Background: an optimization exercise with open tools, aiming at small area. Do not read the settings as production practice. Where RTL was checked, it was by simulation tests only, not by an equivalence proof against the original. The series may have gaps, and a smaller design here may also do less where the tests do not look. No functional check of the RTL was part of runs 3, 4 and 11 to 14. No activity file was given, so power comes from the tool's default toggle rates.

**design/flow/config.mk**
```make
export PLATFORM = sky130hd
export DESIGN_NAME = turbosound
export DESIGN_NICKNAME = turbosound
export VERILOG_FILES = /design/flow/design.v
export SDC_FILE = /design/flow/constraint.sdc
export NUM_CORES = 4
export LEC_CHECK = 0
export ABC_AREA = 1
export CAP_MARGIN = 20
export CORE_MARGIN = 2
export CORE_UTILIZATION = 60
export SLEW_MARGIN = 20
```
**design/flow/constraint.sdc**
```tcl
create_clock -name core_clock -period 10.0 [get_ports {clk}]
set_input_delay 2.0000 -clock core_clock [delete_from_list [all_inputs] [get_ports {clk}]]
set_output_delay 2.0000 -clock core_clock [all_outputs]
set_load 0.01 [all_outputs]
```
**design/flow/design.v**
```verilog
`timescale 1ns / 1ps
`default_nettype none
module ay_period_counter #(parameter W = 12) (
  input wire clk,
  input wire rst_n,        
  input wire tick,
  input wire [W-1:0] period_n,    
  output wire wrap
  );
  reg [W-1:0] cnt;
  reg [W:0] ge;            
  reg [W:0] cy;            
  reg [W-1:0] nxt;
  integer i;
  always @* begin
    ge[0] = 1'b1;
    cy[0] = tick;
    for (i = 0; i < W; i = i + 1) begin
      ge[i+1] = (cnt[i] & period_n[i]) | ((cnt[i] | period_n[i]) & ge[i]);
      cy[i+1] = cy[i] & cnt[i];
      nxt[i]  = cnt[i] ^ cy[i];
    end
  end
  assign wrap = tick & ge[W];
  wire clr = ~rst_n | wrap;
  always @(posedge clk)
    cnt <= clr ? {{(W-1){1'b0}}, 1'b1} : nxt;
endmodule
module ay_3_8192 (
  input wire clk,
  input wire clken,
  input wire rst_n,
  input wire a8,
  input wire bdir,
  input wire bc1,
  input wire [7:0] din,
  input wire [7:0] din_z,      
  output reg [7:0] dout,       
  output wire rd_ok,           
  output wire midi,            
  output wire [7:0] channel_a,
  output wire [7:0] channel_b,
  output wire [7:0] channel_c
  );
  reg [3:0] ra;
  reg ra_ok;
  wire latch = a8 & bdir & bc1;
  always @(posedge clk)
    if (~rst_n | latch) begin
      ra    <= din_z[3:0];
      ra_ok <= ~rst_n | (din[7:4] == 4'b0000);
    end
  wire wr = a8 & bdir & ~bc1 & ra_ok;
  assign rd_ok = ~bdir & bc1 & ra_ok;
  wire [15:0] we;
  genvar g;
  generate
    for (g = 0; g < 16; g = g + 1) begin : dec
      assign we[g] = ~rst_n | (wr & (ra == g));
    end
  endgenerate
  reg [11:0] period_a_n, period_b_n, period_c_n;    
  reg [4:0] noise_period_n;
  reg [7:0] enable_chan;
  reg [4:0] vol_a, vol_b, vol_c;    
  reg [15:0] envelope_period_n;
  reg [3:0] envelope_shape;
  reg [7:0] reg_port_a, reg_port_b;
  always @(posedge clk) begin
    if (we[0])  period_a_n[7:0]       <= ~din_z;
    if (we[1])  period_a_n[11:8]      <= ~din_z[3:0];
    if (we[2])  period_b_n[7:0]       <= ~din_z;
    if (we[3])  period_b_n[11:8]      <= ~din_z[3:0];
    if (we[4])  period_c_n[7:0]       <= ~din_z;
    if (we[5])  period_c_n[11:8]      <= ~din_z[3:0];
    if (we[6])  noise_period_n        <= ~din_z[4:0];
    if (we[7])  enable_chan           <= din | {8{~rst_n}};
    if (we[8])  vol_a                 <= din_z[4:0];
    if (we[9])  vol_b                 <= din_z[4:0];
    if (we[10]) vol_c                 <= din_z[4:0];
    if (we[11]) envelope_period_n[7:0]  <= ~din_z;
    if (we[12]) envelope_period_n[15:8] <= ~din_z;
    if (we[13]) envelope_shape        <= din_z[3:0];
    if (we[14]) reg_port_a            <= din_z;
    if (we[15]) reg_port_b            <= din_z;
  end
  assign midi = reg_port_a[2];
  always @* begin
    case (ra)
      4'd0 : dout = ~period_a_n[7:0];
      4'd1 : dout = {4'b0000, ~period_a_n[11:8]};
      4'd2 : dout = ~period_b_n[7:0];
      4'd3 : dout = {4'b0000, ~period_b_n[11:8]};
      4'd4 : dout = ~period_c_n[7:0];
      4'd5 : dout = {4'b0000, ~period_c_n[11:8]};
      4'd6 : dout = {3'b000, ~noise_period_n};
      4'd7 : dout = enable_chan;
      4'd8 : dout = {3'b000, vol_a};
      4'd9 : dout = {3'b000, vol_b};
      4'd10: dout = {3'b000, vol_c};
      4'd11: dout = ~envelope_period_n[7:0];
      4'd12: dout = ~envelope_period_n[15:8];
      4'd13: dout = {4'b0000, envelope_shape};
      4'd14: dout = reg_port_a & {8{enable_chan[6]}};
      default: dout = reg_port_b | {8{~enable_chan[7]}};
    endcase
  end
  reg [3:0] presc;
  always @(posedge clk)
    presc <= {4{rst_n}} & (presc + {3'b000, clken});
  wire tick     = clken & (presc[2:0] == 3'b000);
  wire tick_env = tick & ~presc[3];
  wire wrap_a, wrap_b, wrap_c, wrap_n;
  ay_period_counter #(12) cnt_a (.clk(clk), .rst_n(rst_n), .tick(tick), .period_n(period_a_n), .wrap(wrap_a));
  ay_period_counter #(12) cnt_b (.clk(clk), .rst_n(rst_n), .tick(tick), .period_n(period_b_n), .wrap(wrap_b));
  ay_period_counter #(12) cnt_c (.clk(clk), .rst_n(rst_n), .tick(tick), .period_n(period_c_n), .wrap(wrap_c));
  ay_period_counter #(5)  cnt_n (.clk(clk), .rst_n(rst_n), .tick(tick), .period_n(noise_period_n), .wrap(wrap_n));
  reg tone_a, tone_b, tone_c, tone_noise;
  localparam [16:0] NS_INV = 17'h0AAAA;
  reg [16:0] ns_q;
  wire [16:0] noise_shiftreg = ns_q ^ NS_INV;
  always @(posedge clk) begin
    tone_a     <= rst_n & (tone_a ^ wrap_a);
    tone_b     <= rst_n & (tone_b ^ wrap_b);
    tone_c     <= rst_n & (tone_c ^ wrap_c);
    tone_noise <= rst_n & (tone_noise ^ (wrap_n & noise_shiftreg[0]));
    if (~rst_n | wrap_n)
      ns_q <= NS_INV ^ (rst_n ? {noise_shiftreg[0] ^ noise_shiftreg[3], noise_shiftreg[16:1]} : 17'h00001);
  end
  wire tone_noise_a = (tone_a | enable_chan[0]) & (tone_noise | enable_chan[3]);
  wire tone_noise_b = (tone_b | enable_chan[1]) & (tone_noise | enable_chan[4]);
  wire tone_noise_c = (tone_c | enable_chan[2]) & (tone_noise | enable_chan[5]);
  wire env_rst_n = rst_n & ~(wr & (ra == 4'd13));
  wire wrap_e;
  ay_period_counter #(16) cnt_e (.clk(clk), .rst_n(env_rst_n), .tick(tick_env), .period_n(envelope_period_n), .wrap(wrap_e));
  reg [4:0] env_seq;
  reg env_first;
  always @(posedge clk) begin
    if (~env_rst_n | wrap_e)
      env_seq <= {5{env_rst_n}} & (env_seq + 5'd1);
    env_first <= ~env_rst_n | (env_first & ~(wrap_e & (env_seq[3:0] == 4'b1111) & ~env_seq[4]));
  end
  wire cont   = envelope_shape[3];
  wire attack = envelope_shape[2];
  wire altern = envelope_shape[1];
  wire hold   = envelope_shape[0];
  reg [3:0] envelope;
  always @* begin
    if (env_first)
      envelope = env_seq[3:0] ^ {4{~attack}};
    else if (~cont)
      envelope = 4'b0000;
    else if (hold)
      envelope = {4{attack ^ altern}};
    else
      envelope = env_seq[3:0] ^ {4{~attack ^ (altern & env_seq[4])}};
  end
  reg [3:0] lin_a, lin_b, lin_c;      
  reg [3:0] lvl_a, lvl_b, lvl_c;      
  always @(posedge clk) begin
    if (clken) begin
      lin_a <= (vol_a[4] ? envelope : vol_a[3:0]) & {4{tone_noise_a}};
      lin_b <= (vol_b[4] ? envelope : vol_b[3:0]) & {4{tone_noise_b}};
      lin_c <= (vol_c[4] ? envelope : vol_c[3:0]) & {4{tone_noise_c}};
      lvl_a <= lin_a;
      lvl_b <= lin_b;
      lvl_c <= lin_c;
    end
  end
  localparam [127:0] lin2log = {8'd255, 8'd208, 8'd166, 8'd130,
                                8'd98,  8'd77,  8'd55,  8'd34,
                                8'd29,  8'd18,  8'd13,  8'd9,
                                8'd6,   8'd4,   8'd3,   8'd0};
  assign channel_a = lin2log[lvl_a*8 +: 8];
  assign channel_b = lin2log[lvl_b*8 +: 8];
  assign channel_c = lin2log[lvl_c*8 +: 8];
endmodule
`timescale 1ns / 1ps
`default_nettype none
module turbosound (
    input wire clk,
    input wire clk35en,
    input wire clk175en,
    input wire reset_n,
    input wire disable_ay,
    input wire disable_turboay,
    input wire bdir,
    input wire bc1,
    input wire [7:0] din,
    output reg [7:0] dout,
    output reg oe,
    output reg midi_out,
    output wire [23:0] audio_out_ay1_splitted,
    output wire [23:0] audio_out_ay2_splitted
    );
  reg ay_select;
  wire sel_en = ~reset_n | (~disable_ay & ~disable_turboay & bdir & bc1 & (&din[7:1]));
  always @(posedge clk)
    if (sel_en)
      ay_select <= ~reset_n | din[0];
  wire [7:0] din_z = din & {8{reset_n}};
  wire rd_ok1, rd_ok2;
  wire [7:0] dout_ay1, dout_ay2;
  wire midi1, midi2;
  always @* begin
    if (ay_select == 1'b0) begin
      midi_out = midi2;
      dout = dout_ay2;
      oe = ~disable_ay & ~disable_turboay & rd_ok2;
    end
    else begin
      midi_out = midi1;
      dout = dout_ay1;
      oe = ~disable_ay & rd_ok1;
    end
  end
  ay_3_8192 ay1 (
    .clk(clk),
    .clken(~disable_ay & clk175en),
    .rst_n(reset_n),
    .a8(ay_select),
    .bdir(bdir),
    .bc1(bc1),
    .din(din),
    .din_z(din_z),
    .dout(dout_ay1),
    .rd_ok(rd_ok1),
    .midi(midi1),
    .channel_a(audio_out_ay1_splitted[23:16]),
    .channel_b(audio_out_ay1_splitted[15:8]),
    .channel_c(audio_out_ay1_splitted[7:0])
  );
  ay_3_8192 ay2 (
    .clk(clk),
    .clken(~disable_ay & ~disable_turboay & clk175en),
    .rst_n(reset_n),
    .a8(~ay_select),
    .bdir(bdir),
    .bc1(bc1),
    .din(din),
    .din_z(din_z),
    .dout(dout_ay2),
    .rd_ok(rd_ok2),
    .midi(midi2),
    .channel_a(audio_out_ay2_splitted[23:16]),
    .channel_b(audio_out_ay2_splitted[15:8]),
    .channel_c(audio_out_ay2_splitted[7:0])
  );
endmodule
```
**design/flow/flow/run.sh**
```bash
#!/bin/bash
# Standard ORFS layout through standard.sh, with these changes:
#  - synthesis: same script, but ABC maps with an area-oriented script
#    (flow/abc_area.script) and Yosys does not pre-extract half/full adders,
#    so ABC optimises that logic too; registers are untouched
#  - clock tree: no dummy loads, sink clusters of up to 15, clkbuf_8 buffers
#  - port buffers: buf_1
set -euo pipefail
W=$PWD
rm -rf "$W/scripts_local"
cp -r "$FLOW_HOME/scripts" "$W/scripts_local"
cp "$W/flow/abc_area.script" "$W/scripts_local/abc_area.script"
export CTS_ARGS="-sink_clustering_enable -repair_clock_nets -dont_use_dummy_load -sink_clustering_size 15 -sink_clustering_max_diameter 80 -buf_list sky130_fd_sc_hd__clkbuf_8"
export BUFFER_PORTS_ARGS="-buffer_cell sky130_fd_sc_hd__buf_1"
bash standard.sh SCRIPTS_DIR="$W/scripts_local" ADDER_MAP_FILE= finish > standard.log 2>&1
```
**design/flow/flow/abc_area.script**
```
&get -n
&st
&syn2
&dch -f
&nf -a -p -F 8 -A 4
&st
&syn2
&dch -f
&nf -a -p -F 8 -A 4
&put
topo
```
**design/flow/standard.sh**
```bash
#!/bin/bash
# synth_recipe.tcl (not shown) runs the flow's synth.tcl, then flattens the netlist and writes it again
# the make line also repeats each setting of config.mk as NAME=value (left out here)
make -C /OpenROAD-flow-scripts/flow DESIGN_CONFIG=/design/flow/config.mk WORK_HOME=/design/flow/orfs CLKGATE_MAP_FILE= SYNTH_SCRIPT=/design/flow/synth_recipe.tcl "${@:-finish}"
```
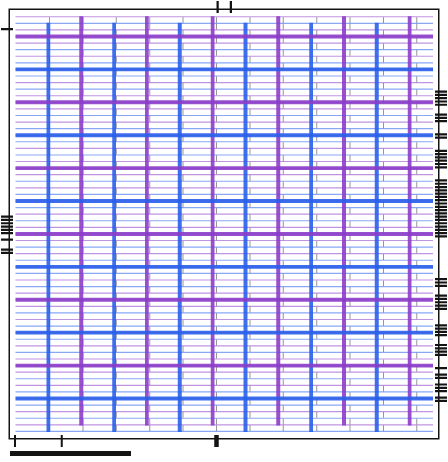
(run_1/power_grid.png)
Bar = 50 um. Pins as bars on the die edge. Tap cells in gray.
Key: VDD = purple; VSS = blue
The core has 63 rows. 74 signal pins sit on the boundary. 390 tap cells.
Core Area: 0.0296 mm^2
DIE WIDTH: 177 um

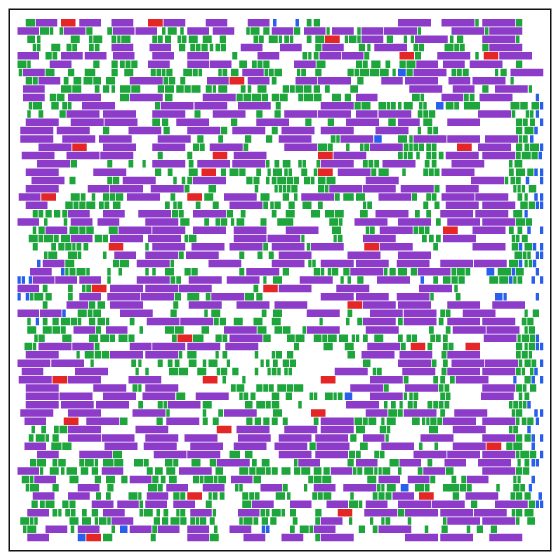
(run_1/placement_by_type.png)
Key: combinational and other logic = green [cells 1067, share of their area 33%]; sequential cells = purple [cells 435, share of their area 63%]; clock drivers = red [cells 34, share of their area 2.5%]; remaining buffers and delay cells = blue [cells 80, share of their area 1.8%]
Final Instance Area: 0.0192 mm^2
Seq/total area: 0.610
Final Util: 0.651

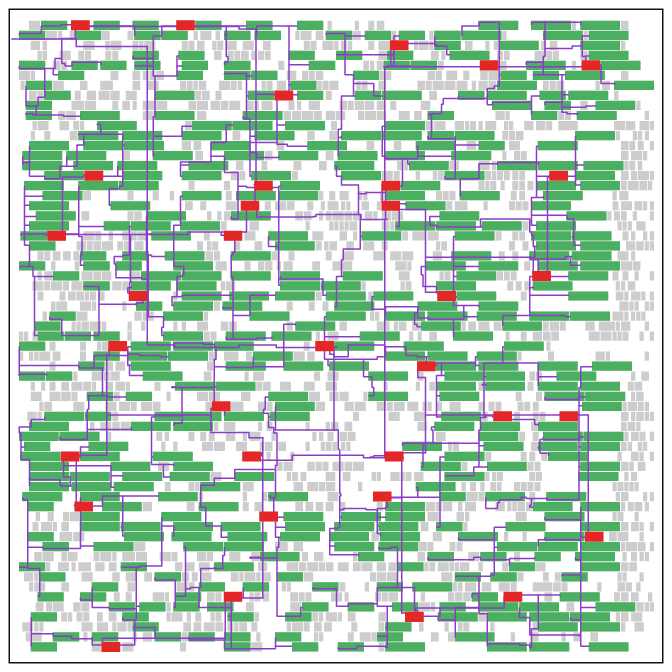
(run_1/clk_routes.png)
Key: flip-flops = green [count 435]; clock wires = purple [length 4640 um]; clock drivers = red [count 34]
There are 35 routed clock nets. Position of the flops: spread over the die.
Skew-Pair Late Insertion Delay: 0.56 ns
Final Skew: 0.0196 ns
Clock power frac: 0.267
clock distribution power: 0.000842 W

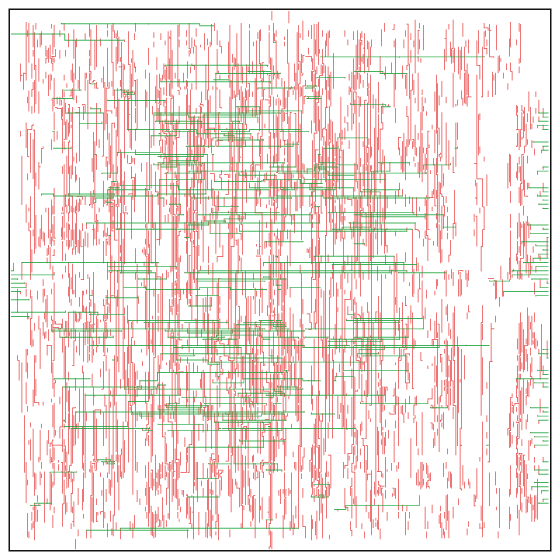
(run_1/wires.png)
Two of the layers only.
Key: metal 2 = red [wire length 18600 um]; metal 3 = green [wire length 4530 um]
final wirelength: 43700 um
all-layer global routing usage: 0.281
Routed WL per cell: 21.8 um
Vias: 12900

==> flow_summary.yaml, run 1 <==
status:
  status: "complete, no violations"
placed_design:
  io_buffers: 72
yosys:
  syn_nets: 1518
  yosys.area.top_type: "edfxtp_1"
  synth_mux_area_frac: 0.00230
  syn_inst: 1502
  yosys-top-cells-area: "edfxtp_1, dfxtp_1, o21ai_0, a21oi_1, xnor2_1"
worst_setup_path:
  critPathArrivalTime_ns: 3.34
  cp.depth: 11
  critPathRequiredTime_ns: 8.00
cells_and_area:
  dominant-cell-class: "sequential cells"
  seq_cell_count: 435
  area_delta_synth_final_pct: 7.34
  buffer_area_frac: 0.0174
  n_all_buffers: 80
  nNonClkInverters: 31
  drive_gt1_frac: 0.0297
grt:
  gr-usage-met3: 0.0533
  grt.overflow.total: 0
pwr:
  combPwrFrac: 0.070
  total_power_w: 0.00315
  p_seq_w: 0.00208
  power_density_mw_per_mm2: 164
floorplanning:
  io_pins: 74
  dieArea_mm2: 0.0313
clock_network:
  holdBufCountCts: 0
timing:
  setup_violations: 0
drt:
  dr_wl_met2_um: 18600
  vias_per_cell: 6.45
--- run 2 (diff from run 1) ---
==> design/flow/flow/abc_area.script (replaced) <==
&get -n
&st
&syn2
&dch -f
&nf -a -p -F 8 -A 4
&st
&deepsyn -T 60
&dch -f
&nf -a -p -F 8 -A 4
&put
topo
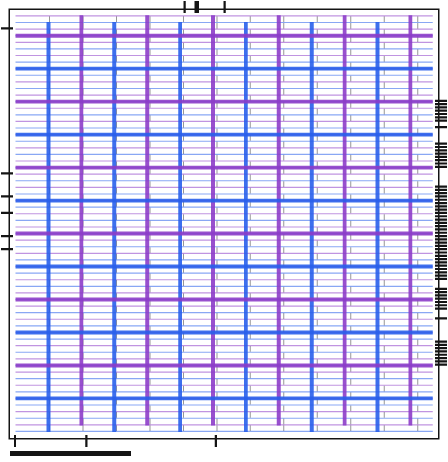
(run_2/power_grid.png)
Bar = 50 um. Pins as bars on the die edge. Tap cells in gray.
Key: VDD = purple; VSS = blue
390 tap cells. The core has 63 rows. 12 straps on met5. 74 signal pins sit on the boundary.
Core Area: 0.0295 mm^2
DIE WIDTH: 177 um
Die Y: 177 um
Max VDD drop: 116 uV

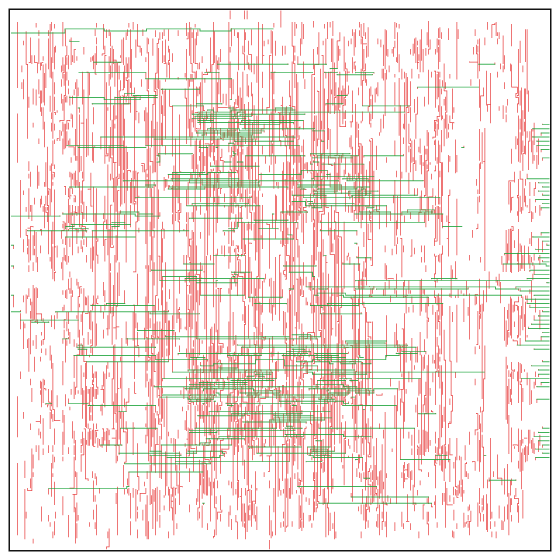
(run_2/wires.png)
Two of the layers only.
Key: metal 2 = red [wire length 18900 um]; metal 3 = green [wire length 4980 um]
Vias: 13100
final wirelength: 44100 um
Routed WL per cell: 22.1 um
all-layer global routing usage: 0.283

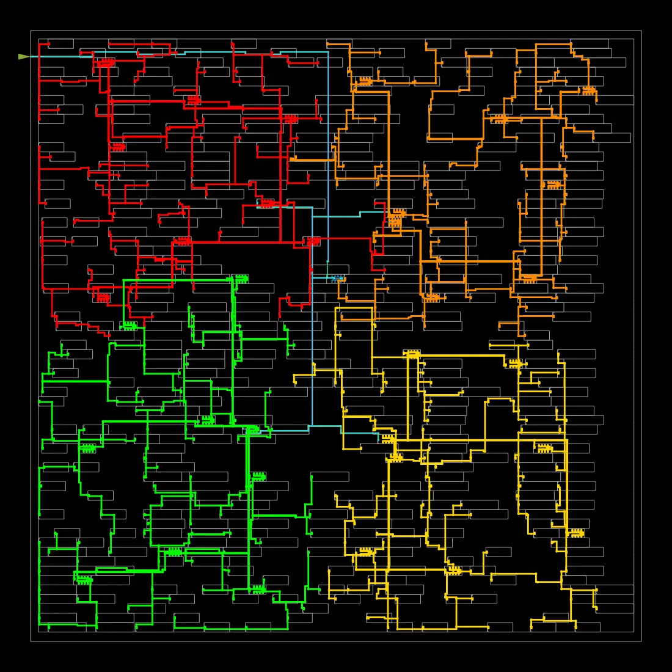
(run_2/clock_tree.png)
CTS Buf Count: 34
number of H-tree levels: 2
Root Driver: clkbuf_8

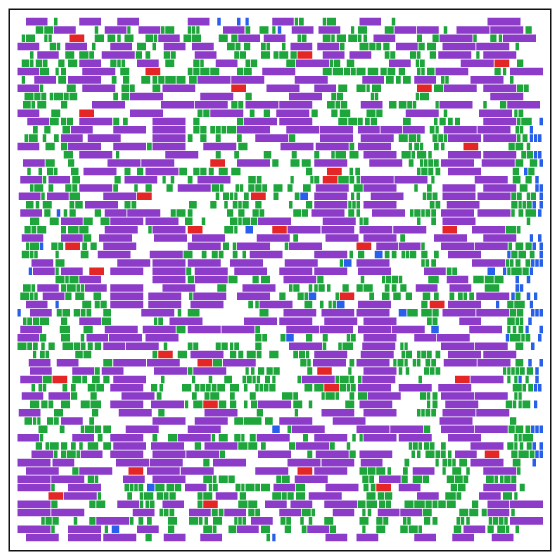
(run_2/placement_by_type.png)
Key: clock drivers = red [cells 34, share of their area 2.5%]; combinational and other logic = green [cells 1056, share of their area 33%]; remaining buffers and delay cells = blue [cells 84, share of their area 1.9%]; sequential cells = purple [cells 435, share of their area 63%]
Final Instance Area: 0.0192 mm^2
Seq/total area: 0.611
Final Util: 0.651
FP Rows: 63

==> run 2 against run 1 <==
Compared with the run above: still clean; non-clock buffer count is 4 higher; synthesized area is 0.39% lower; final cell count is 0.35% lower; sequential power hardly changed; largest power group unchanged; highest routed layer unchanged.
==> flow_summary.yaml, run 2 <==
floorplanning:
  dieArea_mm2: 0.0312
  io_pins: 74
yosys:
  syn_nets: 1507
  yosys-top-cells-area: "edfxtp_1, dfxtp_1, nand2_1, o21ai_0, nor2_1"
  syn_inst: 1491
  yosys.area.top_type: "edfxtp_1"
  synth_mux_area_frac: 0.000631
cells_and_area:
  n_all_buffers: 84
  area_delta_synth_final_pct: 7.54
  nets: 1627
  dominant-cell-class: "sequential cells"
  buffer_area_frac: 0.0190
  nNonClkInverters: 25
  drive_gt1_frac: 0.0323
  seq_cell_count: 435
pwr:
  combPwrFrac: 0.072
  power_density_mw_per_mm2: 164
  p_seq_w: 0.00208
  total_power_w: 0.00316
grt:
  gr-usage-met3: 0.0696
  grt.overflow.total: 0
worst_setup_path:
  critPathRequiredTime_ns: 8.00
  cp.depth: 8
  critPathArrivalTime_ns: 3.35
placed_design:
  io_buffers: 72
status:
  status: "complete, no violations"
clock_network:
  holdBufCountCts: 0
drt:
  dr_wl_met2_um: 18900
timing:
  slew_viol_final: 0
  fin_skew_ns: 0.0416
  setup_violations: 0
--- run 3 (diff from run 2) ---
--- a/design/flow/design.v
+++ b/design/flow/design.v
@@ -116,16 +116,14 @@
   ay_period_counter #(12) cnt_c (.clk(clk), .rst_n(rst_n), .tick(tick), .period_n(period_c_n), .wrap(wrap_c));
   ay_period_counter #(5)  cnt_n (.clk(clk), .rst_n(rst_n), .tick(tick), .period_n(noise_period_n), .wrap(wrap_n));
   reg tone_a, tone_b, tone_c, tone_noise;
-  localparam [16:0] NS_INV = 17'h0AAAA;
-  reg [16:0] ns_q;
-  wire [16:0] noise_shiftreg = ns_q ^ NS_INV;
+  reg [16:0] noise_shiftreg;
   always @(posedge clk) begin
     tone_a     <= rst_n & (tone_a ^ wrap_a);
     tone_b     <= rst_n & (tone_b ^ wrap_b);
     tone_c     <= rst_n & (tone_c ^ wrap_c);
     tone_noise <= rst_n & (tone_noise ^ (wrap_n & noise_shiftreg[0]));
     if (~rst_n | wrap_n)
-      ns_q <= NS_INV ^ (rst_n ? {noise_shiftreg[0] ^ noise_shiftreg[3], noise_shiftreg[16:1]} : 17'h00001);
+      noise_shiftreg <= rst_n ? {noise_shiftreg[0] ^ noise_shiftreg[3], noise_shiftreg[16:1]} : 17'h00001;
   end
   wire tone_noise_a = (tone_a | enable_chan[0]) & (tone_noise | enable_chan[3]);
   wire tone_noise_b = (tone_b | enable_chan[1]) & (tone_noise | enable_chan[4]);
==> design/flow/flow/abc_area.script (replaced) <==
&get -n
&st
&syn2
&dch -f
&nf -a -p -F 8 -A 4
&st
&syn2
&dch -f
&nf -a -p -F 8 -A 4
&put
topo
--- a/design/flow/config.mk
+++ b/design/flow/config.mk
@@ -8,5 +8,5 @@
 export ABC_AREA = 1
 export CAP_MARGIN = 20
 export CORE_MARGIN = 2
-export CORE_UTILIZATION = 60
+export CORE_UTILIZATION = 75
 export SLEW_MARGIN = 20
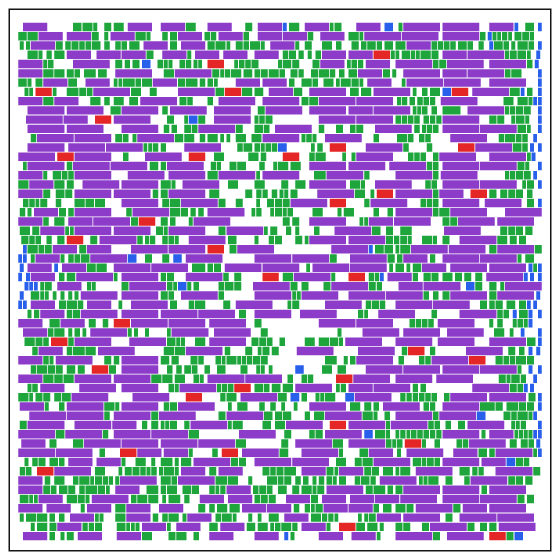
(run_3/placement_by_type.png)
Key: combinational and other logic = green [cells 1070, share of their area 33%]; sequential cells = purple [cells 435, share of their area 62%]; remaining buffers and delay cells = blue [cells 87, share of their area 2.1%]; clock drivers = red [cells 34, share of their area 2.5%]
Final Instance Area: 0.0192 mm^2
Final Util: 0.819

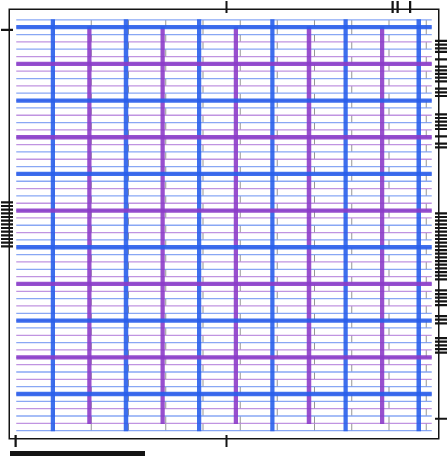
(run_3/power_grid.png)
Bar = 50 um. Pins as bars on the die edge. Tap cells in gray.
Key: VDD = purple; VSS = blue
57 met1 rails follow the rows. 11 straps on met4. The core has 56 rows.
Die Y: 159 um
DIE WIDTH: 159 um
Max VDD drop: 138 uV
Core Area: 0.0235 mm^2

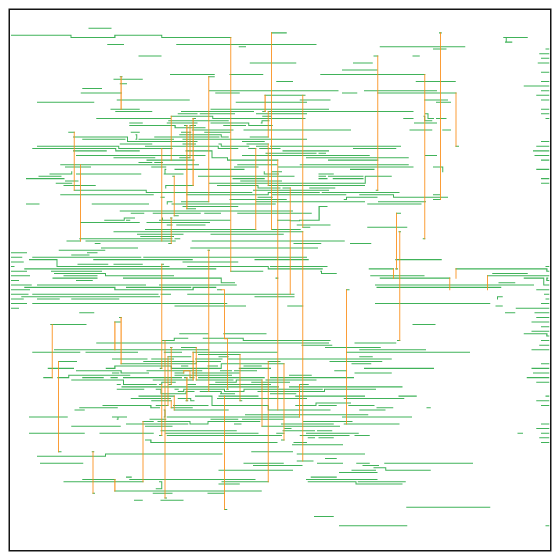
(run_3/wires.png)
Two of the layers only.
Routed WL per cell: 23.2 um
all-layer global routing usage: 0.357
Vias: 13500
final wirelength: 45100 um

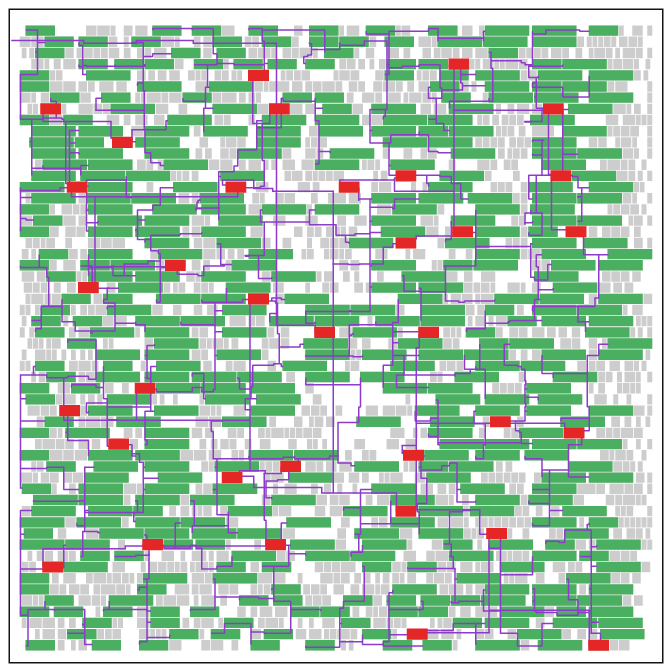
(run_3/clk_routes.png)
Key: clock drivers = red [count 34]; clock wires = purple [length 4210 um]; flip-flops = green [count 435]
There are 35 routed clock nets. Position of the flops: spread over the die.
Skew-Pair Late Insertion Delay: 0.57 ns
Clock power frac: 0.265
clock distribution power: 0.000834 W

==> run 3 against run 2 <==
Compared with the run above: still clean on timing, DRC and antenna; synthesized cell count increased by 0.94%; flip-flop and latch count is the same; worst setup slack got worse by 0.20 ns; clock power decreased by 2%; non-clock buffer count is 3 higher; final cell count fell by 2.7%; sequential power hardly changed.
==> flow_summary.yaml, run 3 <==
worst_setup_path:
  critPathRequiredTime_ns: 8.00
  endpoint: "dout[0]"
  setup.worst_path.start: "ay1.ra[2]$_DFFE_PP_"
  cp.depth: 9
  cp_max_fo: 9
  slowest_delay_ns: 0.73
  critPathArrivalTime_ns: 3.55
  r2r-end: "ay1.cnt_e.cnt[0]$_SDFF_PP1_"
cells_and_area:
  buffer_area_frac: 0.0201
  top_regs: "ay1.noise_shiftreg (17), ay2.noise_shiftreg (17)"
  seq_cell_count: 435
  n_all_buffers: 87
  area_delta_synth_final_pct: 7.07
  nets: 1644
  dominant-cell-class: "sequential cells"
  antenna_cells: 0
  drive_gt1_frac: 0.0326
  nNonClkInverters: 30
  multi_input_area_share: 0.318
  sh_seq_area: 0.611
status:
  status: "complete, no violations"
clock_network:
  cts-root-buf: "clkbuf_8"
  clock_sinks: 435
  holdBufCountCts: 0
  cts_resized: 0
  post-cts-setup-buffers: 0
  htree_levels: 2
  cts_buffers: 34
  cts_tree: "yes"
floorplanning:
  rows: 56
  dieArea_mm2: 0.0252
  io_pins: 74
pwr:
  combPwrFrac: 0.073
  power_density_mw_per_mm2: 164
  p_seq_w: 0.00209
  total_power_w: 0.00315
timing:
  hold_viol: 0
  setup_violations: 0
  relSlewSlack: 0.304
  clock.fmax_ghz: 0.180
  slew_viol_final: 0
  fin_skew_ns: 0.0378
yosys:
  syn_inst: 1505
  yosys.area.top_type: "edfxtp_1"
  yosys-top-cells-area: "edfxtp_1, dfxtp_1, o21ai_0, a21oi_1, nor2_1"
  synth_mux_area_frac: 0.000627
  syn_nets: 1521
  yosys-top-cells-count: "edfxtp_1, o21ai_0, dfxtp_1"
  synth-edff-count: 303
placed_design:
  dp_slack_ns: 4.40
  io_buffers: 72
drt:
  dr_wl_met2_um: 20300
  vias_per_cell: 6.96
  met1_length_um: 17000
  top_layer: "met5"
grt:
  grt.overflow.total: 0
  gr-usage-met3: 0.0977
  busiest_layer: "met2"
hold_path:
  holdPathEnd: "ay2.lvl_c[3]$_DFFE_PP_"
  worstHoldStart: "ay2.lin_c[3]$_DFFE_PP_"
--- run 4 (diff from run 3) ---
--- a/design/flow/config.mk
+++ b/design/flow/config.mk
@@ -8,5 +8,5 @@
 export ABC_AREA = 1
 export CAP_MARGIN = 20
 export CORE_MARGIN = 2
-export CORE_UTILIZATION = 75
+export CORE_UTILIZATION = 60
 export SLEW_MARGIN = 20
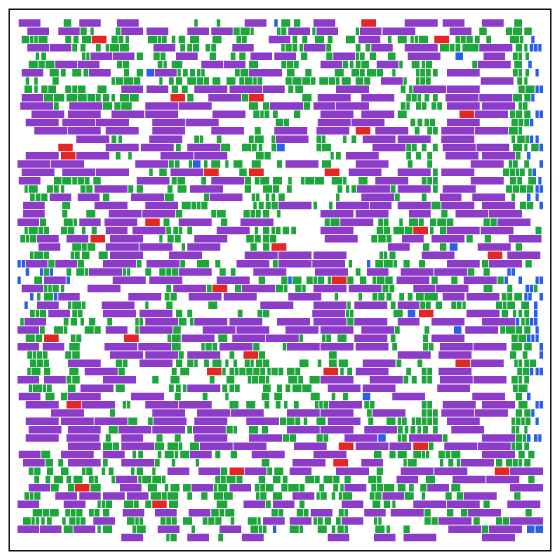
(run_4/placement_by_type.png)
Key: remaining buffers and delay cells = blue [cells 82, share of their area 1.9%]; combinational and other logic = green [cells 1070, share of their area 33%]; sequential cells = purple [cells 435, share of their area 63%]; clock drivers = red [cells 34, share of their area 2.5%]
Final Instance Area: 0.0193 mm^2
Final Util: 0.652
Core Area: 0.0296 mm^2
Seq/total area: 0.609

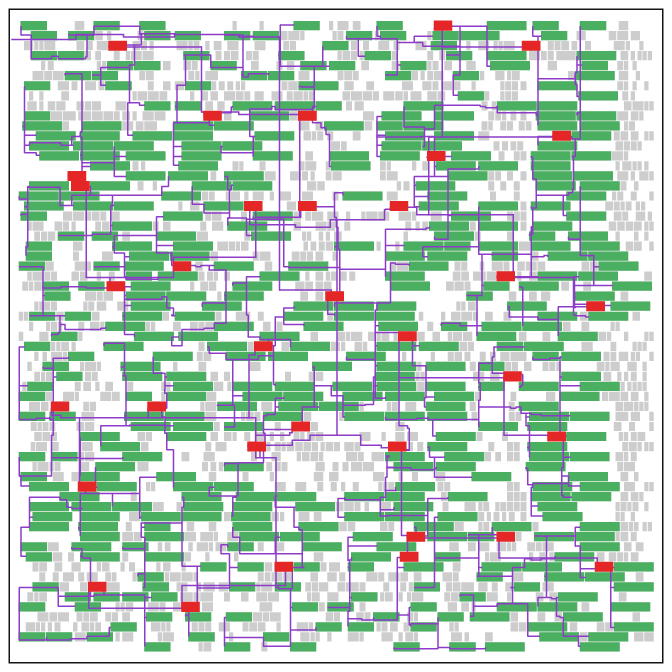
(run_4/clk_routes.png)
Key: clock drivers = red [count 34]; flip-flops = green [count 435]; clock wires = purple [length 4590 um]
Position of the flops: spread over the die. There are 35 routed clock nets.
Final Skew: 0.0461 ns
Clock power frac: 0.267
clock distribution power: 0.000840 W

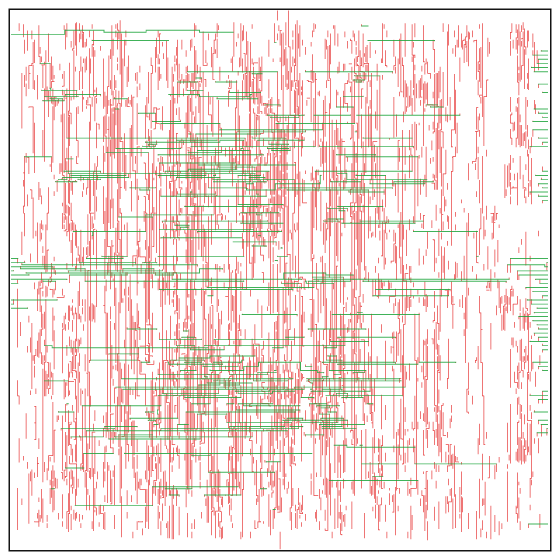
(run_4/wires.png)
Two of the layers only.
all-layer global routing usage: 0.281
Vias: 13000
final wirelength: 43900 um
Routed WL per cell: 21.8 um

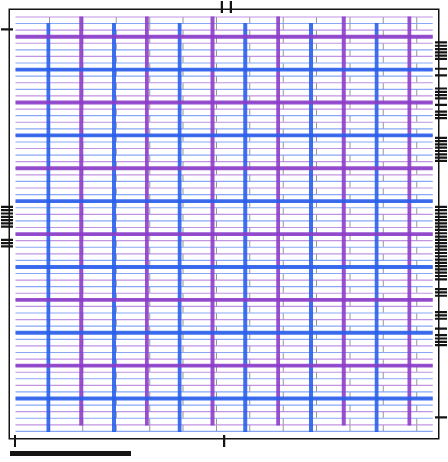
(run_4/power_grid.png)
Bar = 50 um. Pins as bars on the die edge. Tap cells in gray.
Die Y: 177 um
Max VDD drop: 150 uV
DIE WIDTH: 177 um

==> run 4 against run 3 <==
Compared with the run above: clock skew up 0.0083 ns; die area up 24%; via count down 4.2%; flip-flop and latch count unchanged; synthesized area unchanged; final cell count up 3.4%; wire length down 2.5%; sequential share of layout area down 0.17 points; utilization down 17 points.
==> flow_summary.yaml, run 4 <==
hold_path:
  worstHoldStart: "ay1.lin_b[3]$_DFFE_PP_"
  holdPathEnd: "ay1.lvl_b[3]$_DFFE_PP_"
grt:
  grt.overflow.total: 0
  gr-usage-met3: 0.0629
worst_setup_path:
  setup.worst_path.start: "ay1.ra[2]$_DFFE_PP_"
  r2r-end: "ay1.cnt_e.cnt[3]$_SDFF_PP0_"
  critPathRequiredTime_ns: 8.00
  cp_max_fo: 9
  cp.depth: 9
cells_and_area:
  area_delta_synth_final_pct: 7.37
  seq_cell_count: 435
  drive_gt1_frac: 0.0296
  dominant-cell-class: "sequential cells"
  top_regs: "ay1.noise_shiftreg (17), ay2.noise_shiftreg (17)"
  buffer_area_frac: 0.0181
  nNonClkInverters: 30
  n_all_buffers: 82
yosys:
  synth-edff-count: 303
  syn_nets: 1521
status:
  status: "complete, no violations"
floorplanning:
  dieArea_mm2: 0.0313
  io_pins: 74
  rows: 63
timing:
  relSlewSlack: 0.203
  clock.fmax_ghz: 0.180
  setup_violations: 0
  hold_viol: 0
pwr:
  combPwrFrac: 0.071
  total_power_w: 0.00315
  power_density_mw_per_mm2: 163
  p_seq_w: 0.00208
drt:
  top_layer: "met4"
  met1_length_um: 19500
  dr_wl_met2_um: 18900
  vias_per_cell: 6.44
clock_network:
  holdBufCountCts: 0
  post-cts-setup-buffers: 0
  cts_resized: 0
  cts_tree: "yes"
  htree_levels: 2
placed_design:
  io_buffers: 72
  dp_slack_ns: 4.42
--- run 5 (diff from run 4) ---
--- a/design/flow/design.v
+++ b/design/flow/design.v
@@ -116,14 +116,16 @@
   ay_period_counter #(12) cnt_c (.clk(clk), .rst_n(rst_n), .tick(tick), .period_n(period_c_n), .wrap(wrap_c));
   ay_period_counter #(5)  cnt_n (.clk(clk), .rst_n(rst_n), .tick(tick), .period_n(noise_period_n), .wrap(wrap_n));
   reg tone_a, tone_b, tone_c, tone_noise;
-  reg [16:0] noise_shiftreg;
+  localparam [16:0] NS_INV = 17'h0AAAA;
+  reg [16:0] ns_q;
+  wire [16:0] noise_shiftreg = ns_q ^ NS_INV;
   always @(posedge clk) begin
     tone_a     <= rst_n & (tone_a ^ wrap_a);
     tone_b     <= rst_n & (tone_b ^ wrap_b);
     tone_c     <= rst_n & (tone_c ^ wrap_c);
     tone_noise <= rst_n & (tone_noise ^ (wrap_n & noise_shiftreg[0]));
     if (~rst_n | wrap_n)
-      noise_shiftreg <= rst_n ? {noise_shiftreg[0] ^ noise_shiftreg[3], noise_shiftreg[16:1]} : 17'h00001;
+      ns_q <= NS_INV ^ (rst_n ? {noise_shiftreg[0] ^ noise_shiftreg[3], noise_shiftreg[16:1]} : 17'h00001);
   end
   wire tone_noise_a = (tone_a | enable_chan[0]) & (tone_noise | enable_chan[3]);
   wire tone_noise_b = (tone_b | enable_chan[1]) & (tone_noise | enable_chan[4]);
==> design/flow/flow/run.sh (replaced) <==
#!/bin/bash
# Standard ORFS layout through standard.sh, with these changes:
#  - synthesis: same script, but ABC maps with an area-oriented script
#    (flow/abc_area.script) and Yosys does not pre-extract half/full adders,
#    so ABC optimises that logic too; registers are untouched
#  - clock tree: no dummy loads, sink clusters of up to 8, clkbuf_4 buffers
#  - port buffers: buf_1
set -euo pipefail
W=$PWD
rm -rf "$W/scripts_local"
cp -r "$FLOW_HOME/scripts" "$W/scripts_local"
cp "$W/flow/abc_area.script" "$W/scripts_local/abc_area.script"
export CTS_ARGS="-sink_clustering_enable -repair_clock_nets -dont_use_dummy_load -sink_clustering_size 8 -sink_clustering_max_diameter 60 -buf_list sky130_fd_sc_hd__clkbuf_4"
export BUFFER_PORTS_ARGS="-buffer_cell sky130_fd_sc_hd__buf_1"
bash standard.sh SCRIPTS_DIR="$W/scripts_local" ADDER_MAP_FILE= finish > standard.log 2>&1
==> design/flow/flow/abc_area.script (replaced) <==
&get -n
&st
&syn2
&dch -f
&nf -a -p -F 8 -A 4
&st
&deepsyn -T 60
&dch -f
&nf -a -p -F 8 -A 4
&put
topo
--- a/design/flow/config.mk
+++ b/design/flow/config.mk
@@ -6,7 +6,7 @@
 export NUM_CORES = 4
 export LEC_CHECK = 0
 export ABC_AREA = 1
-export CAP_MARGIN = 20
+export CAP_MARGIN = 5
 export CORE_MARGIN = 2
 export CORE_UTILIZATION = 60
-export SLEW_MARGIN = 20
+export SLEW_MARGIN = 5
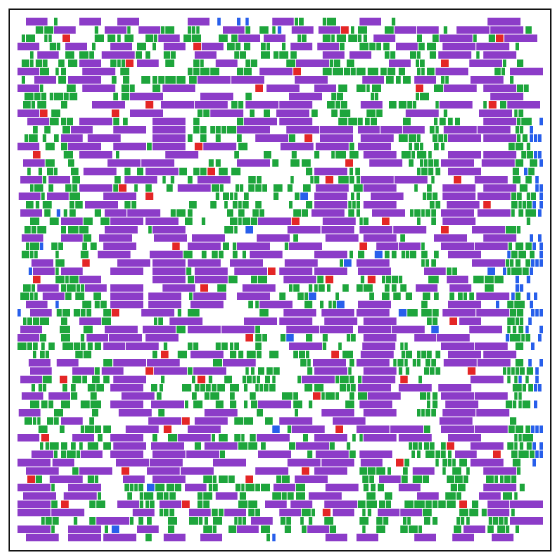
(run_5/placement_by_type.png)
Final Util: 0.650
Seq/total area: 0.612
Final Instance Area: 0.0192 mm^2
Core Area: 0.0295 mm^2

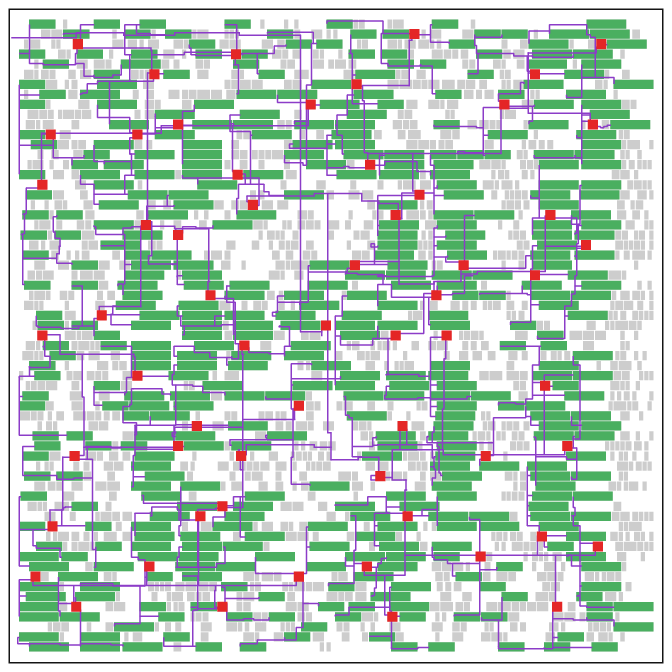
(run_5/clk_routes.png)
Final Skew: 0.0758 ns
clock distribution power: 0.000830 W
Skew-Pair Late Insertion Delay: 0.76 ns
Clock power frac: 0.265

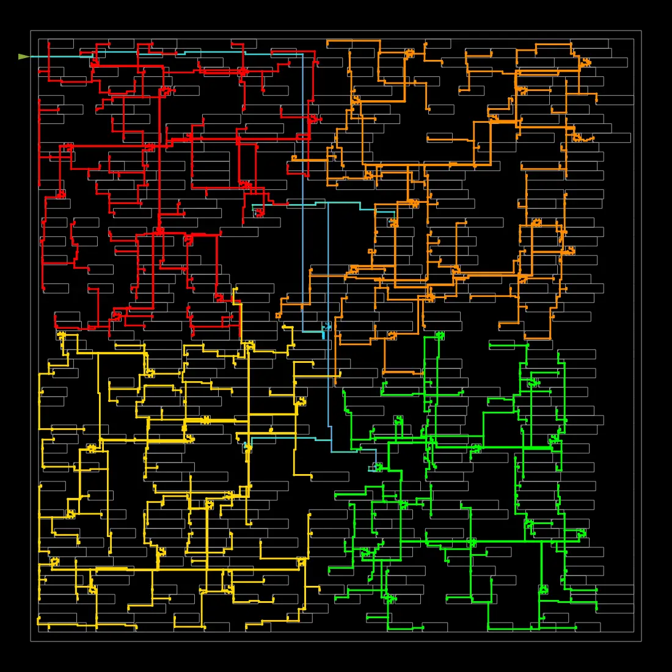
(run_5/clock_tree.png)
clock sinks: 435
CTS Buf Count: 60
Root Driver: clkbuf_4

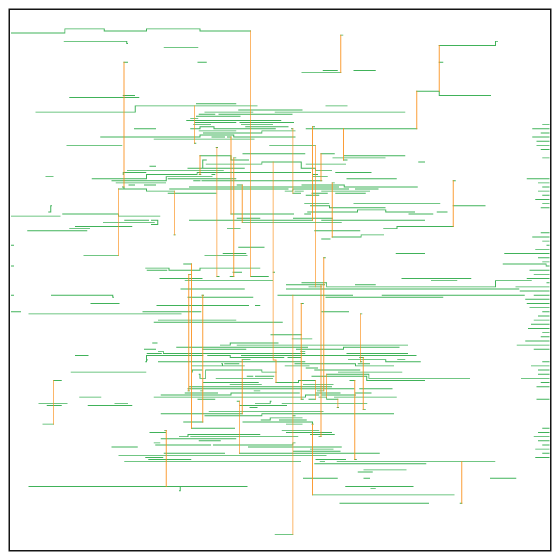
(run_5/wires.png)
Two of the layers only.
final wirelength: 44400 um
Routed WL per cell: 21.9 um

==> run 5 against run 4 <==
Compared with the run above: register-to-register slack better by 0.14 ns; critical path depth shrank 1; largest cell class unchanged; die area fell by 0.50%; clock power is 1% lower; via count up 1.2%; sequential power about the same; non-clock buffer count is 2 higher.
==> flow_summary.yaml, run 5 <==
pwr:
  ir_worst_vdd_uv: 100
  total_power_w: 0.00314
  p_seq_w: 0.00208
cells_and_area:
  area_delta_synth_final_pct: 7.38
  nNonClkInverters: 25
  top_regs: "ay1.ns_q (17), ay2.ns_q (17)"
  buffer_area_frac: 0.0190
  n_all_buffers: 84
  drive_gt1_frac: 0.0471
placed_design:
  io_buffers: 72
worst_setup_path:
  critPathRequiredTime_ns: 8.00
  cp.depth: 8
floorplanning:
  die_w_um: 177
timing:
  setup_violations: 0
  clock.fmax_ghz: 0.182
drt:
  top_layer: "met5"
  dr_wl_met2_um: 18900
grt:
  grt.overflow.total: 0
  grtUsageTotal: 0.286
clock_network:
  cts_resized: 0
  cts_tree: "yes"
status:
  status: "complete, no violations"
hold_path:
  worstHoldStart: "ay2.lin_b[0]$_DFFE_PP_"
  holdPathEnd: "ay2.lvl_b[0]$_DFFE_PP_"
yosys:
  synth-edff-count: 303
--- run 6 (diff from run 5) ---
--- a/design/flow/config.mk
+++ b/design/flow/config.mk
@@ -6,7 +6,7 @@
 export NUM_CORES = 4
 export LEC_CHECK = 0
 export ABC_AREA = 1
-export CAP_MARGIN = 5
+export CAP_MARGIN = 20
 export CORE_MARGIN = 2
 export CORE_UTILIZATION = 60
-export SLEW_MARGIN = 5
+export SLEW_MARGIN = 20
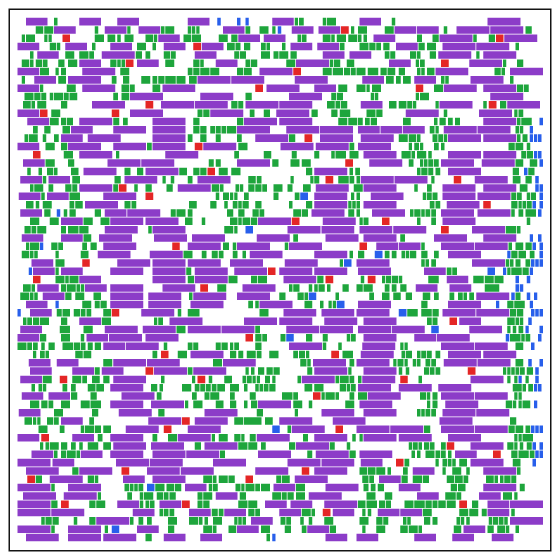
(run_6/placement_by_type.png)
Key: clock drivers = red [cells 60, share of their area 2.4%]; combinational and other logic = green [cells 1056, share of their area 33%]; sequential cells = purple [cells 435, share of their area 63%]; remaining buffers and delay cells = blue [cells 84, share of their area 1.9%]
Seq/total area: 0.612
Final Instance Area: 0.0192 mm^2
Final Util: 0.651

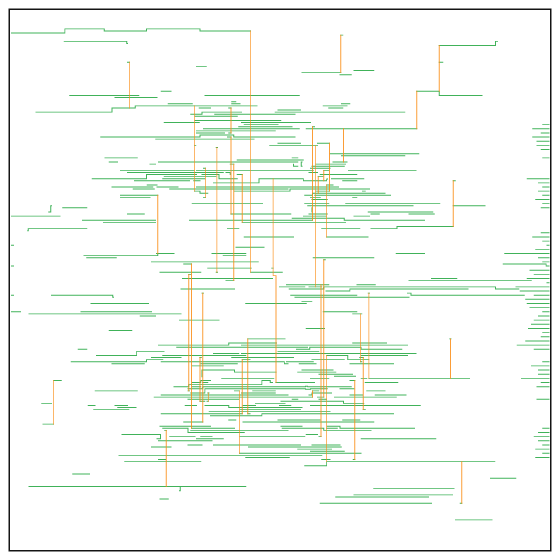
(run_6/wires.png)
Two of the layers only.
final wirelength: 44500 um
Routed WL per cell: 22.0 um
all-layer global routing usage: 0.286
Vias: 13100

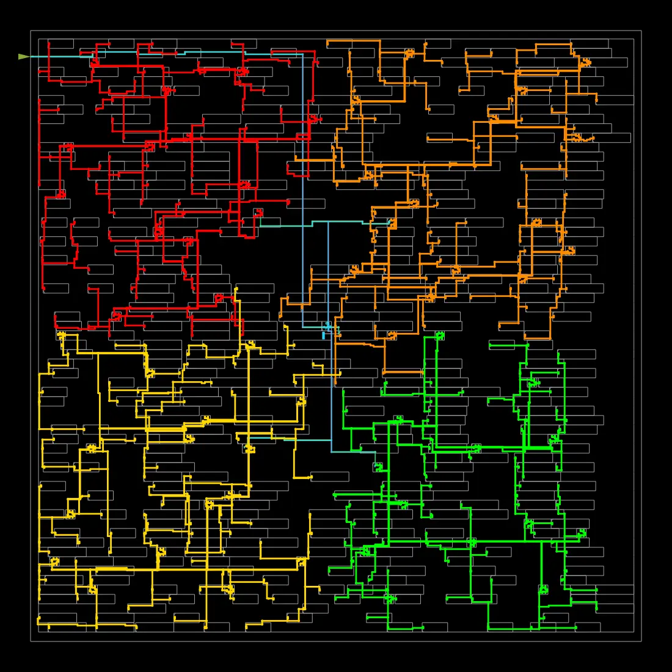
(run_6/clock_tree.png)
final sequential cell count: 435

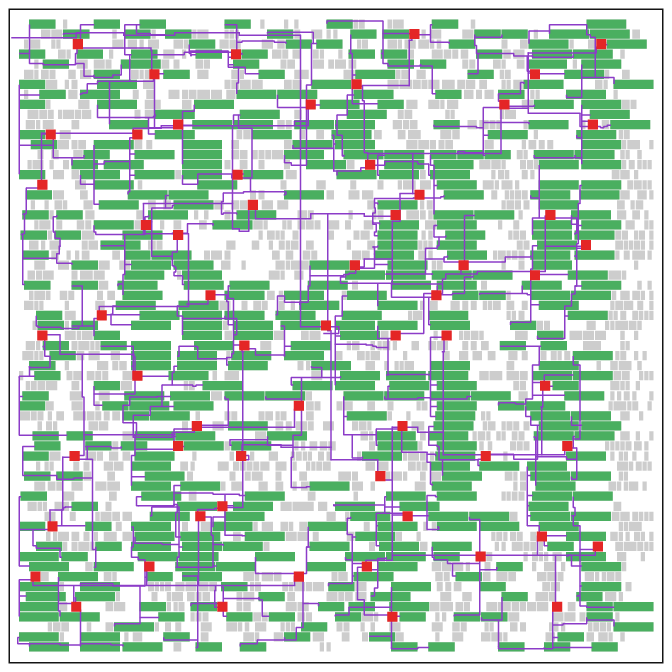
(run_6/clk_routes.png)
Key: clock wires = purple [length 5000 um]; flip-flops = green [count 435]; clock drivers = red [count 60]
There are 61 routed clock nets. Position of the flops: spread over the die.
clock distribution power: 0.000832 W
Final Skew: 0.0791 ns

==> run 6 against run 5 <==
Compared with the run above: critical endpoint unchanged; combinational power is essentially flat; wire length grew 0.20%; largest cell class unchanged; critical path depth is the same; non-clock buffer count is the same; worst setup slack lost 0.012 ns; utilization is essentially flat; count of clock-buffer cells in the layout is the same.
==> flow_summary.yaml, run 6 <==
worst_setup_path:
  crit_path_frequent_cell: "a21oi_1"
  critPathRequiredTime_ns: 8.00
  cp.depth: 8
floorplanning:
  core-area_mm2: 0.0295
  rows: 63
  die_w_um: 177
clock_network:
  cts_buffers: 60
  cts_resized: 0
  cts_tree: "yes"
  clk_latency_ns: 0.75
  clock_sinks: 435
  cts-root-buf: "clkbuf_4"
drt:
  dr_wl_met2_um: 18900
  top_layer: "met5"
cells_and_area:
  drive_gt1_frac: 0.0477
  nNonClkInverters: 25
  final_common_cell: "edfxtp_1"
  area_delta_synth_final_pct: 7.45
  nClkBuffers: 60
  buffer_area_frac: 0.0190
  top_regs: "ay1.ns_q (17), ay2.ns_q (17)"
pwr:
  ir_worst_vdd_uv: 100
  power.leakage_nw: 6.19
  power_frac_clock: 0.265
  total_power_w: 0.00314
grt:
  antenna_found_initial: 1
  grt.overflow.total: 0
  busiest_layer: "met1"
yosys:
  yosys-top-cells-area: "edfxtp_1, dfxtp_1, nand2_1, o21ai_0, nor2_1"
  syn_inst: 1491
  synth-edff-count: 303
  synth_top_cell_area_share: 0.509
placed_design:
  io_buffers: 72
timing:
  clock.fmax_ghz: 0.182
  tns_ns: 0
  setup_violations: 0
  worstMarginPinSlew_ns: 1.08
  relSlewSlack: 0.276
status:
  status: "complete, no violations"
job:
  maxCapViolCount: 0
hold_path:
  holdPathEnd: "ay2.lvl_b[0]$_DFFE_PP_"
--- run 7 (diff from run 6) ---
--- a/design/flow/design.v
+++ b/design/flow/design.v
@@ -136,8 +136,7 @@
   reg [4:0] env_seq;
   reg env_first;
   always @(posedge clk) begin
-    if (~env_rst_n | wrap_e)
-      env_seq <= {5{env_rst_n}} & (env_seq + 5'd1);
+    env_seq <= {5{env_rst_n}} & (env_seq + {4'b0000, wrap_e});
     env_first <= ~env_rst_n | (env_first & ~(wrap_e & (env_seq[3:0] == 4'b1111) & ~env_seq[4]));
   end
   wire cont   = envelope_shape[3];
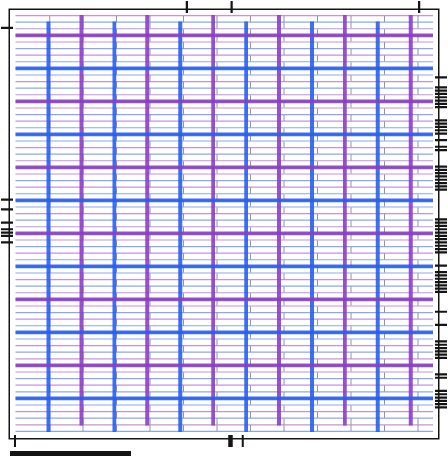
(run_7/power_grid.png)
Bar = 50 um. Pins as bars on the die edge. Tap cells in gray.
Die Y: 176 um
Max VDD drop: 111 uV
DIE WIDTH: 176 um

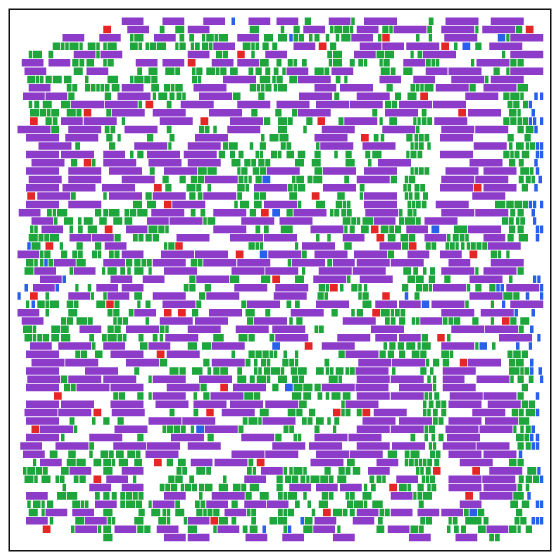
(run_7/placement_by_type.png)
Final Util: 0.650
Seq/total area: 0.608
Final Instance Area: 0.0191 mm^2

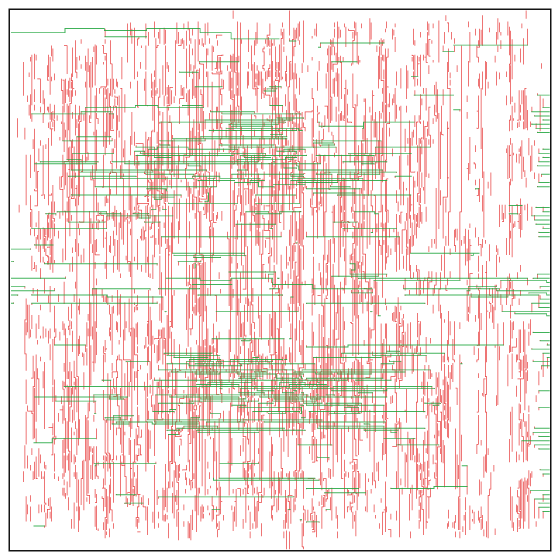
(run_7/wires.png)
Two of the layers only.
Key: metal 2 = red [wire length 18800 um]; metal 3 = green [wire length 5000 um]
final wirelength: 43400 um
all-layer global routing usage: 0.277
Vias: 13200
Routed WL per cell: 21.1 um

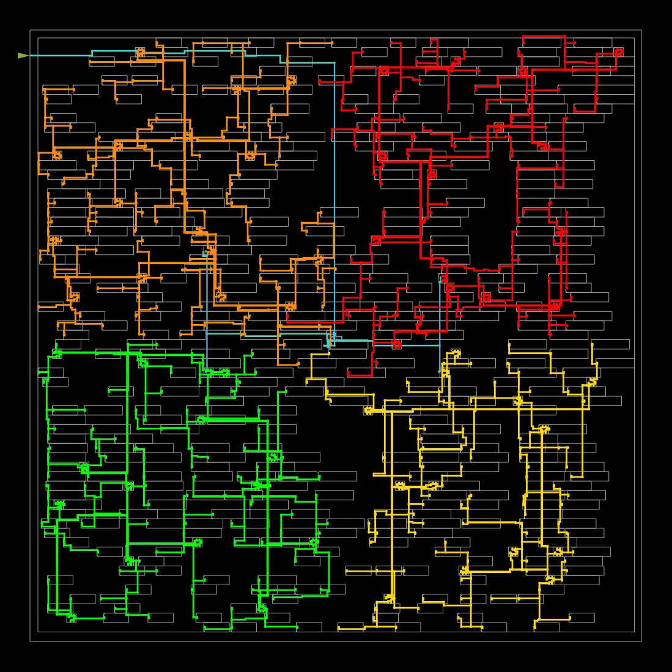
(run_7/clock_tree.png)

==> run 7 against run 6 <==
Compared with the run above: final cell count up 1.7%; worst setup slack better by 0.16 ns; clock power down 0.7%; die area down 0.16%; non-clock buffer count down 1; critical path depth up 1; largest cell class unchanged.
==> flow_summary.yaml, run 7 <==
status:
  status: "complete, no violations"
grt:
  grt.overflow.total: 0
  antenna_found_initial: 1
  busiest_layer: "met2"
clock_network:
  cts-root-buf: "clkbuf_4"
  cts_buffers: 60
  cts_tree: "yes"
  clk_latency_ns: 0.74
  cts_resized: 0
timing:
  worstMarginPinSlew_ns: 1.06
  fin_skew_ns: 0.0830
  tns_ns: 0
  clock.fmax_ghz: 0.187
  setup_violations: 0
cells_and_area:
  nNonClkInverters: 29
  final_common_cell: "edfxtp_1"
  seq_cell_count: 435
  nClkBuffers: 60
  top_regs: "ay1.ns_q (17), ay2.ns_q (17)"
  area_delta_synth_final_pct: 7.41
floorplanning:
  core-area_mm2: 0.0295
  rows: 63
drt:
  dr_wl_met2_um: 18800
  top_layer: "met4"
hold_path:
  holdPathEnd: "ay2.lvl_a[1]$_DFFE_PP_"
pwr:
  power.leakage_nw: 6.19
  total_power_w: 0.00311
  power_frac_clock: 0.266
placed_design:
  io_buffers: 72
yosys:
  syn_inst: 1525
--- run 8 (diff from run 7) ---
--- a/design/flow/config.mk
+++ b/design/flow/config.mk
@@ -8,5 +8,5 @@
 export ABC_AREA = 1
 export CAP_MARGIN = 20
 export CORE_MARGIN = 2
-export CORE_UTILIZATION = 60
+export CORE_UTILIZATION = 45
 export SLEW_MARGIN = 20
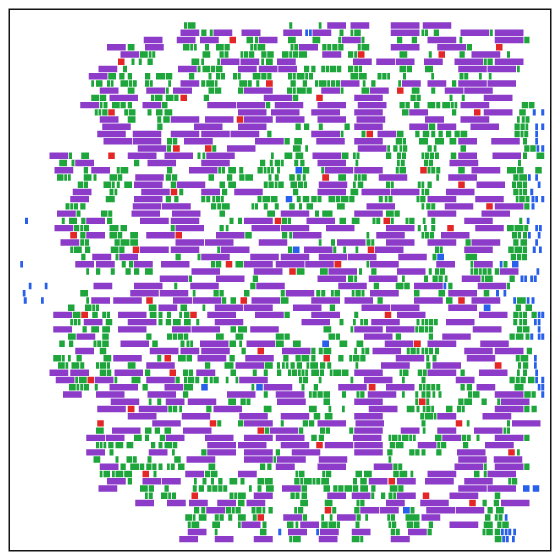
(run_8/placement_by_type.png)
Final Util: 0.496
Seq/total area: 0.603
FP Rows: 72

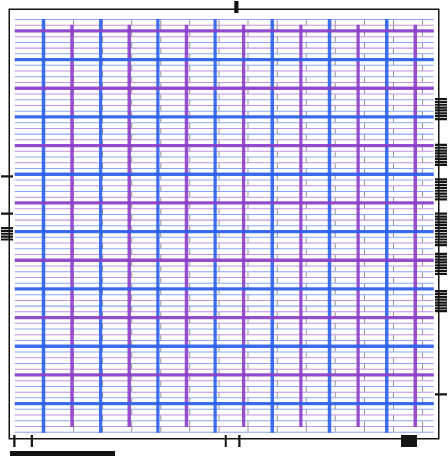
(run_8/power_grid.png)
Bar = 50 um. Pins as bars on the die edge. Tap cells in gray.
Core Area: 0.0389 mm^2
Max VDD drop: 62.1 uV
Die Y: 203 um

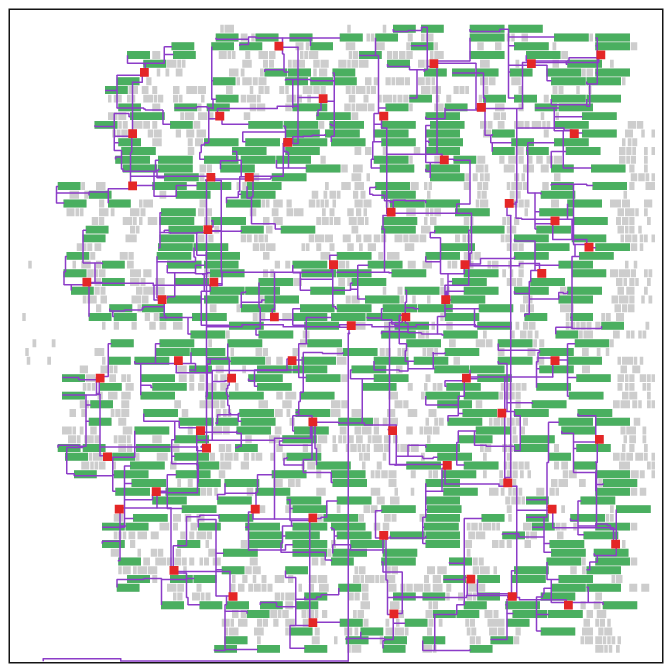
(run_8/clk_routes.png)
Key: clock wires = purple [length 5480 um]; clock drivers = red [count 60]; flip-flops = green [count 435]
Position of the flops: spread over the die.
Clock power frac: 0.271
clock distribution power: 0.000849 W
Final Skew: 0.0407 ns

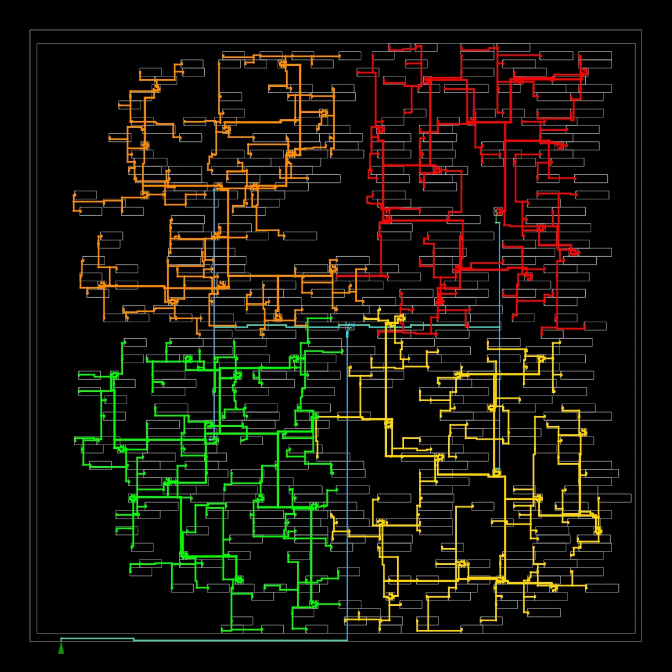
(run_8/clock_tree.png)

==> run 8 against run 7 <==
Compared with the run above: global-route usage is 5.7 points lower; utilization is 15 points lower; sequential power hardly changed; worst hold slack hardly changed; power is 0.83% higher; combinational power hardly changed; worst setup slack worse by 0.024 ns; first-iteration DRC count is 4.2% higher; non-clock buffer count stayed put.
==> flow_summary.yaml, run 8 <==
timing:
  tns_ns: 0
  clock.fmax_ghz: 0.186
  setup_violations: 0
  worstMarginPinSlew_ns: 1.15
  relSlewSlack: 0.223
cells_and_area:
  fill_cells: 3540
  finalInstanceArea_mm2: 0.0193
  layout_common_cells: "edfxtp_1, nand2_1, dfxtp_1, nor2_1, o21ai_0"
  top_regs: "ay1.ns_q (17), ay2.ns_q (17)"
  final_common_cell: "edfxtp_1"
  drive_gt1_frac: 0.0462
  nets: 1686
  seq_cell_count: 435
  nClkBuffers: 60
  antenna_cells: 1
  post_layout_nonfiller_instances: 2187
  area_delta_synth_final_pct: 8.30
  nNonClkInverters: 29
worst_setup_path:
  path_cells: "nand2b_1 -> nand3b_1 -> o22ai_1 -> a2111oi_0 -> nand4_1 -> o221ai_1 -> a31oi_1 -> buf_1"
  reg2reg_depth: 13
  cp-end-kind: "output pin"
  cp-start-kind: "flip-flop"
  critPathRequiredTime_ns: 8.00
  path_delay_family: "compound AO/OA/AOI/OAI gates"
job:
  maxCapViolCount: 0
yosys:
  syn_inst: 1525
  syn_area_mm2: 0.0178
  yosys.area.top_type: "edfxtp_1"
  synth_cell_types: 50
  synthXorXnorAreaFrac: 0.0255
  postSynthAreaPerCell_um2: 11.7
  synthFlopType: "edfxtp_1"
clock_network:
  cts-root-buf: "clkbuf_4"
  cts_resized: 0
  cts_tree: "yes"
  post-cts-setup-buffers: 0
  cts_buffers: 60
  clk_latency_ns: 0.82
  holdBufCountCts: 0
drt:
  drt-total-wl_um: 45600
  top_layer: "met4"
  via_count: 13200
  dr_wl_met2_um: 19600
  wl_per_cell_um: 20.8
grt:
  antenna_found_initial: 2
  busiest_layer: "met2"
  grt_use_met1: 0.318
  grt.overflow.total: 0
  grtUsageTotal: 0.220
floorplanning:
  initial_core_util: 0.458
  die_w_um: 203
  io_pins: 74
pwr:
  power.leakage_nw: 6.19
  intPower_w: 0.00234
  total_power_w: 0.00313
placed_design:
  io_buffers: 72
  postPlaceCellArea_mm2: 0.0188
hold_path:
  holdPathEnd: "ay2.lvl_c[2]$_DFFE_PP_"
  worstHoldStart: "ay2.lin_c[2]$_DFFE_PP_"
status:
  status: "complete, no violations"
--- run 9 (diff from run 8) ---
--- a/design/flow/config.mk
+++ b/design/flow/config.mk
@@ -8,5 +8,6 @@
 export ABC_AREA = 1
 export CAP_MARGIN = 20
 export CORE_MARGIN = 2
-export CORE_UTILIZATION = 45
+export CORE_UTILIZATION = 70
+export PLACE_DENSITY = 0.8
 export SLEW_MARGIN = 20
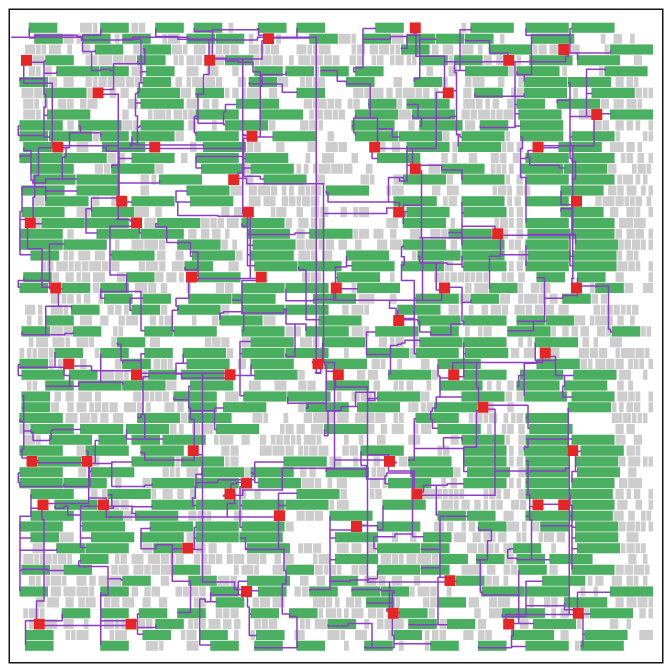
(run_9/clk_routes.png)
Final Skew: 0.0447 ns
clock distribution power: 0.000815 W
Clock power frac: 0.263
Skew-Pair Late Insertion Delay: 0.74 ns

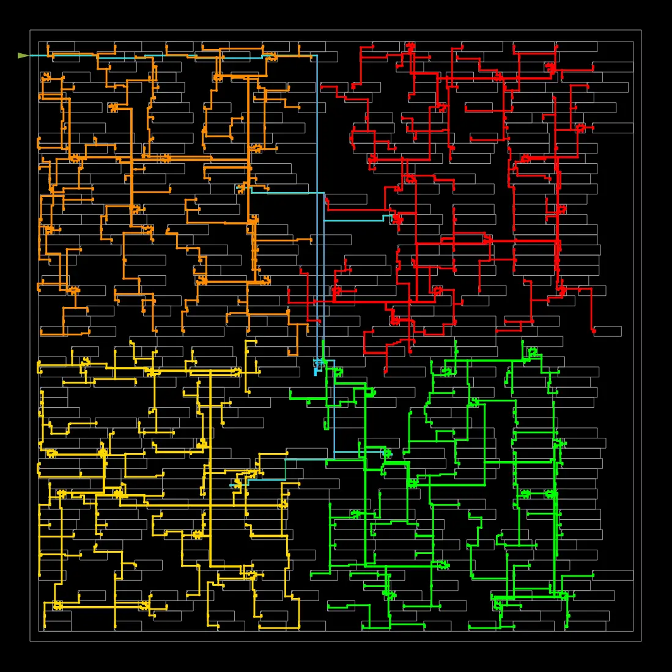
(run_9/clock_tree.png)

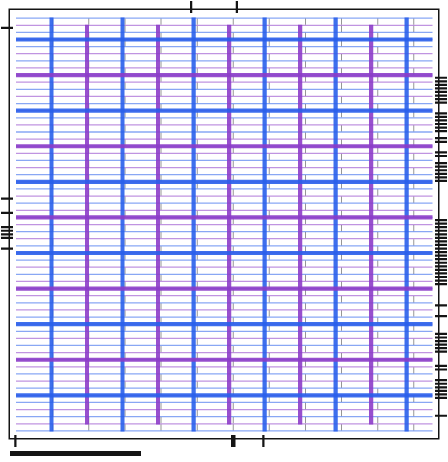
(run_9/power_grid.png)
Bar = 50 um. Pins as bars on the die edge. Tap cells in gray.
Key: VDD = purple; VSS = blue
The core has 58 rows. 11 straps on met4. 330 tap cells. 59 met1 rails follow the rows. 11 straps on met5.
DIE WIDTH: 164 um
Core Area: 0.0251 mm^2
Max VDD drop: 136 uV
Die Y: 164 um

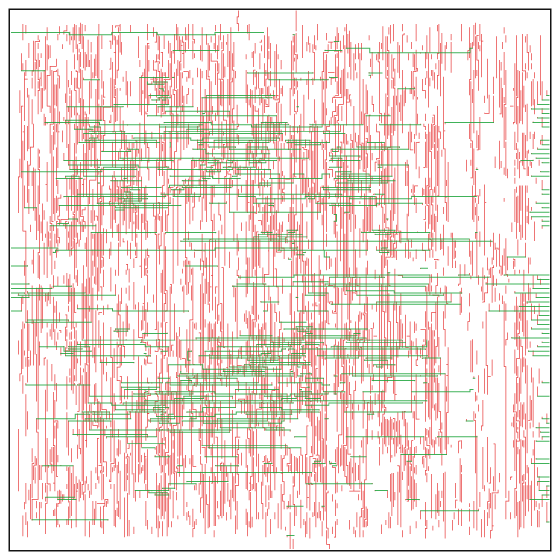
(run_9/wires.png)
Two of the layers only.
Key: metal 3 = green [wire length 5380 um]; metal 2 = red [wire length 19000 um]
final wirelength: 42900 um
Routed WL per cell: 21.5 um
all-layer global routing usage: 0.321
Vias: 13400

==> run 9 against run 8 <==
Compared with the run above: still clean; synthesized area did not move; combinational power barely moved; register-to-register slack barely moved; worst setup slack improved by 0.12 ns; critical path type unchanged; highest routed layer unchanged.
==> flow_summary.yaml, run 9 <==
pwr:
  power.leakage_nw: 6.16
  intPower_w: 0.00234
  total_power_w: 0.00310
cells_and_area:
  sh_seq_area: 0.611
  drive_gt1_frac: 0.0433
  fill_cells: 1688
  nets: 1682
  fin_util: 0.758
  post_layout_nonfiller_instances: 1995
  nClkBuffers: 60
worst_setup_path:
  path_delay_family: "compound AO/OA/AOI/OAI gates"
  critPathRequiredTime_ns: 8.00
  cp-start-kind: "flip-flop"
yosys:
  yosys.area.top_type: "edfxtp_1"
  postSynthAreaPerCell_um2: 11.7
  synthFlopType: "edfxtp_1"
floorplanning:
  initial_core_util: 0.710
  rows: 58
clock_network:
  post-cts-setup-buffers: 0
  cts_resized: 0
hold_path:
  worstHoldStart: "ay1.lin_b[1]$_DFFE_PP_"
status:
  status: "complete, no violations"
grt:
  grt_use_met1: 0.474
timing:
  setup_violations: 0
  relSlewSlack: 0.223
--- run 10 (diff from run 9) ---
==> design/flow/flow/run.sh (replaced) <==
#!/bin/bash
# Standard ORFS layout through standard.sh, with these changes:
#  - synthesis: same script, but ABC maps with an area-oriented script
#    (flow/abc_area.script) and Yosys does not pre-extract half/full adders,
#    so ABC optimises that logic too; registers are untouched
#  - clock tree: no dummy loads, sink clusters of up to 9, clkbuf_4 buffers
#  - port buffers: buf_1
set -euo pipefail
W=$PWD
rm -rf "$W/scripts_local"
cp -r "$FLOW_HOME/scripts" "$W/scripts_local"
cp "$W/flow/abc_area.script" "$W/scripts_local/abc_area.script"
export CTS_ARGS="-sink_clustering_enable -repair_clock_nets -dont_use_dummy_load -sink_clustering_size 9 -sink_clustering_max_diameter 60 -buf_list sky130_fd_sc_hd__clkbuf_4"
export BUFFER_PORTS_ARGS="-buffer_cell sky130_fd_sc_hd__buf_1"
bash standard.sh SCRIPTS_DIR="$W/scripts_local" ADDER_MAP_FILE= finish > standard.log 2>&1
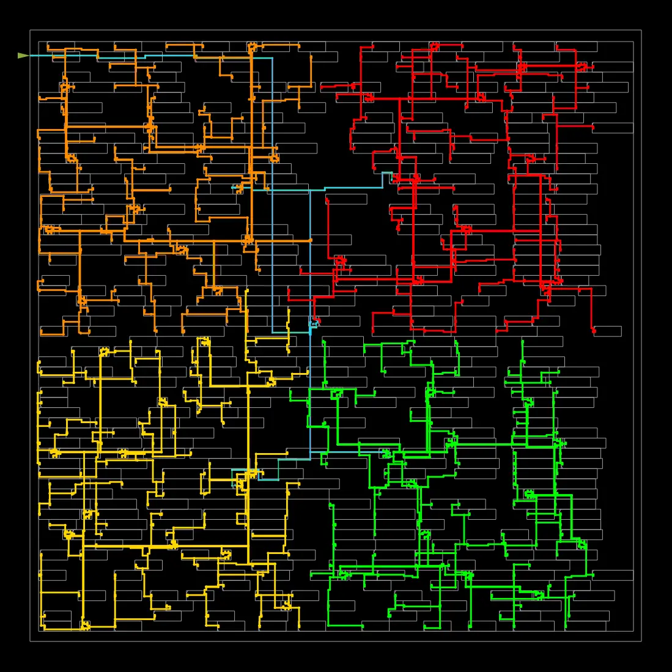
(run_10/clock_tree.png)
CTS Buf Count: 54

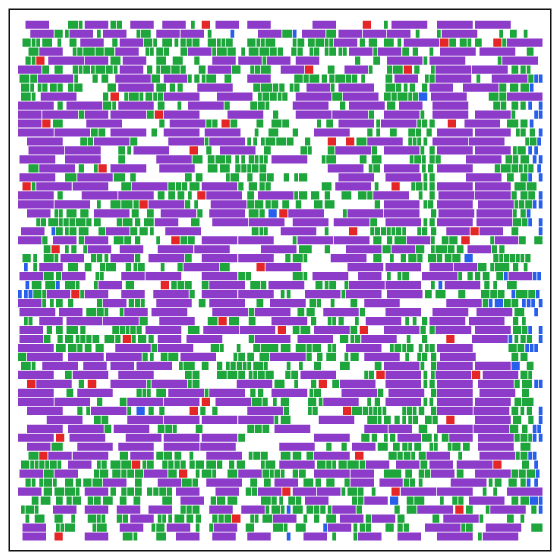
(run_10/placement_by_type.png)
Key: sequential cells = purple [cells 435, share of their area 63%]; combinational and other logic = green [cells 1090, share of their area 33%]; clock drivers = red [cells 54, share of their area 2.2%]; remaining buffers and delay cells = blue [cells 79, share of their area 1.8%]
FP Rows: 58
Final Util: 0.757

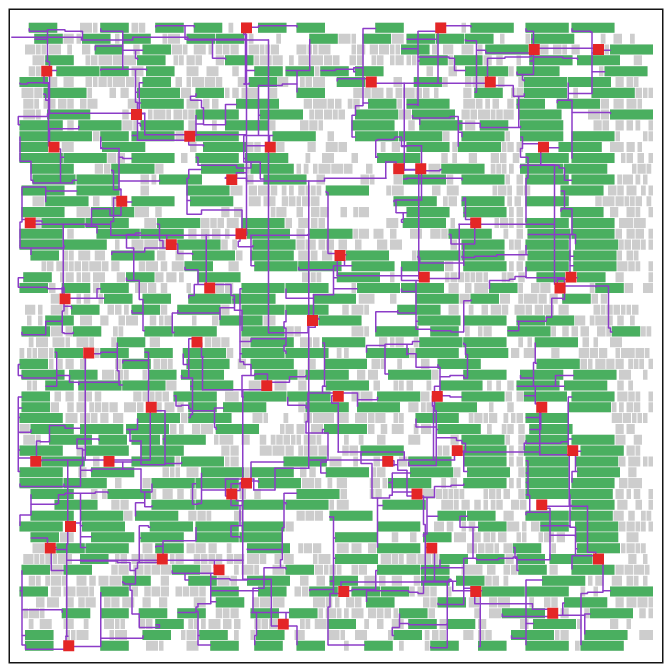
(run_10/clk_routes.png)
clock distribution power: 0.000785 W
Clock power frac: 0.256

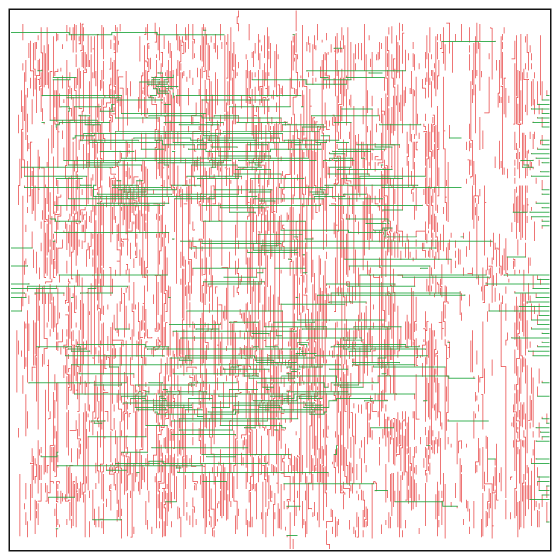
(run_10/wires.png)
Two of the layers only.
Key: metal 3 = green [wire length 5150 um]; metal 2 = red [wire length 19100 um]
Vias: 13400
final wirelength: 43000 um
Routed WL per cell: 21.6 um
all-layer global routing usage: 0.321

==> run 10 against run 9 <==
Compared with the run above: final cell count down 0.30%; clock skew grew 0.0090 ns; sequential share of layout area increased by 0.14 points; via count fell by 0.22%; synthesized area unchanged; fmax rose by 0.41%; first-iteration DRC count down 1.1%; flip-flop and latch count did not move; sequential power about the same; worst setup slack better by 0.022 ns; power decreased by 0.99%; critical endpoint unchanged; largest cell class unchanged.
==> flow_summary.yaml, run 10 <==
timing:
  tns_ns: 0
  fin_skew_ns: 0.0538
  relSlewSlack: 0.224
yosys:
  synth_top_cell_area_share: 0.494
  postSynthAreaPerCell_um2: 11.7
  synthFlopType: "edfxtp_1"
cells_and_area:
  fill_cells: 1715
  nClkBuffers: 54
  sh_seq_area: 0.613
  nets: 1676
  drive_gt1_frac: 0.0398
floorplanning:
  die_w_um: 164
  core-area_mm2: 0.0251
  initial_core_util: 0.710
  chipHeight_um: 164
worst_setup_path:
  cp-start-kind: "flip-flop"
  crit_buf_inv: 1
  critPathRequiredTime_ns: 8.00
  cp_max_fo: 7
  path_delay_family: "simple AND/OR/NAND/NOR gates"
pwr:
  total_power_w: 0.00307
  ir_worst_vdd_uv: 127
  intPower_w: 0.00232
  power.leakage_nw: 6.14
  p_sw_frac: 0.245
hold_path:
  holdPathEnd: "ay1.lvl_b[1]$_DFFE_PP_"
  worstHoldStart: "ay1.lin_b[1]$_DFFE_PP_"
clock_network:
  clk_pin_slew_ns: 0.10
  post-cts-setup-buffers: 0
  cts_resized: 0
  clk_latency_ns: 0.74
status:
  status: "complete, no violations"
job:
  maxCapViolCount: 0
grt:
  grt_use_met1: 0.477
## Run 11: files that changed since run 10, shown whole
removed: design/flow/flow/run.sh
removed: design/flow/flow/abc_area.script
removed: design/flow/standard.sh
==> design/flow/design.v <==
`timescale 1ns / 1ps
`default_nettype none
module ay_period_counter #(parameter W = 12) (
  input wire clk,
  input wire rst_n,        
  input wire tick,
  input wire [W-1:0] period,
  output wire wrap
  );
  reg [W-1:0] cnt;
  reg [W:0] ge;            
  reg [W:0] cy;            
  reg [W-1:0] nxt;
  integer i;
  always @* begin
    ge[0] = 1'b1;
    cy[0] = tick;
    for (i = 0; i < W; i = i + 1) begin
      ge[i+1] = (cnt[i] & ~period[i]) | ((cnt[i] | ~period[i]) & ge[i]);
      cy[i+1] = cy[i] & cnt[i];
      nxt[i]  = cnt[i] ^ cy[i];
    end
  end
  assign wrap = tick & ge[W];
  wire clr = ~rst_n | wrap;
  always @(posedge clk)
    cnt <= clr ? {{(W-1){1'b0}}, 1'b1} : nxt;
endmodule
module ay_3_8192 (
  input wire clk,
  input wire clken,
  input wire rst_n,
  input wire a8,
  input wire bdir,
  input wire bc1,
  input wire [7:0] din,
  input wire [7:0] din_z,      
  output reg [7:0] dout,       
  output wire rd_ok,           
  output wire midi,            
  output wire [7:0] channel_a,
  output wire [7:0] channel_b,
  output wire [7:0] channel_c
  );
  reg [3:0] ra;
  reg ra_ok;
  wire latch = a8 & bdir & bc1;
  always @(posedge clk)
    if (~rst_n | latch) begin
      ra    <= din_z[3:0];
      ra_ok <= ~rst_n | (din[7:4] == 4'b0000);
    end
  wire wr = a8 & bdir & ~bc1 & ra_ok;
  assign rd_ok = ~bdir & bc1 & ra_ok;
  wire [15:0] we;
  genvar g;
  generate
    for (g = 0; g < 16; g = g + 1) begin : dec
      assign we[g] = ~rst_n | (wr & (ra == g));
    end
  endgenerate
  reg [11:0] period_a, period_b, period_c;
  reg [4:0] noise_period;
  reg [7:0] enable_chan;
  reg [4:0] vol_a, vol_b, vol_c;    
  reg [15:0] envelope_period;
  reg [3:0] envelope_shape;
  reg [7:0] reg_port_a, reg_port_b;
  always @(posedge clk) begin
    if (we[0])  period_a[7:0]         <= din_z;
    if (we[1])  period_a[11:8]        <= din_z[3:0];
    if (we[2])  period_b[7:0]         <= din_z;
    if (we[3])  period_b[11:8]        <= din_z[3:0];
    if (we[4])  period_c[7:0]         <= din_z;
    if (we[5])  period_c[11:8]        <= din_z[3:0];
    if (we[6])  noise_period          <= din_z[4:0];
    if (we[7])  enable_chan           <= din | {8{~rst_n}};
    if (we[8])  vol_a                 <= din_z[4:0];
    if (we[9])  vol_b                 <= din_z[4:0];
    if (we[10]) vol_c                 <= din_z[4:0];
    if (we[11]) envelope_period[7:0]  <= din_z;
    if (we[12]) envelope_period[15:8] <= din_z;
    if (we[13]) envelope_shape        <= din_z[3:0];
    if (we[14]) reg_port_a            <= din_z;
    if (we[15]) reg_port_b            <= din_z;
  end
  assign midi = reg_port_a[2];
  always @* begin
    case (ra)
      4'd0 : dout = period_a[7:0];
      4'd1 : dout = {4'b0000, period_a[11:8]};
      4'd2 : dout = period_b[7:0];
      4'd3 : dout = {4'b0000, period_b[11:8]};
      4'd4 : dout = period_c[7:0];
      4'd5 : dout = {4'b0000, period_c[11:8]};
      4'd6 : dout = {3'b000, noise_period};
      4'd7 : dout = enable_chan;
      4'd8 : dout = {3'b000, vol_a};
      4'd9 : dout = {3'b000, vol_b};
      4'd10: dout = {3'b000, vol_c};
      4'd11: dout = envelope_period[7:0];
      4'd12: dout = envelope_period[15:8];
      4'd13: dout = {4'b0000, envelope_shape};
      4'd14: dout = reg_port_a & {8{enable_chan[6]}};
      default: dout = reg_port_b | {8{~enable_chan[7]}};
    endcase
  end
  reg [3:0] presc;
  always @(posedge clk)
    presc <= {4{rst_n}} & (presc + {3'b000, clken});
  wire tick     = clken & (presc[2:0] == 3'b000);
  wire tick_env = tick & ~presc[3];
  wire wrap_a, wrap_b, wrap_c, wrap_n;
  ay_period_counter #(12) cnt_a (.clk(clk), .rst_n(rst_n), .tick(tick), .period(period_a), .wrap(wrap_a));
  ay_period_counter #(12) cnt_b (.clk(clk), .rst_n(rst_n), .tick(tick), .period(period_b), .wrap(wrap_b));
  ay_period_counter #(12) cnt_c (.clk(clk), .rst_n(rst_n), .tick(tick), .period(period_c), .wrap(wrap_c));
  ay_period_counter #(5)  cnt_n (.clk(clk), .rst_n(rst_n), .tick(tick), .period(noise_period), .wrap(wrap_n));
  reg tone_a, tone_b, tone_c, tone_noise;
  reg [16:0] noise_shiftreg;
  always @(posedge clk) begin
    tone_a     <= rst_n & (tone_a ^ wrap_a);
    tone_b     <= rst_n & (tone_b ^ wrap_b);
    tone_c     <= rst_n & (tone_c ^ wrap_c);
    tone_noise <= rst_n & (tone_noise ^ (wrap_n & noise_shiftreg[0]));
    if (~rst_n | wrap_n)
      noise_shiftreg <= rst_n ? {noise_shiftreg[0] ^ noise_shiftreg[3], noise_shiftreg[16:1]} : 17'h00001;
  end
  wire tone_noise_a = (tone_a | enable_chan[0]) & (tone_noise | enable_chan[3]);
  wire tone_noise_b = (tone_b | enable_chan[1]) & (tone_noise | enable_chan[4]);
  wire tone_noise_c = (tone_c | enable_chan[2]) & (tone_noise | enable_chan[5]);
  wire env_rst_n = rst_n & ~(wr & (ra == 4'd13));
  wire wrap_e;
  ay_period_counter #(16) cnt_e (.clk(clk), .rst_n(env_rst_n), .tick(tick_env), .period(envelope_period), .wrap(wrap_e));
  reg [4:0] env_seq;
  reg env_first;
  always @(posedge clk) begin
    if (~env_rst_n | wrap_e)
      env_seq <= {5{env_rst_n}} & (env_seq + 5'd1);
    env_first <= ~env_rst_n | (env_first & ~(wrap_e & (env_seq[3:0] == 4'b1111) & ~env_seq[4]));
  end
  wire cont   = envelope_shape[3];
  wire attack = envelope_shape[2];
  wire altern = envelope_shape[1];
  wire hold   = envelope_shape[0];
  reg [3:0] envelope;
  always @* begin
    if (env_first)
      envelope = env_seq[3:0] ^ {4{~attack}};
    else if (~cont)
      envelope = 4'b0000;
    else if (hold)
      envelope = {4{attack ^ altern}};
    else
      envelope = env_seq[3:0] ^ {4{~attack ^ (altern & env_seq[4])}};
  end
  reg [3:0] lin_a, lin_b, lin_c;      
  reg [3:0] lvl_a, lvl_b, lvl_c;      
  always @(posedge clk) begin
    if (clken) begin
      lin_a <= (vol_a[4] ? envelope : vol_a[3:0]) & {4{tone_noise_a}};
      lin_b <= (vol_b[4] ? envelope : vol_b[3:0]) & {4{tone_noise_b}};
      lin_c <= (vol_c[4] ? envelope : vol_c[3:0]) & {4{tone_noise_c}};
      lvl_a <= lin_a;
      lvl_b <= lin_b;
      lvl_c <= lin_c;
    end
  end
  localparam [127:0] lin2log = {8'd255, 8'd208, 8'd166, 8'd130,
                                8'd98,  8'd77,  8'd55,  8'd34,
                                8'd29,  8'd18,  8'd13,  8'd9,
                                8'd6,   8'd4,   8'd3,   8'd0};
  assign channel_a = lin2log[lvl_a*8 +: 8];
  assign channel_b = lin2log[lvl_b*8 +: 8];
  assign channel_c = lin2log[lvl_c*8 +: 8];
endmodule
`timescale 1ns / 1ps
`default_nettype none
module turbosound (
    input wire clk,
    input wire clk35en,
    input wire clk175en,
    input wire reset_n,
    input wire disable_ay,
    input wire disable_turboay,
    input wire bdir,
    input wire bc1,
    input wire [7:0] din,
    output reg [7:0] dout,
    output reg oe,
    output reg midi_out,
    output wire [23:0] audio_out_ay1_splitted,
    output wire [23:0] audio_out_ay2_splitted
    );
  reg ay_select;
  wire sel_en = ~reset_n | (~disable_ay & ~disable_turboay & bdir & bc1 & (&din[7:1]));
  always @(posedge clk)
    if (sel_en)
      ay_select <= ~reset_n | din[0];
  wire [7:0] din_z = din & {8{reset_n}};
  wire rd_ok1, rd_ok2;
  wire [7:0] dout_ay1, dout_ay2;
  wire midi1, midi2;
  always @* begin
    if (ay_select == 1'b0) begin
      midi_out = midi2;
      dout = dout_ay2;
      oe = ~disable_ay & ~disable_turboay & rd_ok2;
    end
    else begin
      midi_out = midi1;
      dout = dout_ay1;
      oe = ~disable_ay & rd_ok1;
    end
  end
  ay_3_8192 ay1 (
    .clk(clk),
    .clken(~disable_ay & clk175en),
    .rst_n(reset_n),
    .a8(ay_select),
    .bdir(bdir),
    .bc1(bc1),
    .din(din),
    .din_z(din_z),
    .dout(dout_ay1),
    .rd_ok(rd_ok1),
    .midi(midi1),
    .channel_a(audio_out_ay1_splitted[23:16]),
    .channel_b(audio_out_ay1_splitted[15:8]),
    .channel_c(audio_out_ay1_splitted[7:0])
  );
  ay_3_8192 ay2 (
    .clk(clk),
    .clken(~disable_ay & ~disable_turboay & clk175en),
    .rst_n(reset_n),
    .a8(~ay_select),
    .bdir(bdir),
    .bc1(bc1),
    .din(din),
    .din_z(din_z),
    .dout(dout_ay2),
    .rd_ok(rd_ok2),
    .midi(midi2),
    .channel_a(audio_out_ay2_splitted[23:16]),
    .channel_b(audio_out_ay2_splitted[15:8]),
    .channel_c(audio_out_ay2_splitted[7:0])
  );
endmodule
==> design/flow/run.sh <==
#!/bin/bash
# synth_recipe.tcl (not shown) runs the flow's synth.tcl, then flattens the netlist and writes it again
# the make line also repeats each setting of config.mk as NAME=value (left out here)
make -C /OpenROAD-flow-scripts/flow DESIGN_CONFIG=/design/flow/config.mk WORK_HOME=/design/flow/orfs CLKGATE_MAP_FILE= SYNTH_SCRIPT=/design/flow/synth_recipe.tcl finish
==> design/flow/config.mk <==
export PLATFORM = sky130hd
export DESIGN_NAME = turbosound
export DESIGN_NICKNAME = turbosound
export VERILOG_FILES = /design/flow/design.v
export SDC_FILE = /design/flow/constraint.sdc
export NUM_CORES = 4
export LEC_CHECK = 0
export ABC_AREA = 1
export CAP_MARGIN = 20
export CORE_MARGIN = 2
export CORE_UTILIZATION = 60
export CTS_BUF_LIST = sky130_fd_sc_hd__clkbuf_8
export CTS_CLUSTER_SIZE = 30
export SLEW_MARGIN = 20
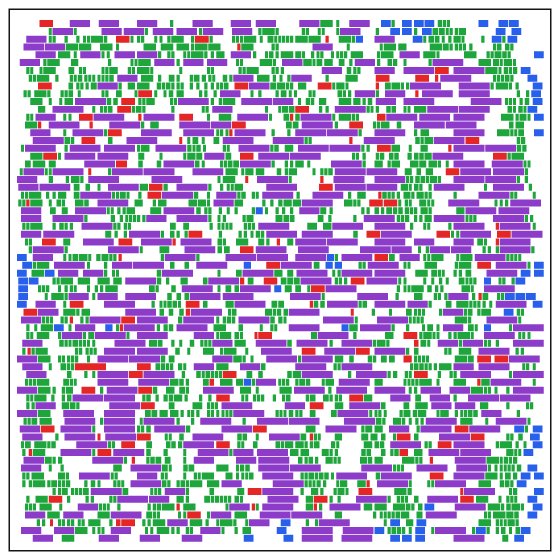
(run_11/placement_by_type.png)
Seq/total area: 0.511
Final Instance Area: 0.0230 mm^2
FP Rows: 67
Core Area: 0.0335 mm^2
Final Util: 0.685

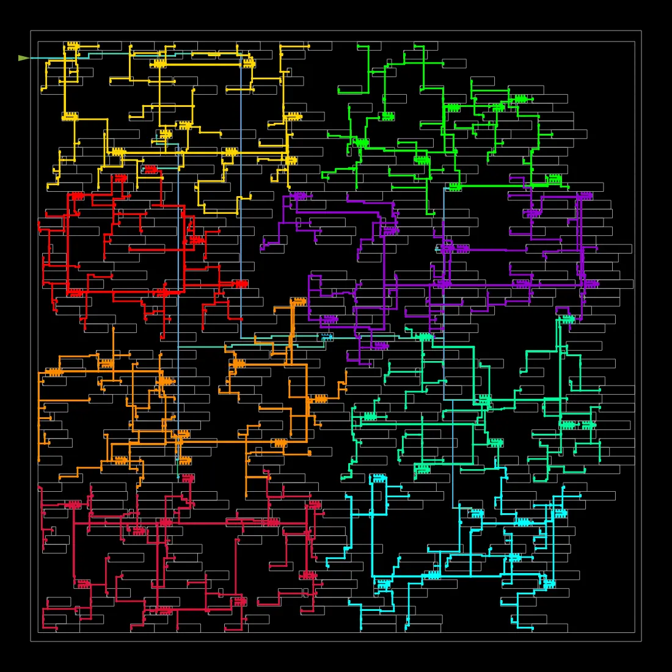
(run_11/clock_tree.png)
CTS Buf Count: 73
number of H-tree levels: 3
Root Driver: clkbuf_8

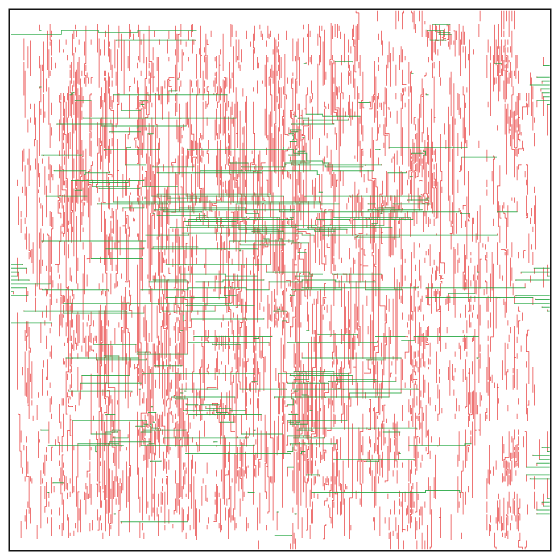
(run_11/wires.png)
Two of the layers only.
Key: metal 3 = green [wire length 4090 um]; metal 2 = red [wire length 20.7 mm]
final wirelength: 46100 um
Routed WL per cell: 17.0 um
Vias: 14700
all-layer global routing usage: 0.266

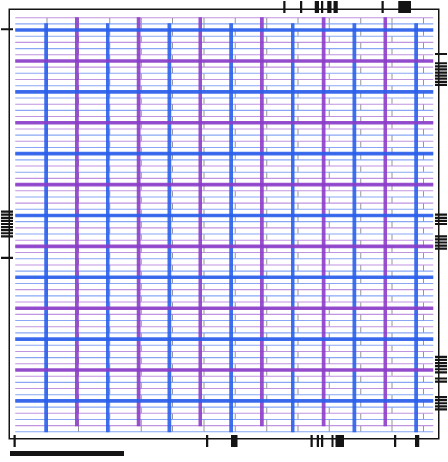
(run_11/power_grid.png)
Bar = 50 um. Pins as bars on the die edge. Tap cells in gray.
Key: VDD = purple; VSS = blue
13 straps on met4. 68 met1 rails follow the rows. 13 straps on met5.
DIE WIDTH: 188 um
Max VDD drop: 115 uV

==> run 11 against run 10 <==
Compared with the run above: final cell count up 37%; clock skew down 0.015 ns; global-route usage down 5.5 points; still clean; first-iteration DRC count down 34%; worst hold slack worse by 0.0036 ns; worst setup slack worse by 1.2 ns; sequential power about the same; die area up 33%; fmax down 19%; count of clock-buffer cells in the layout up 27.
==> flow_summary.yaml, run 11 <==
pwr:
  p_sw_frac: 0.250
  p_clk_w: 0.00148
  power.leakage_nw: 10.2
  total_power_w: 0.00387
  intPower_w: 0.00290
clock_network:
  post-cts-setup-buffers: 0
  cts_resized: 0
  clk_latency_ns: 0.63
  holdBufCountCts: 0
  clk_pin_slew_ns: 0.06
hold_path:
  holdPathEnd: "ay2.lvl_b[0]$_DFFE_PP_"
  worstHoldStart: "ay2.lin_b[0]$_DFFE_PP_"
cells_and_area:
  fill_cells: 2631
  drive_gt1_frac: 0.0617
  nClkBuffers: 81
yosys:
  postSynthAreaPerCell_um2: 9.77
  yosysMostFrequentCell: "inv_1"
  seq_area_frac_synth: 0.576
  synth_fa_ha_area_frac: 0.0814
  yosys-top-cells-count: "inv_1, nand2_1, edfxtp_1"
  synth_top_cell_area_share: 0.446
  yosys.area.top_type: "edfxtp_1"
  synthFlopType: "edfxtp_1"
timing:
  slew_viol_final: 0
  tns_ns: 0
  clock.fmax_ghz: 0.156
  relSlewSlack: 0.232
  period_share: 0.643
  fin_skew_ns: 0.0387
worst_setup_path:
  cp.depth: 23
  cp_max_fo: 26
  crit_buf_inv: 3
  slowest_delay_ns: 0.56
  cp-start-kind: "input pin"
  setup.worst_path.start: "disable_ay"
  critPathRequiredTime_ns: 10.46
  reg2reg_depth: 21
  path_delay_family: "adder cells"
grt:
  grt_use_met1: 0.367
  use_met2: 0.415
job:
  maxCapViolCount: 0
status:
  status: "complete, no violations"
floorplanning:
  initial_core_util: 0.608
drt:
  first_iter_violations: 1199
--- run 12 (diff from run 11) ---
--- a/design/flow/config.mk
+++ b/design/flow/config.mk
@@ -8,7 +8,7 @@
 export ABC_AREA = 1
 export CAP_MARGIN = 20
 export CORE_MARGIN = 2
-export CORE_UTILIZATION = 60
-export CTS_BUF_LIST = sky130_fd_sc_hd__clkbuf_8
-export CTS_CLUSTER_SIZE = 30
+export CORE_UTILIZATION = 70
+export CTS_BUF_LIST = sky130_fd_sc_hd__clkbuf_4
+export CTS_CLUSTER_SIZE = 20
 export SLEW_MARGIN = 20
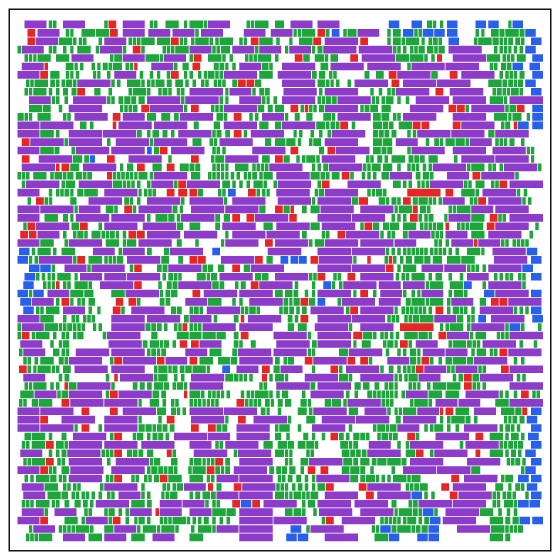
(run_12/placement_by_type.png)
Key: combinational and other logic = green [cells 1619, share of their area 38%]; sequential cells = purple [cells 435, share of their area 52%]; remaining buffers and delay cells = blue [cells 84, share of their area 3.6%]; clock drivers and dummy loads = red [cells 193, share of their area 6.3%]
FP Rows: 62
Seq/total area: 0.512
Final Instance Area: 0.0229 mm^2
Final Util: 0.799
Core Area: 0.0287 mm^2

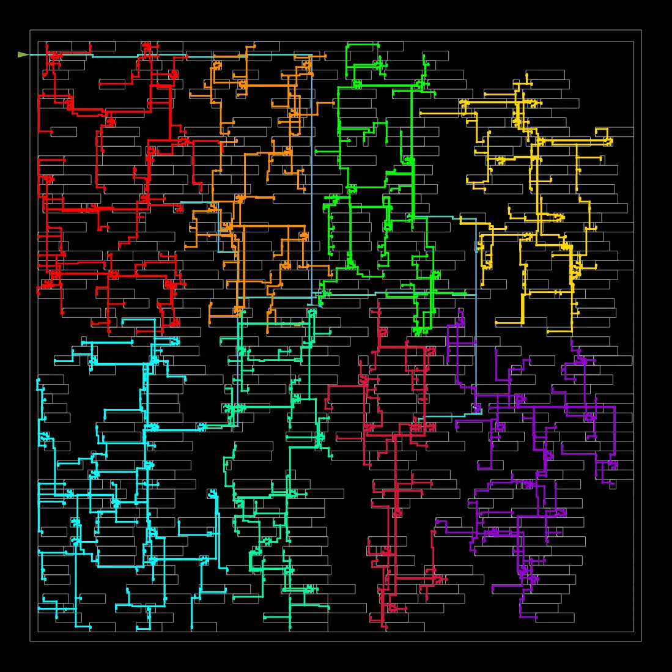
(run_12/clock_tree.png)
CTS Buf Count: 103
Root Driver: clkbuf_4

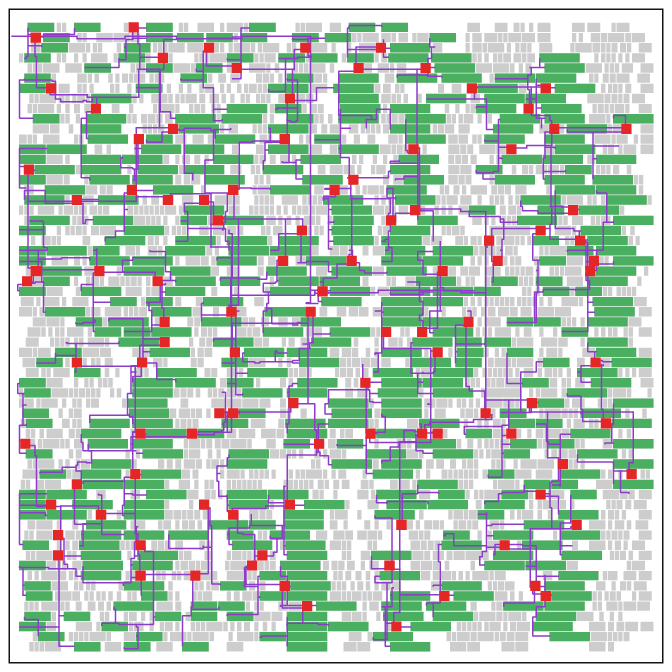
(run_12/clk_routes.png)
clock distribution power: 0.00149 W
Clock power frac: 0.384
Final Skew: 0.0459 ns

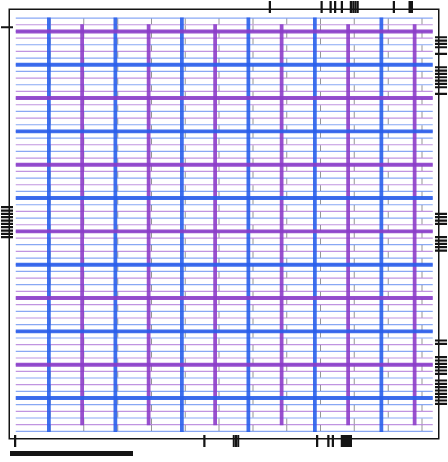
(run_12/power_grid.png)
Bar = 50 um. Pins as bars on the die edge. Tap cells in gray.
Key: VSS = blue; VDD = purple
63 met1 rails follow the rows. 384 tap cells. 12 straps on met5. 74 signal pins sit on the boundary.
Max VDD drop: 173 uV
DIE WIDTH: 175 um
Die Y: 175 um

==> run 12 against run 11 <==
Compared with the run above: register-to-register slack got worse by 0.06 ns; worst setup slack improved by 0.15 ns; critical endpoint unchanged; fmax rose by 2.4%; flip-flop and latch count did not move; combinational power barely moved; cell area fell by 0.14%; largest cell class unchanged; count of clock-buffer cells in the layout rose by 79; worst hold slack improved by 0.0045 ns; final cell count barely moved.
==> flow_summary.yaml, run 12 <==
status:
  status: "complete, no violations"
clock_network:
  cts_resized: 0
  clk_latency_ns: 0.78
  htree_levels: 3
  clk_pin_slew_ns: 0.06
  post-cts-setup-buffers: 0
hold_path:
  worstHoldStart: "ay1.lin_b[0]$_DFFE_PP_"
  holdPathEnd: "ay1.lvl_b[0]$_DFFE_PP_"
pwr:
  p_sw_frac: 0.248
  power.leakage_nw: 10.2
  total_power_w: 0.00388
yosys:
  yosys-top-cells-count: "inv_1, nand2_1, edfxtp_1"
  yosysMostFrequentCell: "inv_1"
  synth_top_cell_area_share: 0.446
  synthFlopType: "edfxtp_1"
  synth_fa_ha_area_frac: 0.0814
drt:
  wl_per_cell_um: 17.0
  via_count: 15300
  drt-total-wl_um: 46200
timing:
  clock.fmax_ghz: 0.159
  tns_ns: 0
  slew_viol_final: 0
  period_share: 0.627
  relSlewSlack: 0.212
worst_setup_path:
  cp-start-kind: "input pin"
  setup.worst_path.start: "disable_ay"
  critPathRequiredTime_ns: 10.58
  cp_max_fo: 26
grt:
  grtUsageTotal: 0.305
cells_and_area:
  nClkBuffers: 160
  fill_cells: 1890
job:
  maxCapViolCount: 0
--- run 13 (diff from run 12) ---
==> design/flow/flow/run.sh (new file) <==
#!/bin/bash
# Standard ORFS layout (standard.sh, unchanged synthesis) with two changes:
#  - clock tree: no dummy loads, larger sink clusters, clkbuf_8 buffers
#  - port buffers: buf_1 instead of the default choice
set -euo pipefail
export CTS_ARGS="-sink_clustering_enable -repair_clock_nets -dont_use_dummy_load -sink_clustering_size 15 -sink_clustering_max_diameter 80 -buf_list sky130_fd_sc_hd__clkbuf_8"
export BUFFER_PORTS_ARGS="-buffer_cell sky130_fd_sc_hd__buf_1"
bash standard.sh > standard.log 2>&1
==> design/flow/standard.sh (new file) <==
#!/bin/bash
# synth_recipe.tcl (not shown) runs the flow's synth.tcl, then flattens the netlist and writes it again
# the make line also repeats each setting of config.mk as NAME=value (left out here)
make -C /OpenROAD-flow-scripts/flow DESIGN_CONFIG=/design/flow/config.mk WORK_HOME=/design/flow/orfs CLKGATE_MAP_FILE= SYNTH_SCRIPT=/design/flow/synth_recipe.tcl "${@:-finish}"
--- a/design/flow/config.mk
+++ b/design/flow/config.mk
@@ -8,7 +8,5 @@
 export ABC_AREA = 1
 export CAP_MARGIN = 20
 export CORE_MARGIN = 2
-export CORE_UTILIZATION = 70
-export CTS_BUF_LIST = sky130_fd_sc_hd__clkbuf_4
-export CTS_CLUSTER_SIZE = 20
+export CORE_UTILIZATION = 60
 export SLEW_MARGIN = 20
removed: design/flow/run.sh
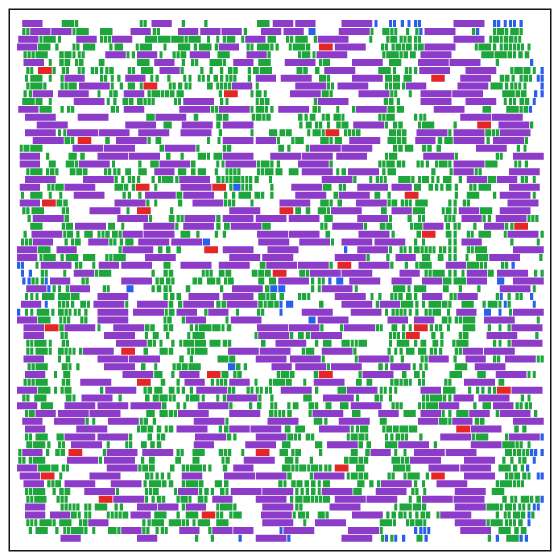
(run_13/placement_by_type.png)
Key: combinational and other logic = green [cells 1619, share of their area 40%]; clock drivers = red [cells 35, share of their area 2.3%]; remaining buffers and delay cells = blue [cells 83, share of their area 1.7%]; sequential cells = purple [cells 435, share of their area 56%]
Final Instance Area: 0.0217 mm^2
Core Area: 0.0335 mm^2
FP Rows: 67
Final Util: 0.646
Seq/total area: 0.542

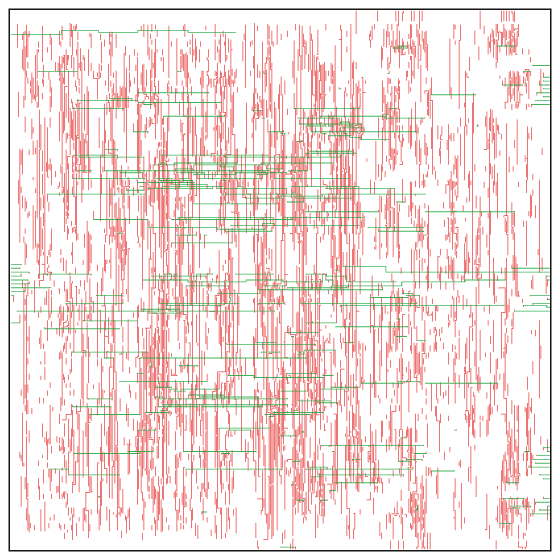
(run_13/wires.png)
Two of the layers only.
Key: metal 2 = red [wire length 20.5 mm]; metal 3 = green [wire length 3570 um]
Vias: 14300
all-layer global routing usage: 0.260
final wirelength: 45400 um
Routed WL per cell: 17.3 um

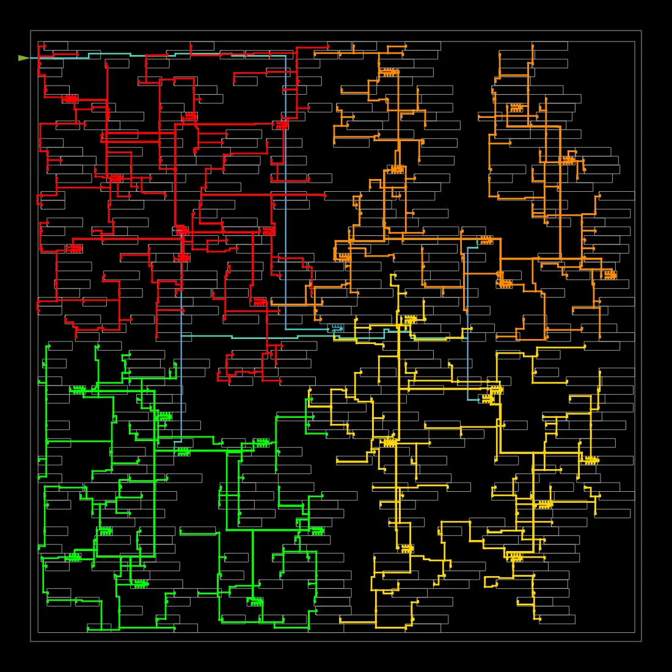
(run_13/clock_tree.png)
number of H-tree levels: 2
CTS Buf Count: 35
Root Driver: clkbuf_8

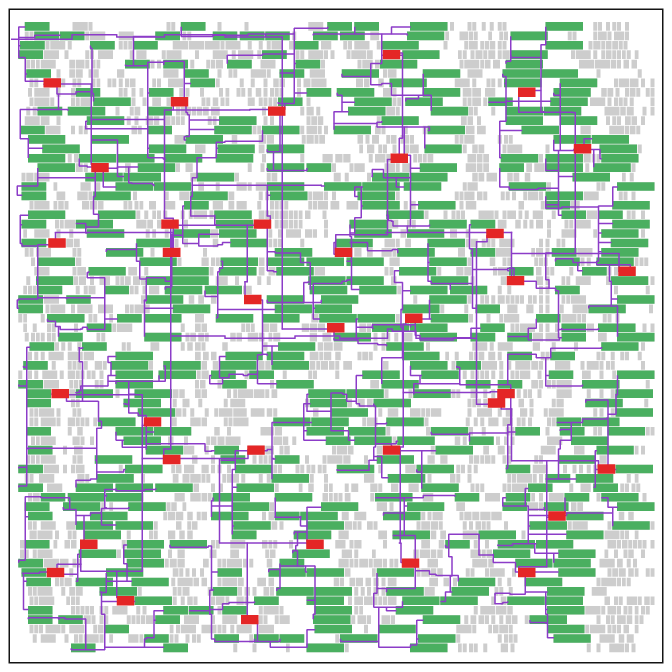
(run_13/clk_routes.png)
clock distribution power: 0.000862 W
Final Skew: 0.0447 ns
Skew-Pair Late Insertion Delay: 0.58 ns
Clock power frac: 0.267

==> run 13 against run 12 <==
Compared with the run above: global-route usage down 4.5 points; largest power group unchanged; via count down 6.3%; still clean on timing, DRC and antenna; critical path type unchanged; final cell count down 3.5%; sequential power about the same.
==> flow_summary.yaml, run 13 <==
yosys:
  synthXorXnorAreaFrac: 0.0133
  synth_fa_ha_area_frac: 0.0814
  yosysMostFrequentCell: "inv_1"
  synth_simple_gate_area_frac: 0.131
  synth_top_cell_area_share: 0.446
  yosys-top-cells-count: "inv_1, nand2_1, edfxtp_1"
  synth_mux_area_frac: 0
worst_setup_path:
  critPathRequiredTime_ns: 10.45
  path_cells: "buf_1 -> nor3_2 -> buf_4 -> and2_1 -> inv_1 -> nor2_1 -> ha_1 -> ha_1 -> ha_1 -> ha_1 -> ha_1 -> ha_1 -> ha_1 -> ha_1 -> ha_1 -> ha_1 -> ha_1 -> ha_1 -> ha_1 -> ha_1 -> ha_1 -> xnor2_1 -> nor2_1"
  cp-start-kind: "input pin"
  cp_max_fo: 26
  rr_startpoint: "ay2.presc[2]$_DFF_P_"
pwr:
  power.leakage_nw: 9.46
  p_sw_frac: 0.249
  ir_worst_vdd_uv: 127
  pwr-share-seq: 0.642
  p_sw_w: 0.000804
  total_power_w: 0.00322
cells_and_area:
  nClkBuffers: 35
  fill_cells: 2835
  drive_gt1_frac: 0.0387
  buffer_area_frac: 0.0165
timing:
  slew_viol_final: 0
  relSlewSlack: 0.245
  period_share: 0.606
  clock.fmax_ghz: 0.165
clock_network:
  clk_pin_slew_ns: 0.10
  post-cts-setup-buffers: 0
  clock_sinks: 435
drt:
  top_layer: "met4"
grt:
  gr-usage-met3: 0.0475
  grt_use_met1: 0.369
status:
  status: "complete, no violations"
hold_path:
  worstHoldStart: "ay1.lin_c[3]$_DFFE_PP_"
  holdPathEnd: "ay1.lvl_c[3]$_DFFE_PP_"
placed_design:
  gp_congestion: 0.938
job:
  maxCapViolCount: 0
floorplanning:
  die_w_um: 188
--- run 14: outline of the changes from run 13 ---
design/flow/design.v: 247 -> 357 lines; modules unchanged: 0
  ay_3_8192: edited, 147 -> 272 lines
  turbosound: edited, 70 -> 81 lines
  removed: ay_period_counter
==> module turbosound as of run 14 <==
module turbosound (
    input wire clk,
		input wire clk35en,
		input wire clk175en,
    input wire reset_n,
    input wire disable_ay,
    input wire disable_turboay,
    input wire bdir,
    input wire bc1,
    input wire [7:0] din,
    output reg [7:0] dout,
    output reg oe,
    output reg midi_out,
    output wire [23:0] audio_out_ay1_splitted,
    output wire [23:0] audio_out_ay2_splitted
    );
	reg ay_select;
	always @(posedge clk) begin
		if (reset_n==1'b0)
			ay_select <= 1'b1;    
		else if (disable_ay == 1'b0 && disable_turboay == 1'b0 && bdir && bc1 && din[7:1]==7'b1111111)   
			ay_select <= din[0];   
	end
	wire oe_n_ay1, oe_n_ay2;
	wire [7:0] dout_ay1, dout_ay2;
  wire [7:0] port_a_ay1, port_a_ay2;
  always @* begin
    if (ay_select == 1'b0) begin
      midi_out = port_a_ay2[2];
      dout = dout_ay2;
      if (!disable_ay && !disable_turboay)
        oe = ~oe_n_ay2;
      else
        oe = 1'b0;
    end
    else begin
      midi_out = port_a_ay1[2];
      dout = dout_ay1;
      if (!disable_ay)
        oe = ~oe_n_ay1;
      else
        oe = 1'b0;
    end
  end
  ay_3_8192 ay1 (
    .clk(clk),
	  .clken(~disable_ay & clk175en),
	  .rst_n(reset_n),
	  .a8(ay_select),
	  .bdir(bdir),
	  .bc1(bc1),
	  .bc2(1'b1),
	  .din(din),
	  .dout(dout_ay1),
	  .oe_n(oe_n_ay1),
	  .channel_a(audio_out_ay1_splitted[23:16]),
	  .channel_b(audio_out_ay1_splitted[15:8]),
	  .channel_c(audio_out_ay1_splitted[7:0]),
    .port_a_din(8'h00),
	  .port_a_dout(port_a_ay1),
	  .port_a_oe_n()
  );
  ay_3_8192 ay2 (
    .clk(clk),
	  .clken(~disable_ay & ~disable_turboay & clk175en),
	  .rst_n(reset_n),
	  .a8(~ay_select),
	  .bdir(bdir),
	  .bc1(bc1),
	  .bc2(1'b1),
	  .din(din),
	  .dout(dout_ay2),
	  .oe_n(oe_n_ay2),
	  .channel_a(audio_out_ay2_splitted[23:16]),
	  .channel_b(audio_out_ay2_splitted[15:8]),
	  .channel_c(audio_out_ay2_splitted[7:0]),
    .port_a_din(8'h00),
	  .port_a_dout(port_a_ay2),
	  .port_a_oe_n()
  );
endmodule
==> design/flow/run.sh (new file) <==
#!/bin/bash
# synth_recipe.tcl (not shown) runs the flow's synth.tcl, then flattens the netlist and writes it again
# the make line also repeats each setting of config.mk as NAME=value (left out here)
make -C /OpenROAD-flow-scripts/flow DESIGN_CONFIG=/design/flow/config.mk WORK_HOME=/design/flow/orfs CLKGATE_MAP_FILE= SYNTH_SCRIPT=/design/flow/synth_recipe.tcl finish
--- a/design/flow/config.mk
+++ b/design/flow/config.mk
@@ -6,7 +6,6 @@
 export NUM_CORES = 4
 export LEC_CHECK = 0
-export ABC_AREA = 1
 export CAP_MARGIN = 20
 export CORE_MARGIN = 2
-export CORE_UTILIZATION = 60
+export CORE_UTILIZATION = 40
 export SLEW_MARGIN = 20
removed: design/flow/flow/run.sh
removed: design/flow/standard.sh
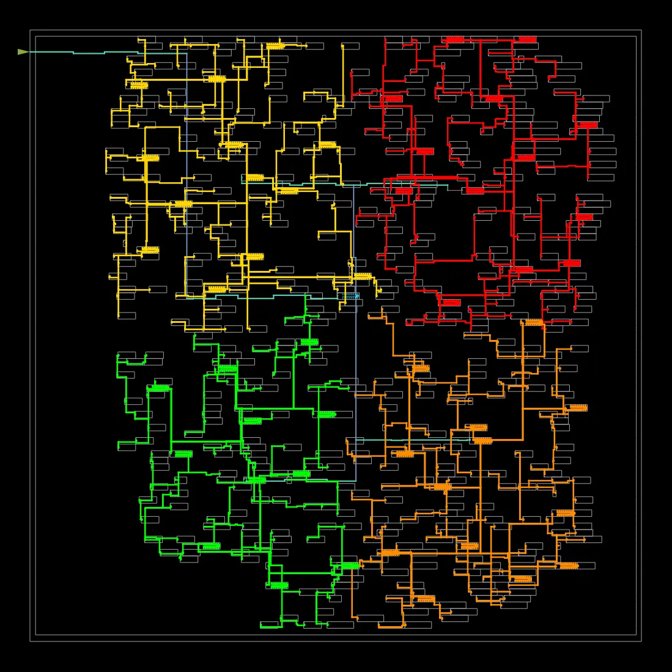
(run_14/clock_tree.png)
Root Driver: clkbuf_16
CTS Buf Count: 51

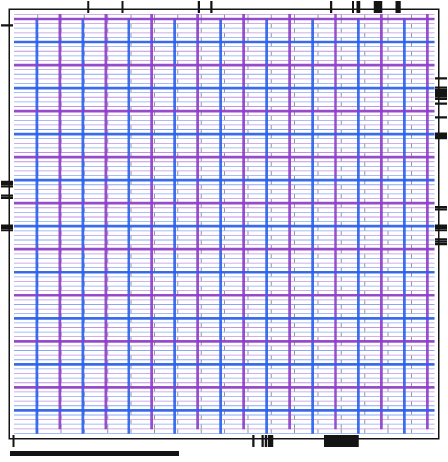
(run_14/power_grid.png)
Bar = 100 um. Pins as bars on the die edge. Tap cells in gray.
DIE WIDTH: 253 um
Die Y: 253 um

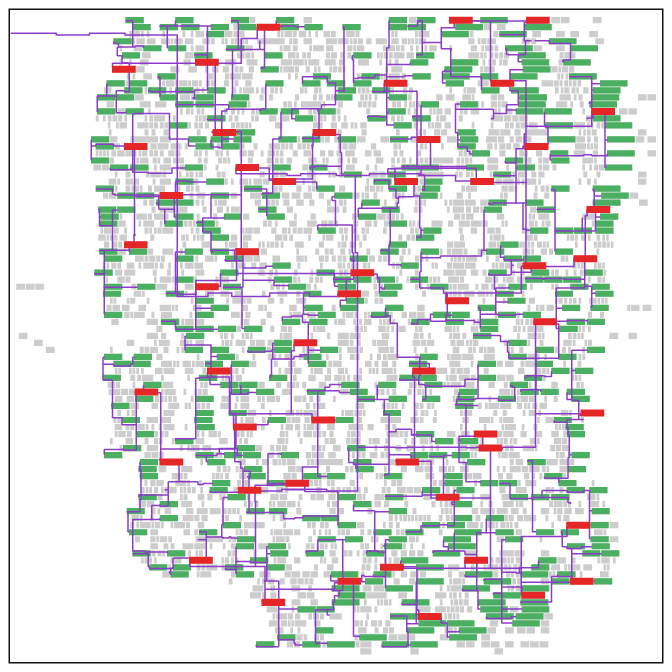
(run_14/clk_routes.png)
Key: clock drivers = red [count 51]; flip-flops = green [count 489]; clock wires = purple [length 6550 um]
Position of the flops: spread over the die. There are 52 routed clock nets.
Skew-Pair Late Insertion Delay: 0.59 ns
Final Skew: 0.0147 ns
clock distribution power: 0.00197 W
Clock power frac: 0.464

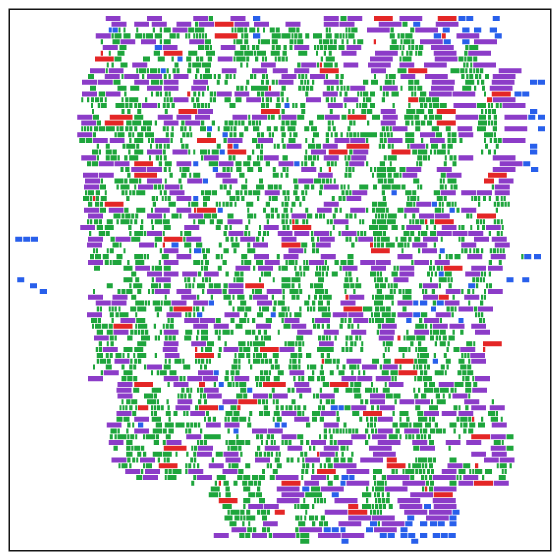
(run_14/placement_by_type.png)
Key: remaining buffers and delay cells = blue [cells 111, share of their area 3.8%]; combinational and other logic = green [cells 2267, share of their area 51%]; sequential cells = purple [cells 489, share of their area 39%]; clock drivers and dummy loads = red [cells 92, share of their area 6.3%]
Core Area: 0.0615 mm^2
Final Util: 0.452
Final Instance Area: 0.0278 mm^2
Seq/total area: 0.378
FP Rows: 91

==> run 14 against run 13 <==
Compared with the run above: sequential share of layout area down 16 points; synthesized area up 21%; power up 32%; critical path depth down 16; global-route usage down 5.2 points; worst setup slack worse by 0.69 ns; synthesized cell count up 40%; register-to-register slack better by 1.4 ns; critical endpoint is now dout[3].
==> flow_summary.yaml, run 14 <==
grt:
  grtUsageTotal: 0.208
  gr-usage-met3: 0.0335
  grt_use_met1: 0.293
yosys:
  syn_area_mm2: 0.0248
  synth_fa_ha_area_frac: 0.0798
  synth_simple_gate_area_frac: 0.207
  synthXorXnorAreaFrac: 0.0400
  yosys-top-cells-count: "nand2_1, dfxtp_1, nor2_1"
  synth_mux_area_frac: 0.0610
  synth_top_cell_area_share: 0.337
  yosysMostFrequentCell: "nand2_1"
cells_and_area:
  multi_input_cells: 2107
  drive_gt1_frac: 0.0507
  fill_cells: 5858
  seq_cell_count: 489
  post_layout_nonfiller_instances: 3749
  n_all_buffers: 111
  antenna_cells: 0
  final-clk-cell-share: 0.0612
floorplanning:
  io_pins: 74
worst_setup_path:
  cp_max_fo: 5
  slowest_delay_ns: 0.60
  rr_startpoint: "ay1.regaddr[0]$_SDFFE_PN0P_"
  cp-start-kind: "input pin"
  path_cells: "clkdlybuf4s50_1 -> nand2b_1 -> nor3b_1 -> nand2_1 -> a2111oi_0 -> nor3b_1 -> clkdlybuf4s50_1"
  critPathRequiredTime_ns: 8.00
status:
  status: "complete, no violations"
timing:
  relSlewSlack: 0.308
  clock.fmax_ghz: 0.148
  period_share: 0.675
  slew_viol_final: 0
pwr:
  combPwrFrac: 0.057
  p_sw_frac: 0.233
  ir_worst_vdd_uv: 110
  p_sw_w: 0.000990
  power.leakage_nw: 10.5
  total_power_w: 0.00425
  pwr-share-seq: 0.480
drt:
  drt-total-wl_um: 67200
  wl_per_cell_um: 17.9
  via_count: 20700
  top_layer: "met5"
placed_design:
  gp_congestion: 0.921
clock_network:
  post-cts-setup-buffers: 0
  clock_sinks: 489
  htree_levels: 2
  clk_pin_slew_ns: 0.06
hold_path:
  worstHoldStart: "ay1.divprescaler[5]$_SDFFE_PN0P_"
  holdPathEnd: "ay1.divprescaler[6]$_SDFFE_PN0P_"
job:
  maxCapViolCount: 0

## re-timing with driven ports
The flow's constraints put no driver on any port. The routed layouts listed below were extracted and timed again, unchanged, in two steps. Step 1: set_driving_cell puts a clkbuf_16 on clk and a buf_2 on each other input, an assumption about the parent block. Step 2 also shifts input and output timing later by t, the mid clock arrival at the registers, as if the neighbouring blocks saw the same clock. a / b / c = ideal ports / drivers / drivers and shift; a / b = the first two.
run	t, ns	setup slack, ns	clock arrival spread, ns	worst register clock-pin slew, ns	worst data-port slew with drivers (ns)
run 1	0.600	4.660 / 4.610 / 4.454	0.021 / 0.020	0.11 / 0.11	0.06
run 2	0.605	4.648 / 4.602 / 4.796	0.046 / 0.046	0.11 / 0.11	0.05
run 3	0.599	4.449 / 4.402 / 4.284	0.047 / 0.046	0.11 / 0.11	0.08
run 4	0.597	4.438 / 4.391 / 4.419	0.048 / 0.048	0.11 / 0.11	0.09
run 5	0.775	4.505 / 4.457 / 4.806	0.076 / 0.076	0.10 / 0.10	0.05
run 6	0.764	4.493 / 4.444 / 4.801	0.079 / 0.079	0.10 / 0.10	0.05
run 7	0.751	4.652 / 4.603 / 4.446	0.092 / 0.092	0.11 / 0.11	0.07
run 8	0.843	4.628 / 4.582 / 4.415	0.053 / 0.053	0.11 / 0.11	0.05
run 9	0.762	4.745 / 4.696 / 4.479	0.045 / 0.045	0.10 / 0.10	0.05
run 10	0.764	4.766 / 4.721 / 4.454	0.054 / 0.053	0.11 / 0.11	0.05
run 11	0.661	3.573 / 3.592 / 2.932	0.040 / 0.041	0.07 / 0.07	0.04
run 12	0.796	3.725 / 3.747 / 2.951	0.055 / 0.055	0.08 / 0.08	0.04
run 13	0.610	3.938 / 3.963 / 3.353	0.057 / 0.056	0.11 / 0.11	0.12
run 14	0.649	3.247 / 3.167 / 3.167	0.015 / 0.016	0.07 / 0.07	0.09
After both steps setup and hold are still met in every run listed. For run 12, which loses most, drivers alone change the setup slack by +0.022 ns; drivers and shift together by -0.774 ns.
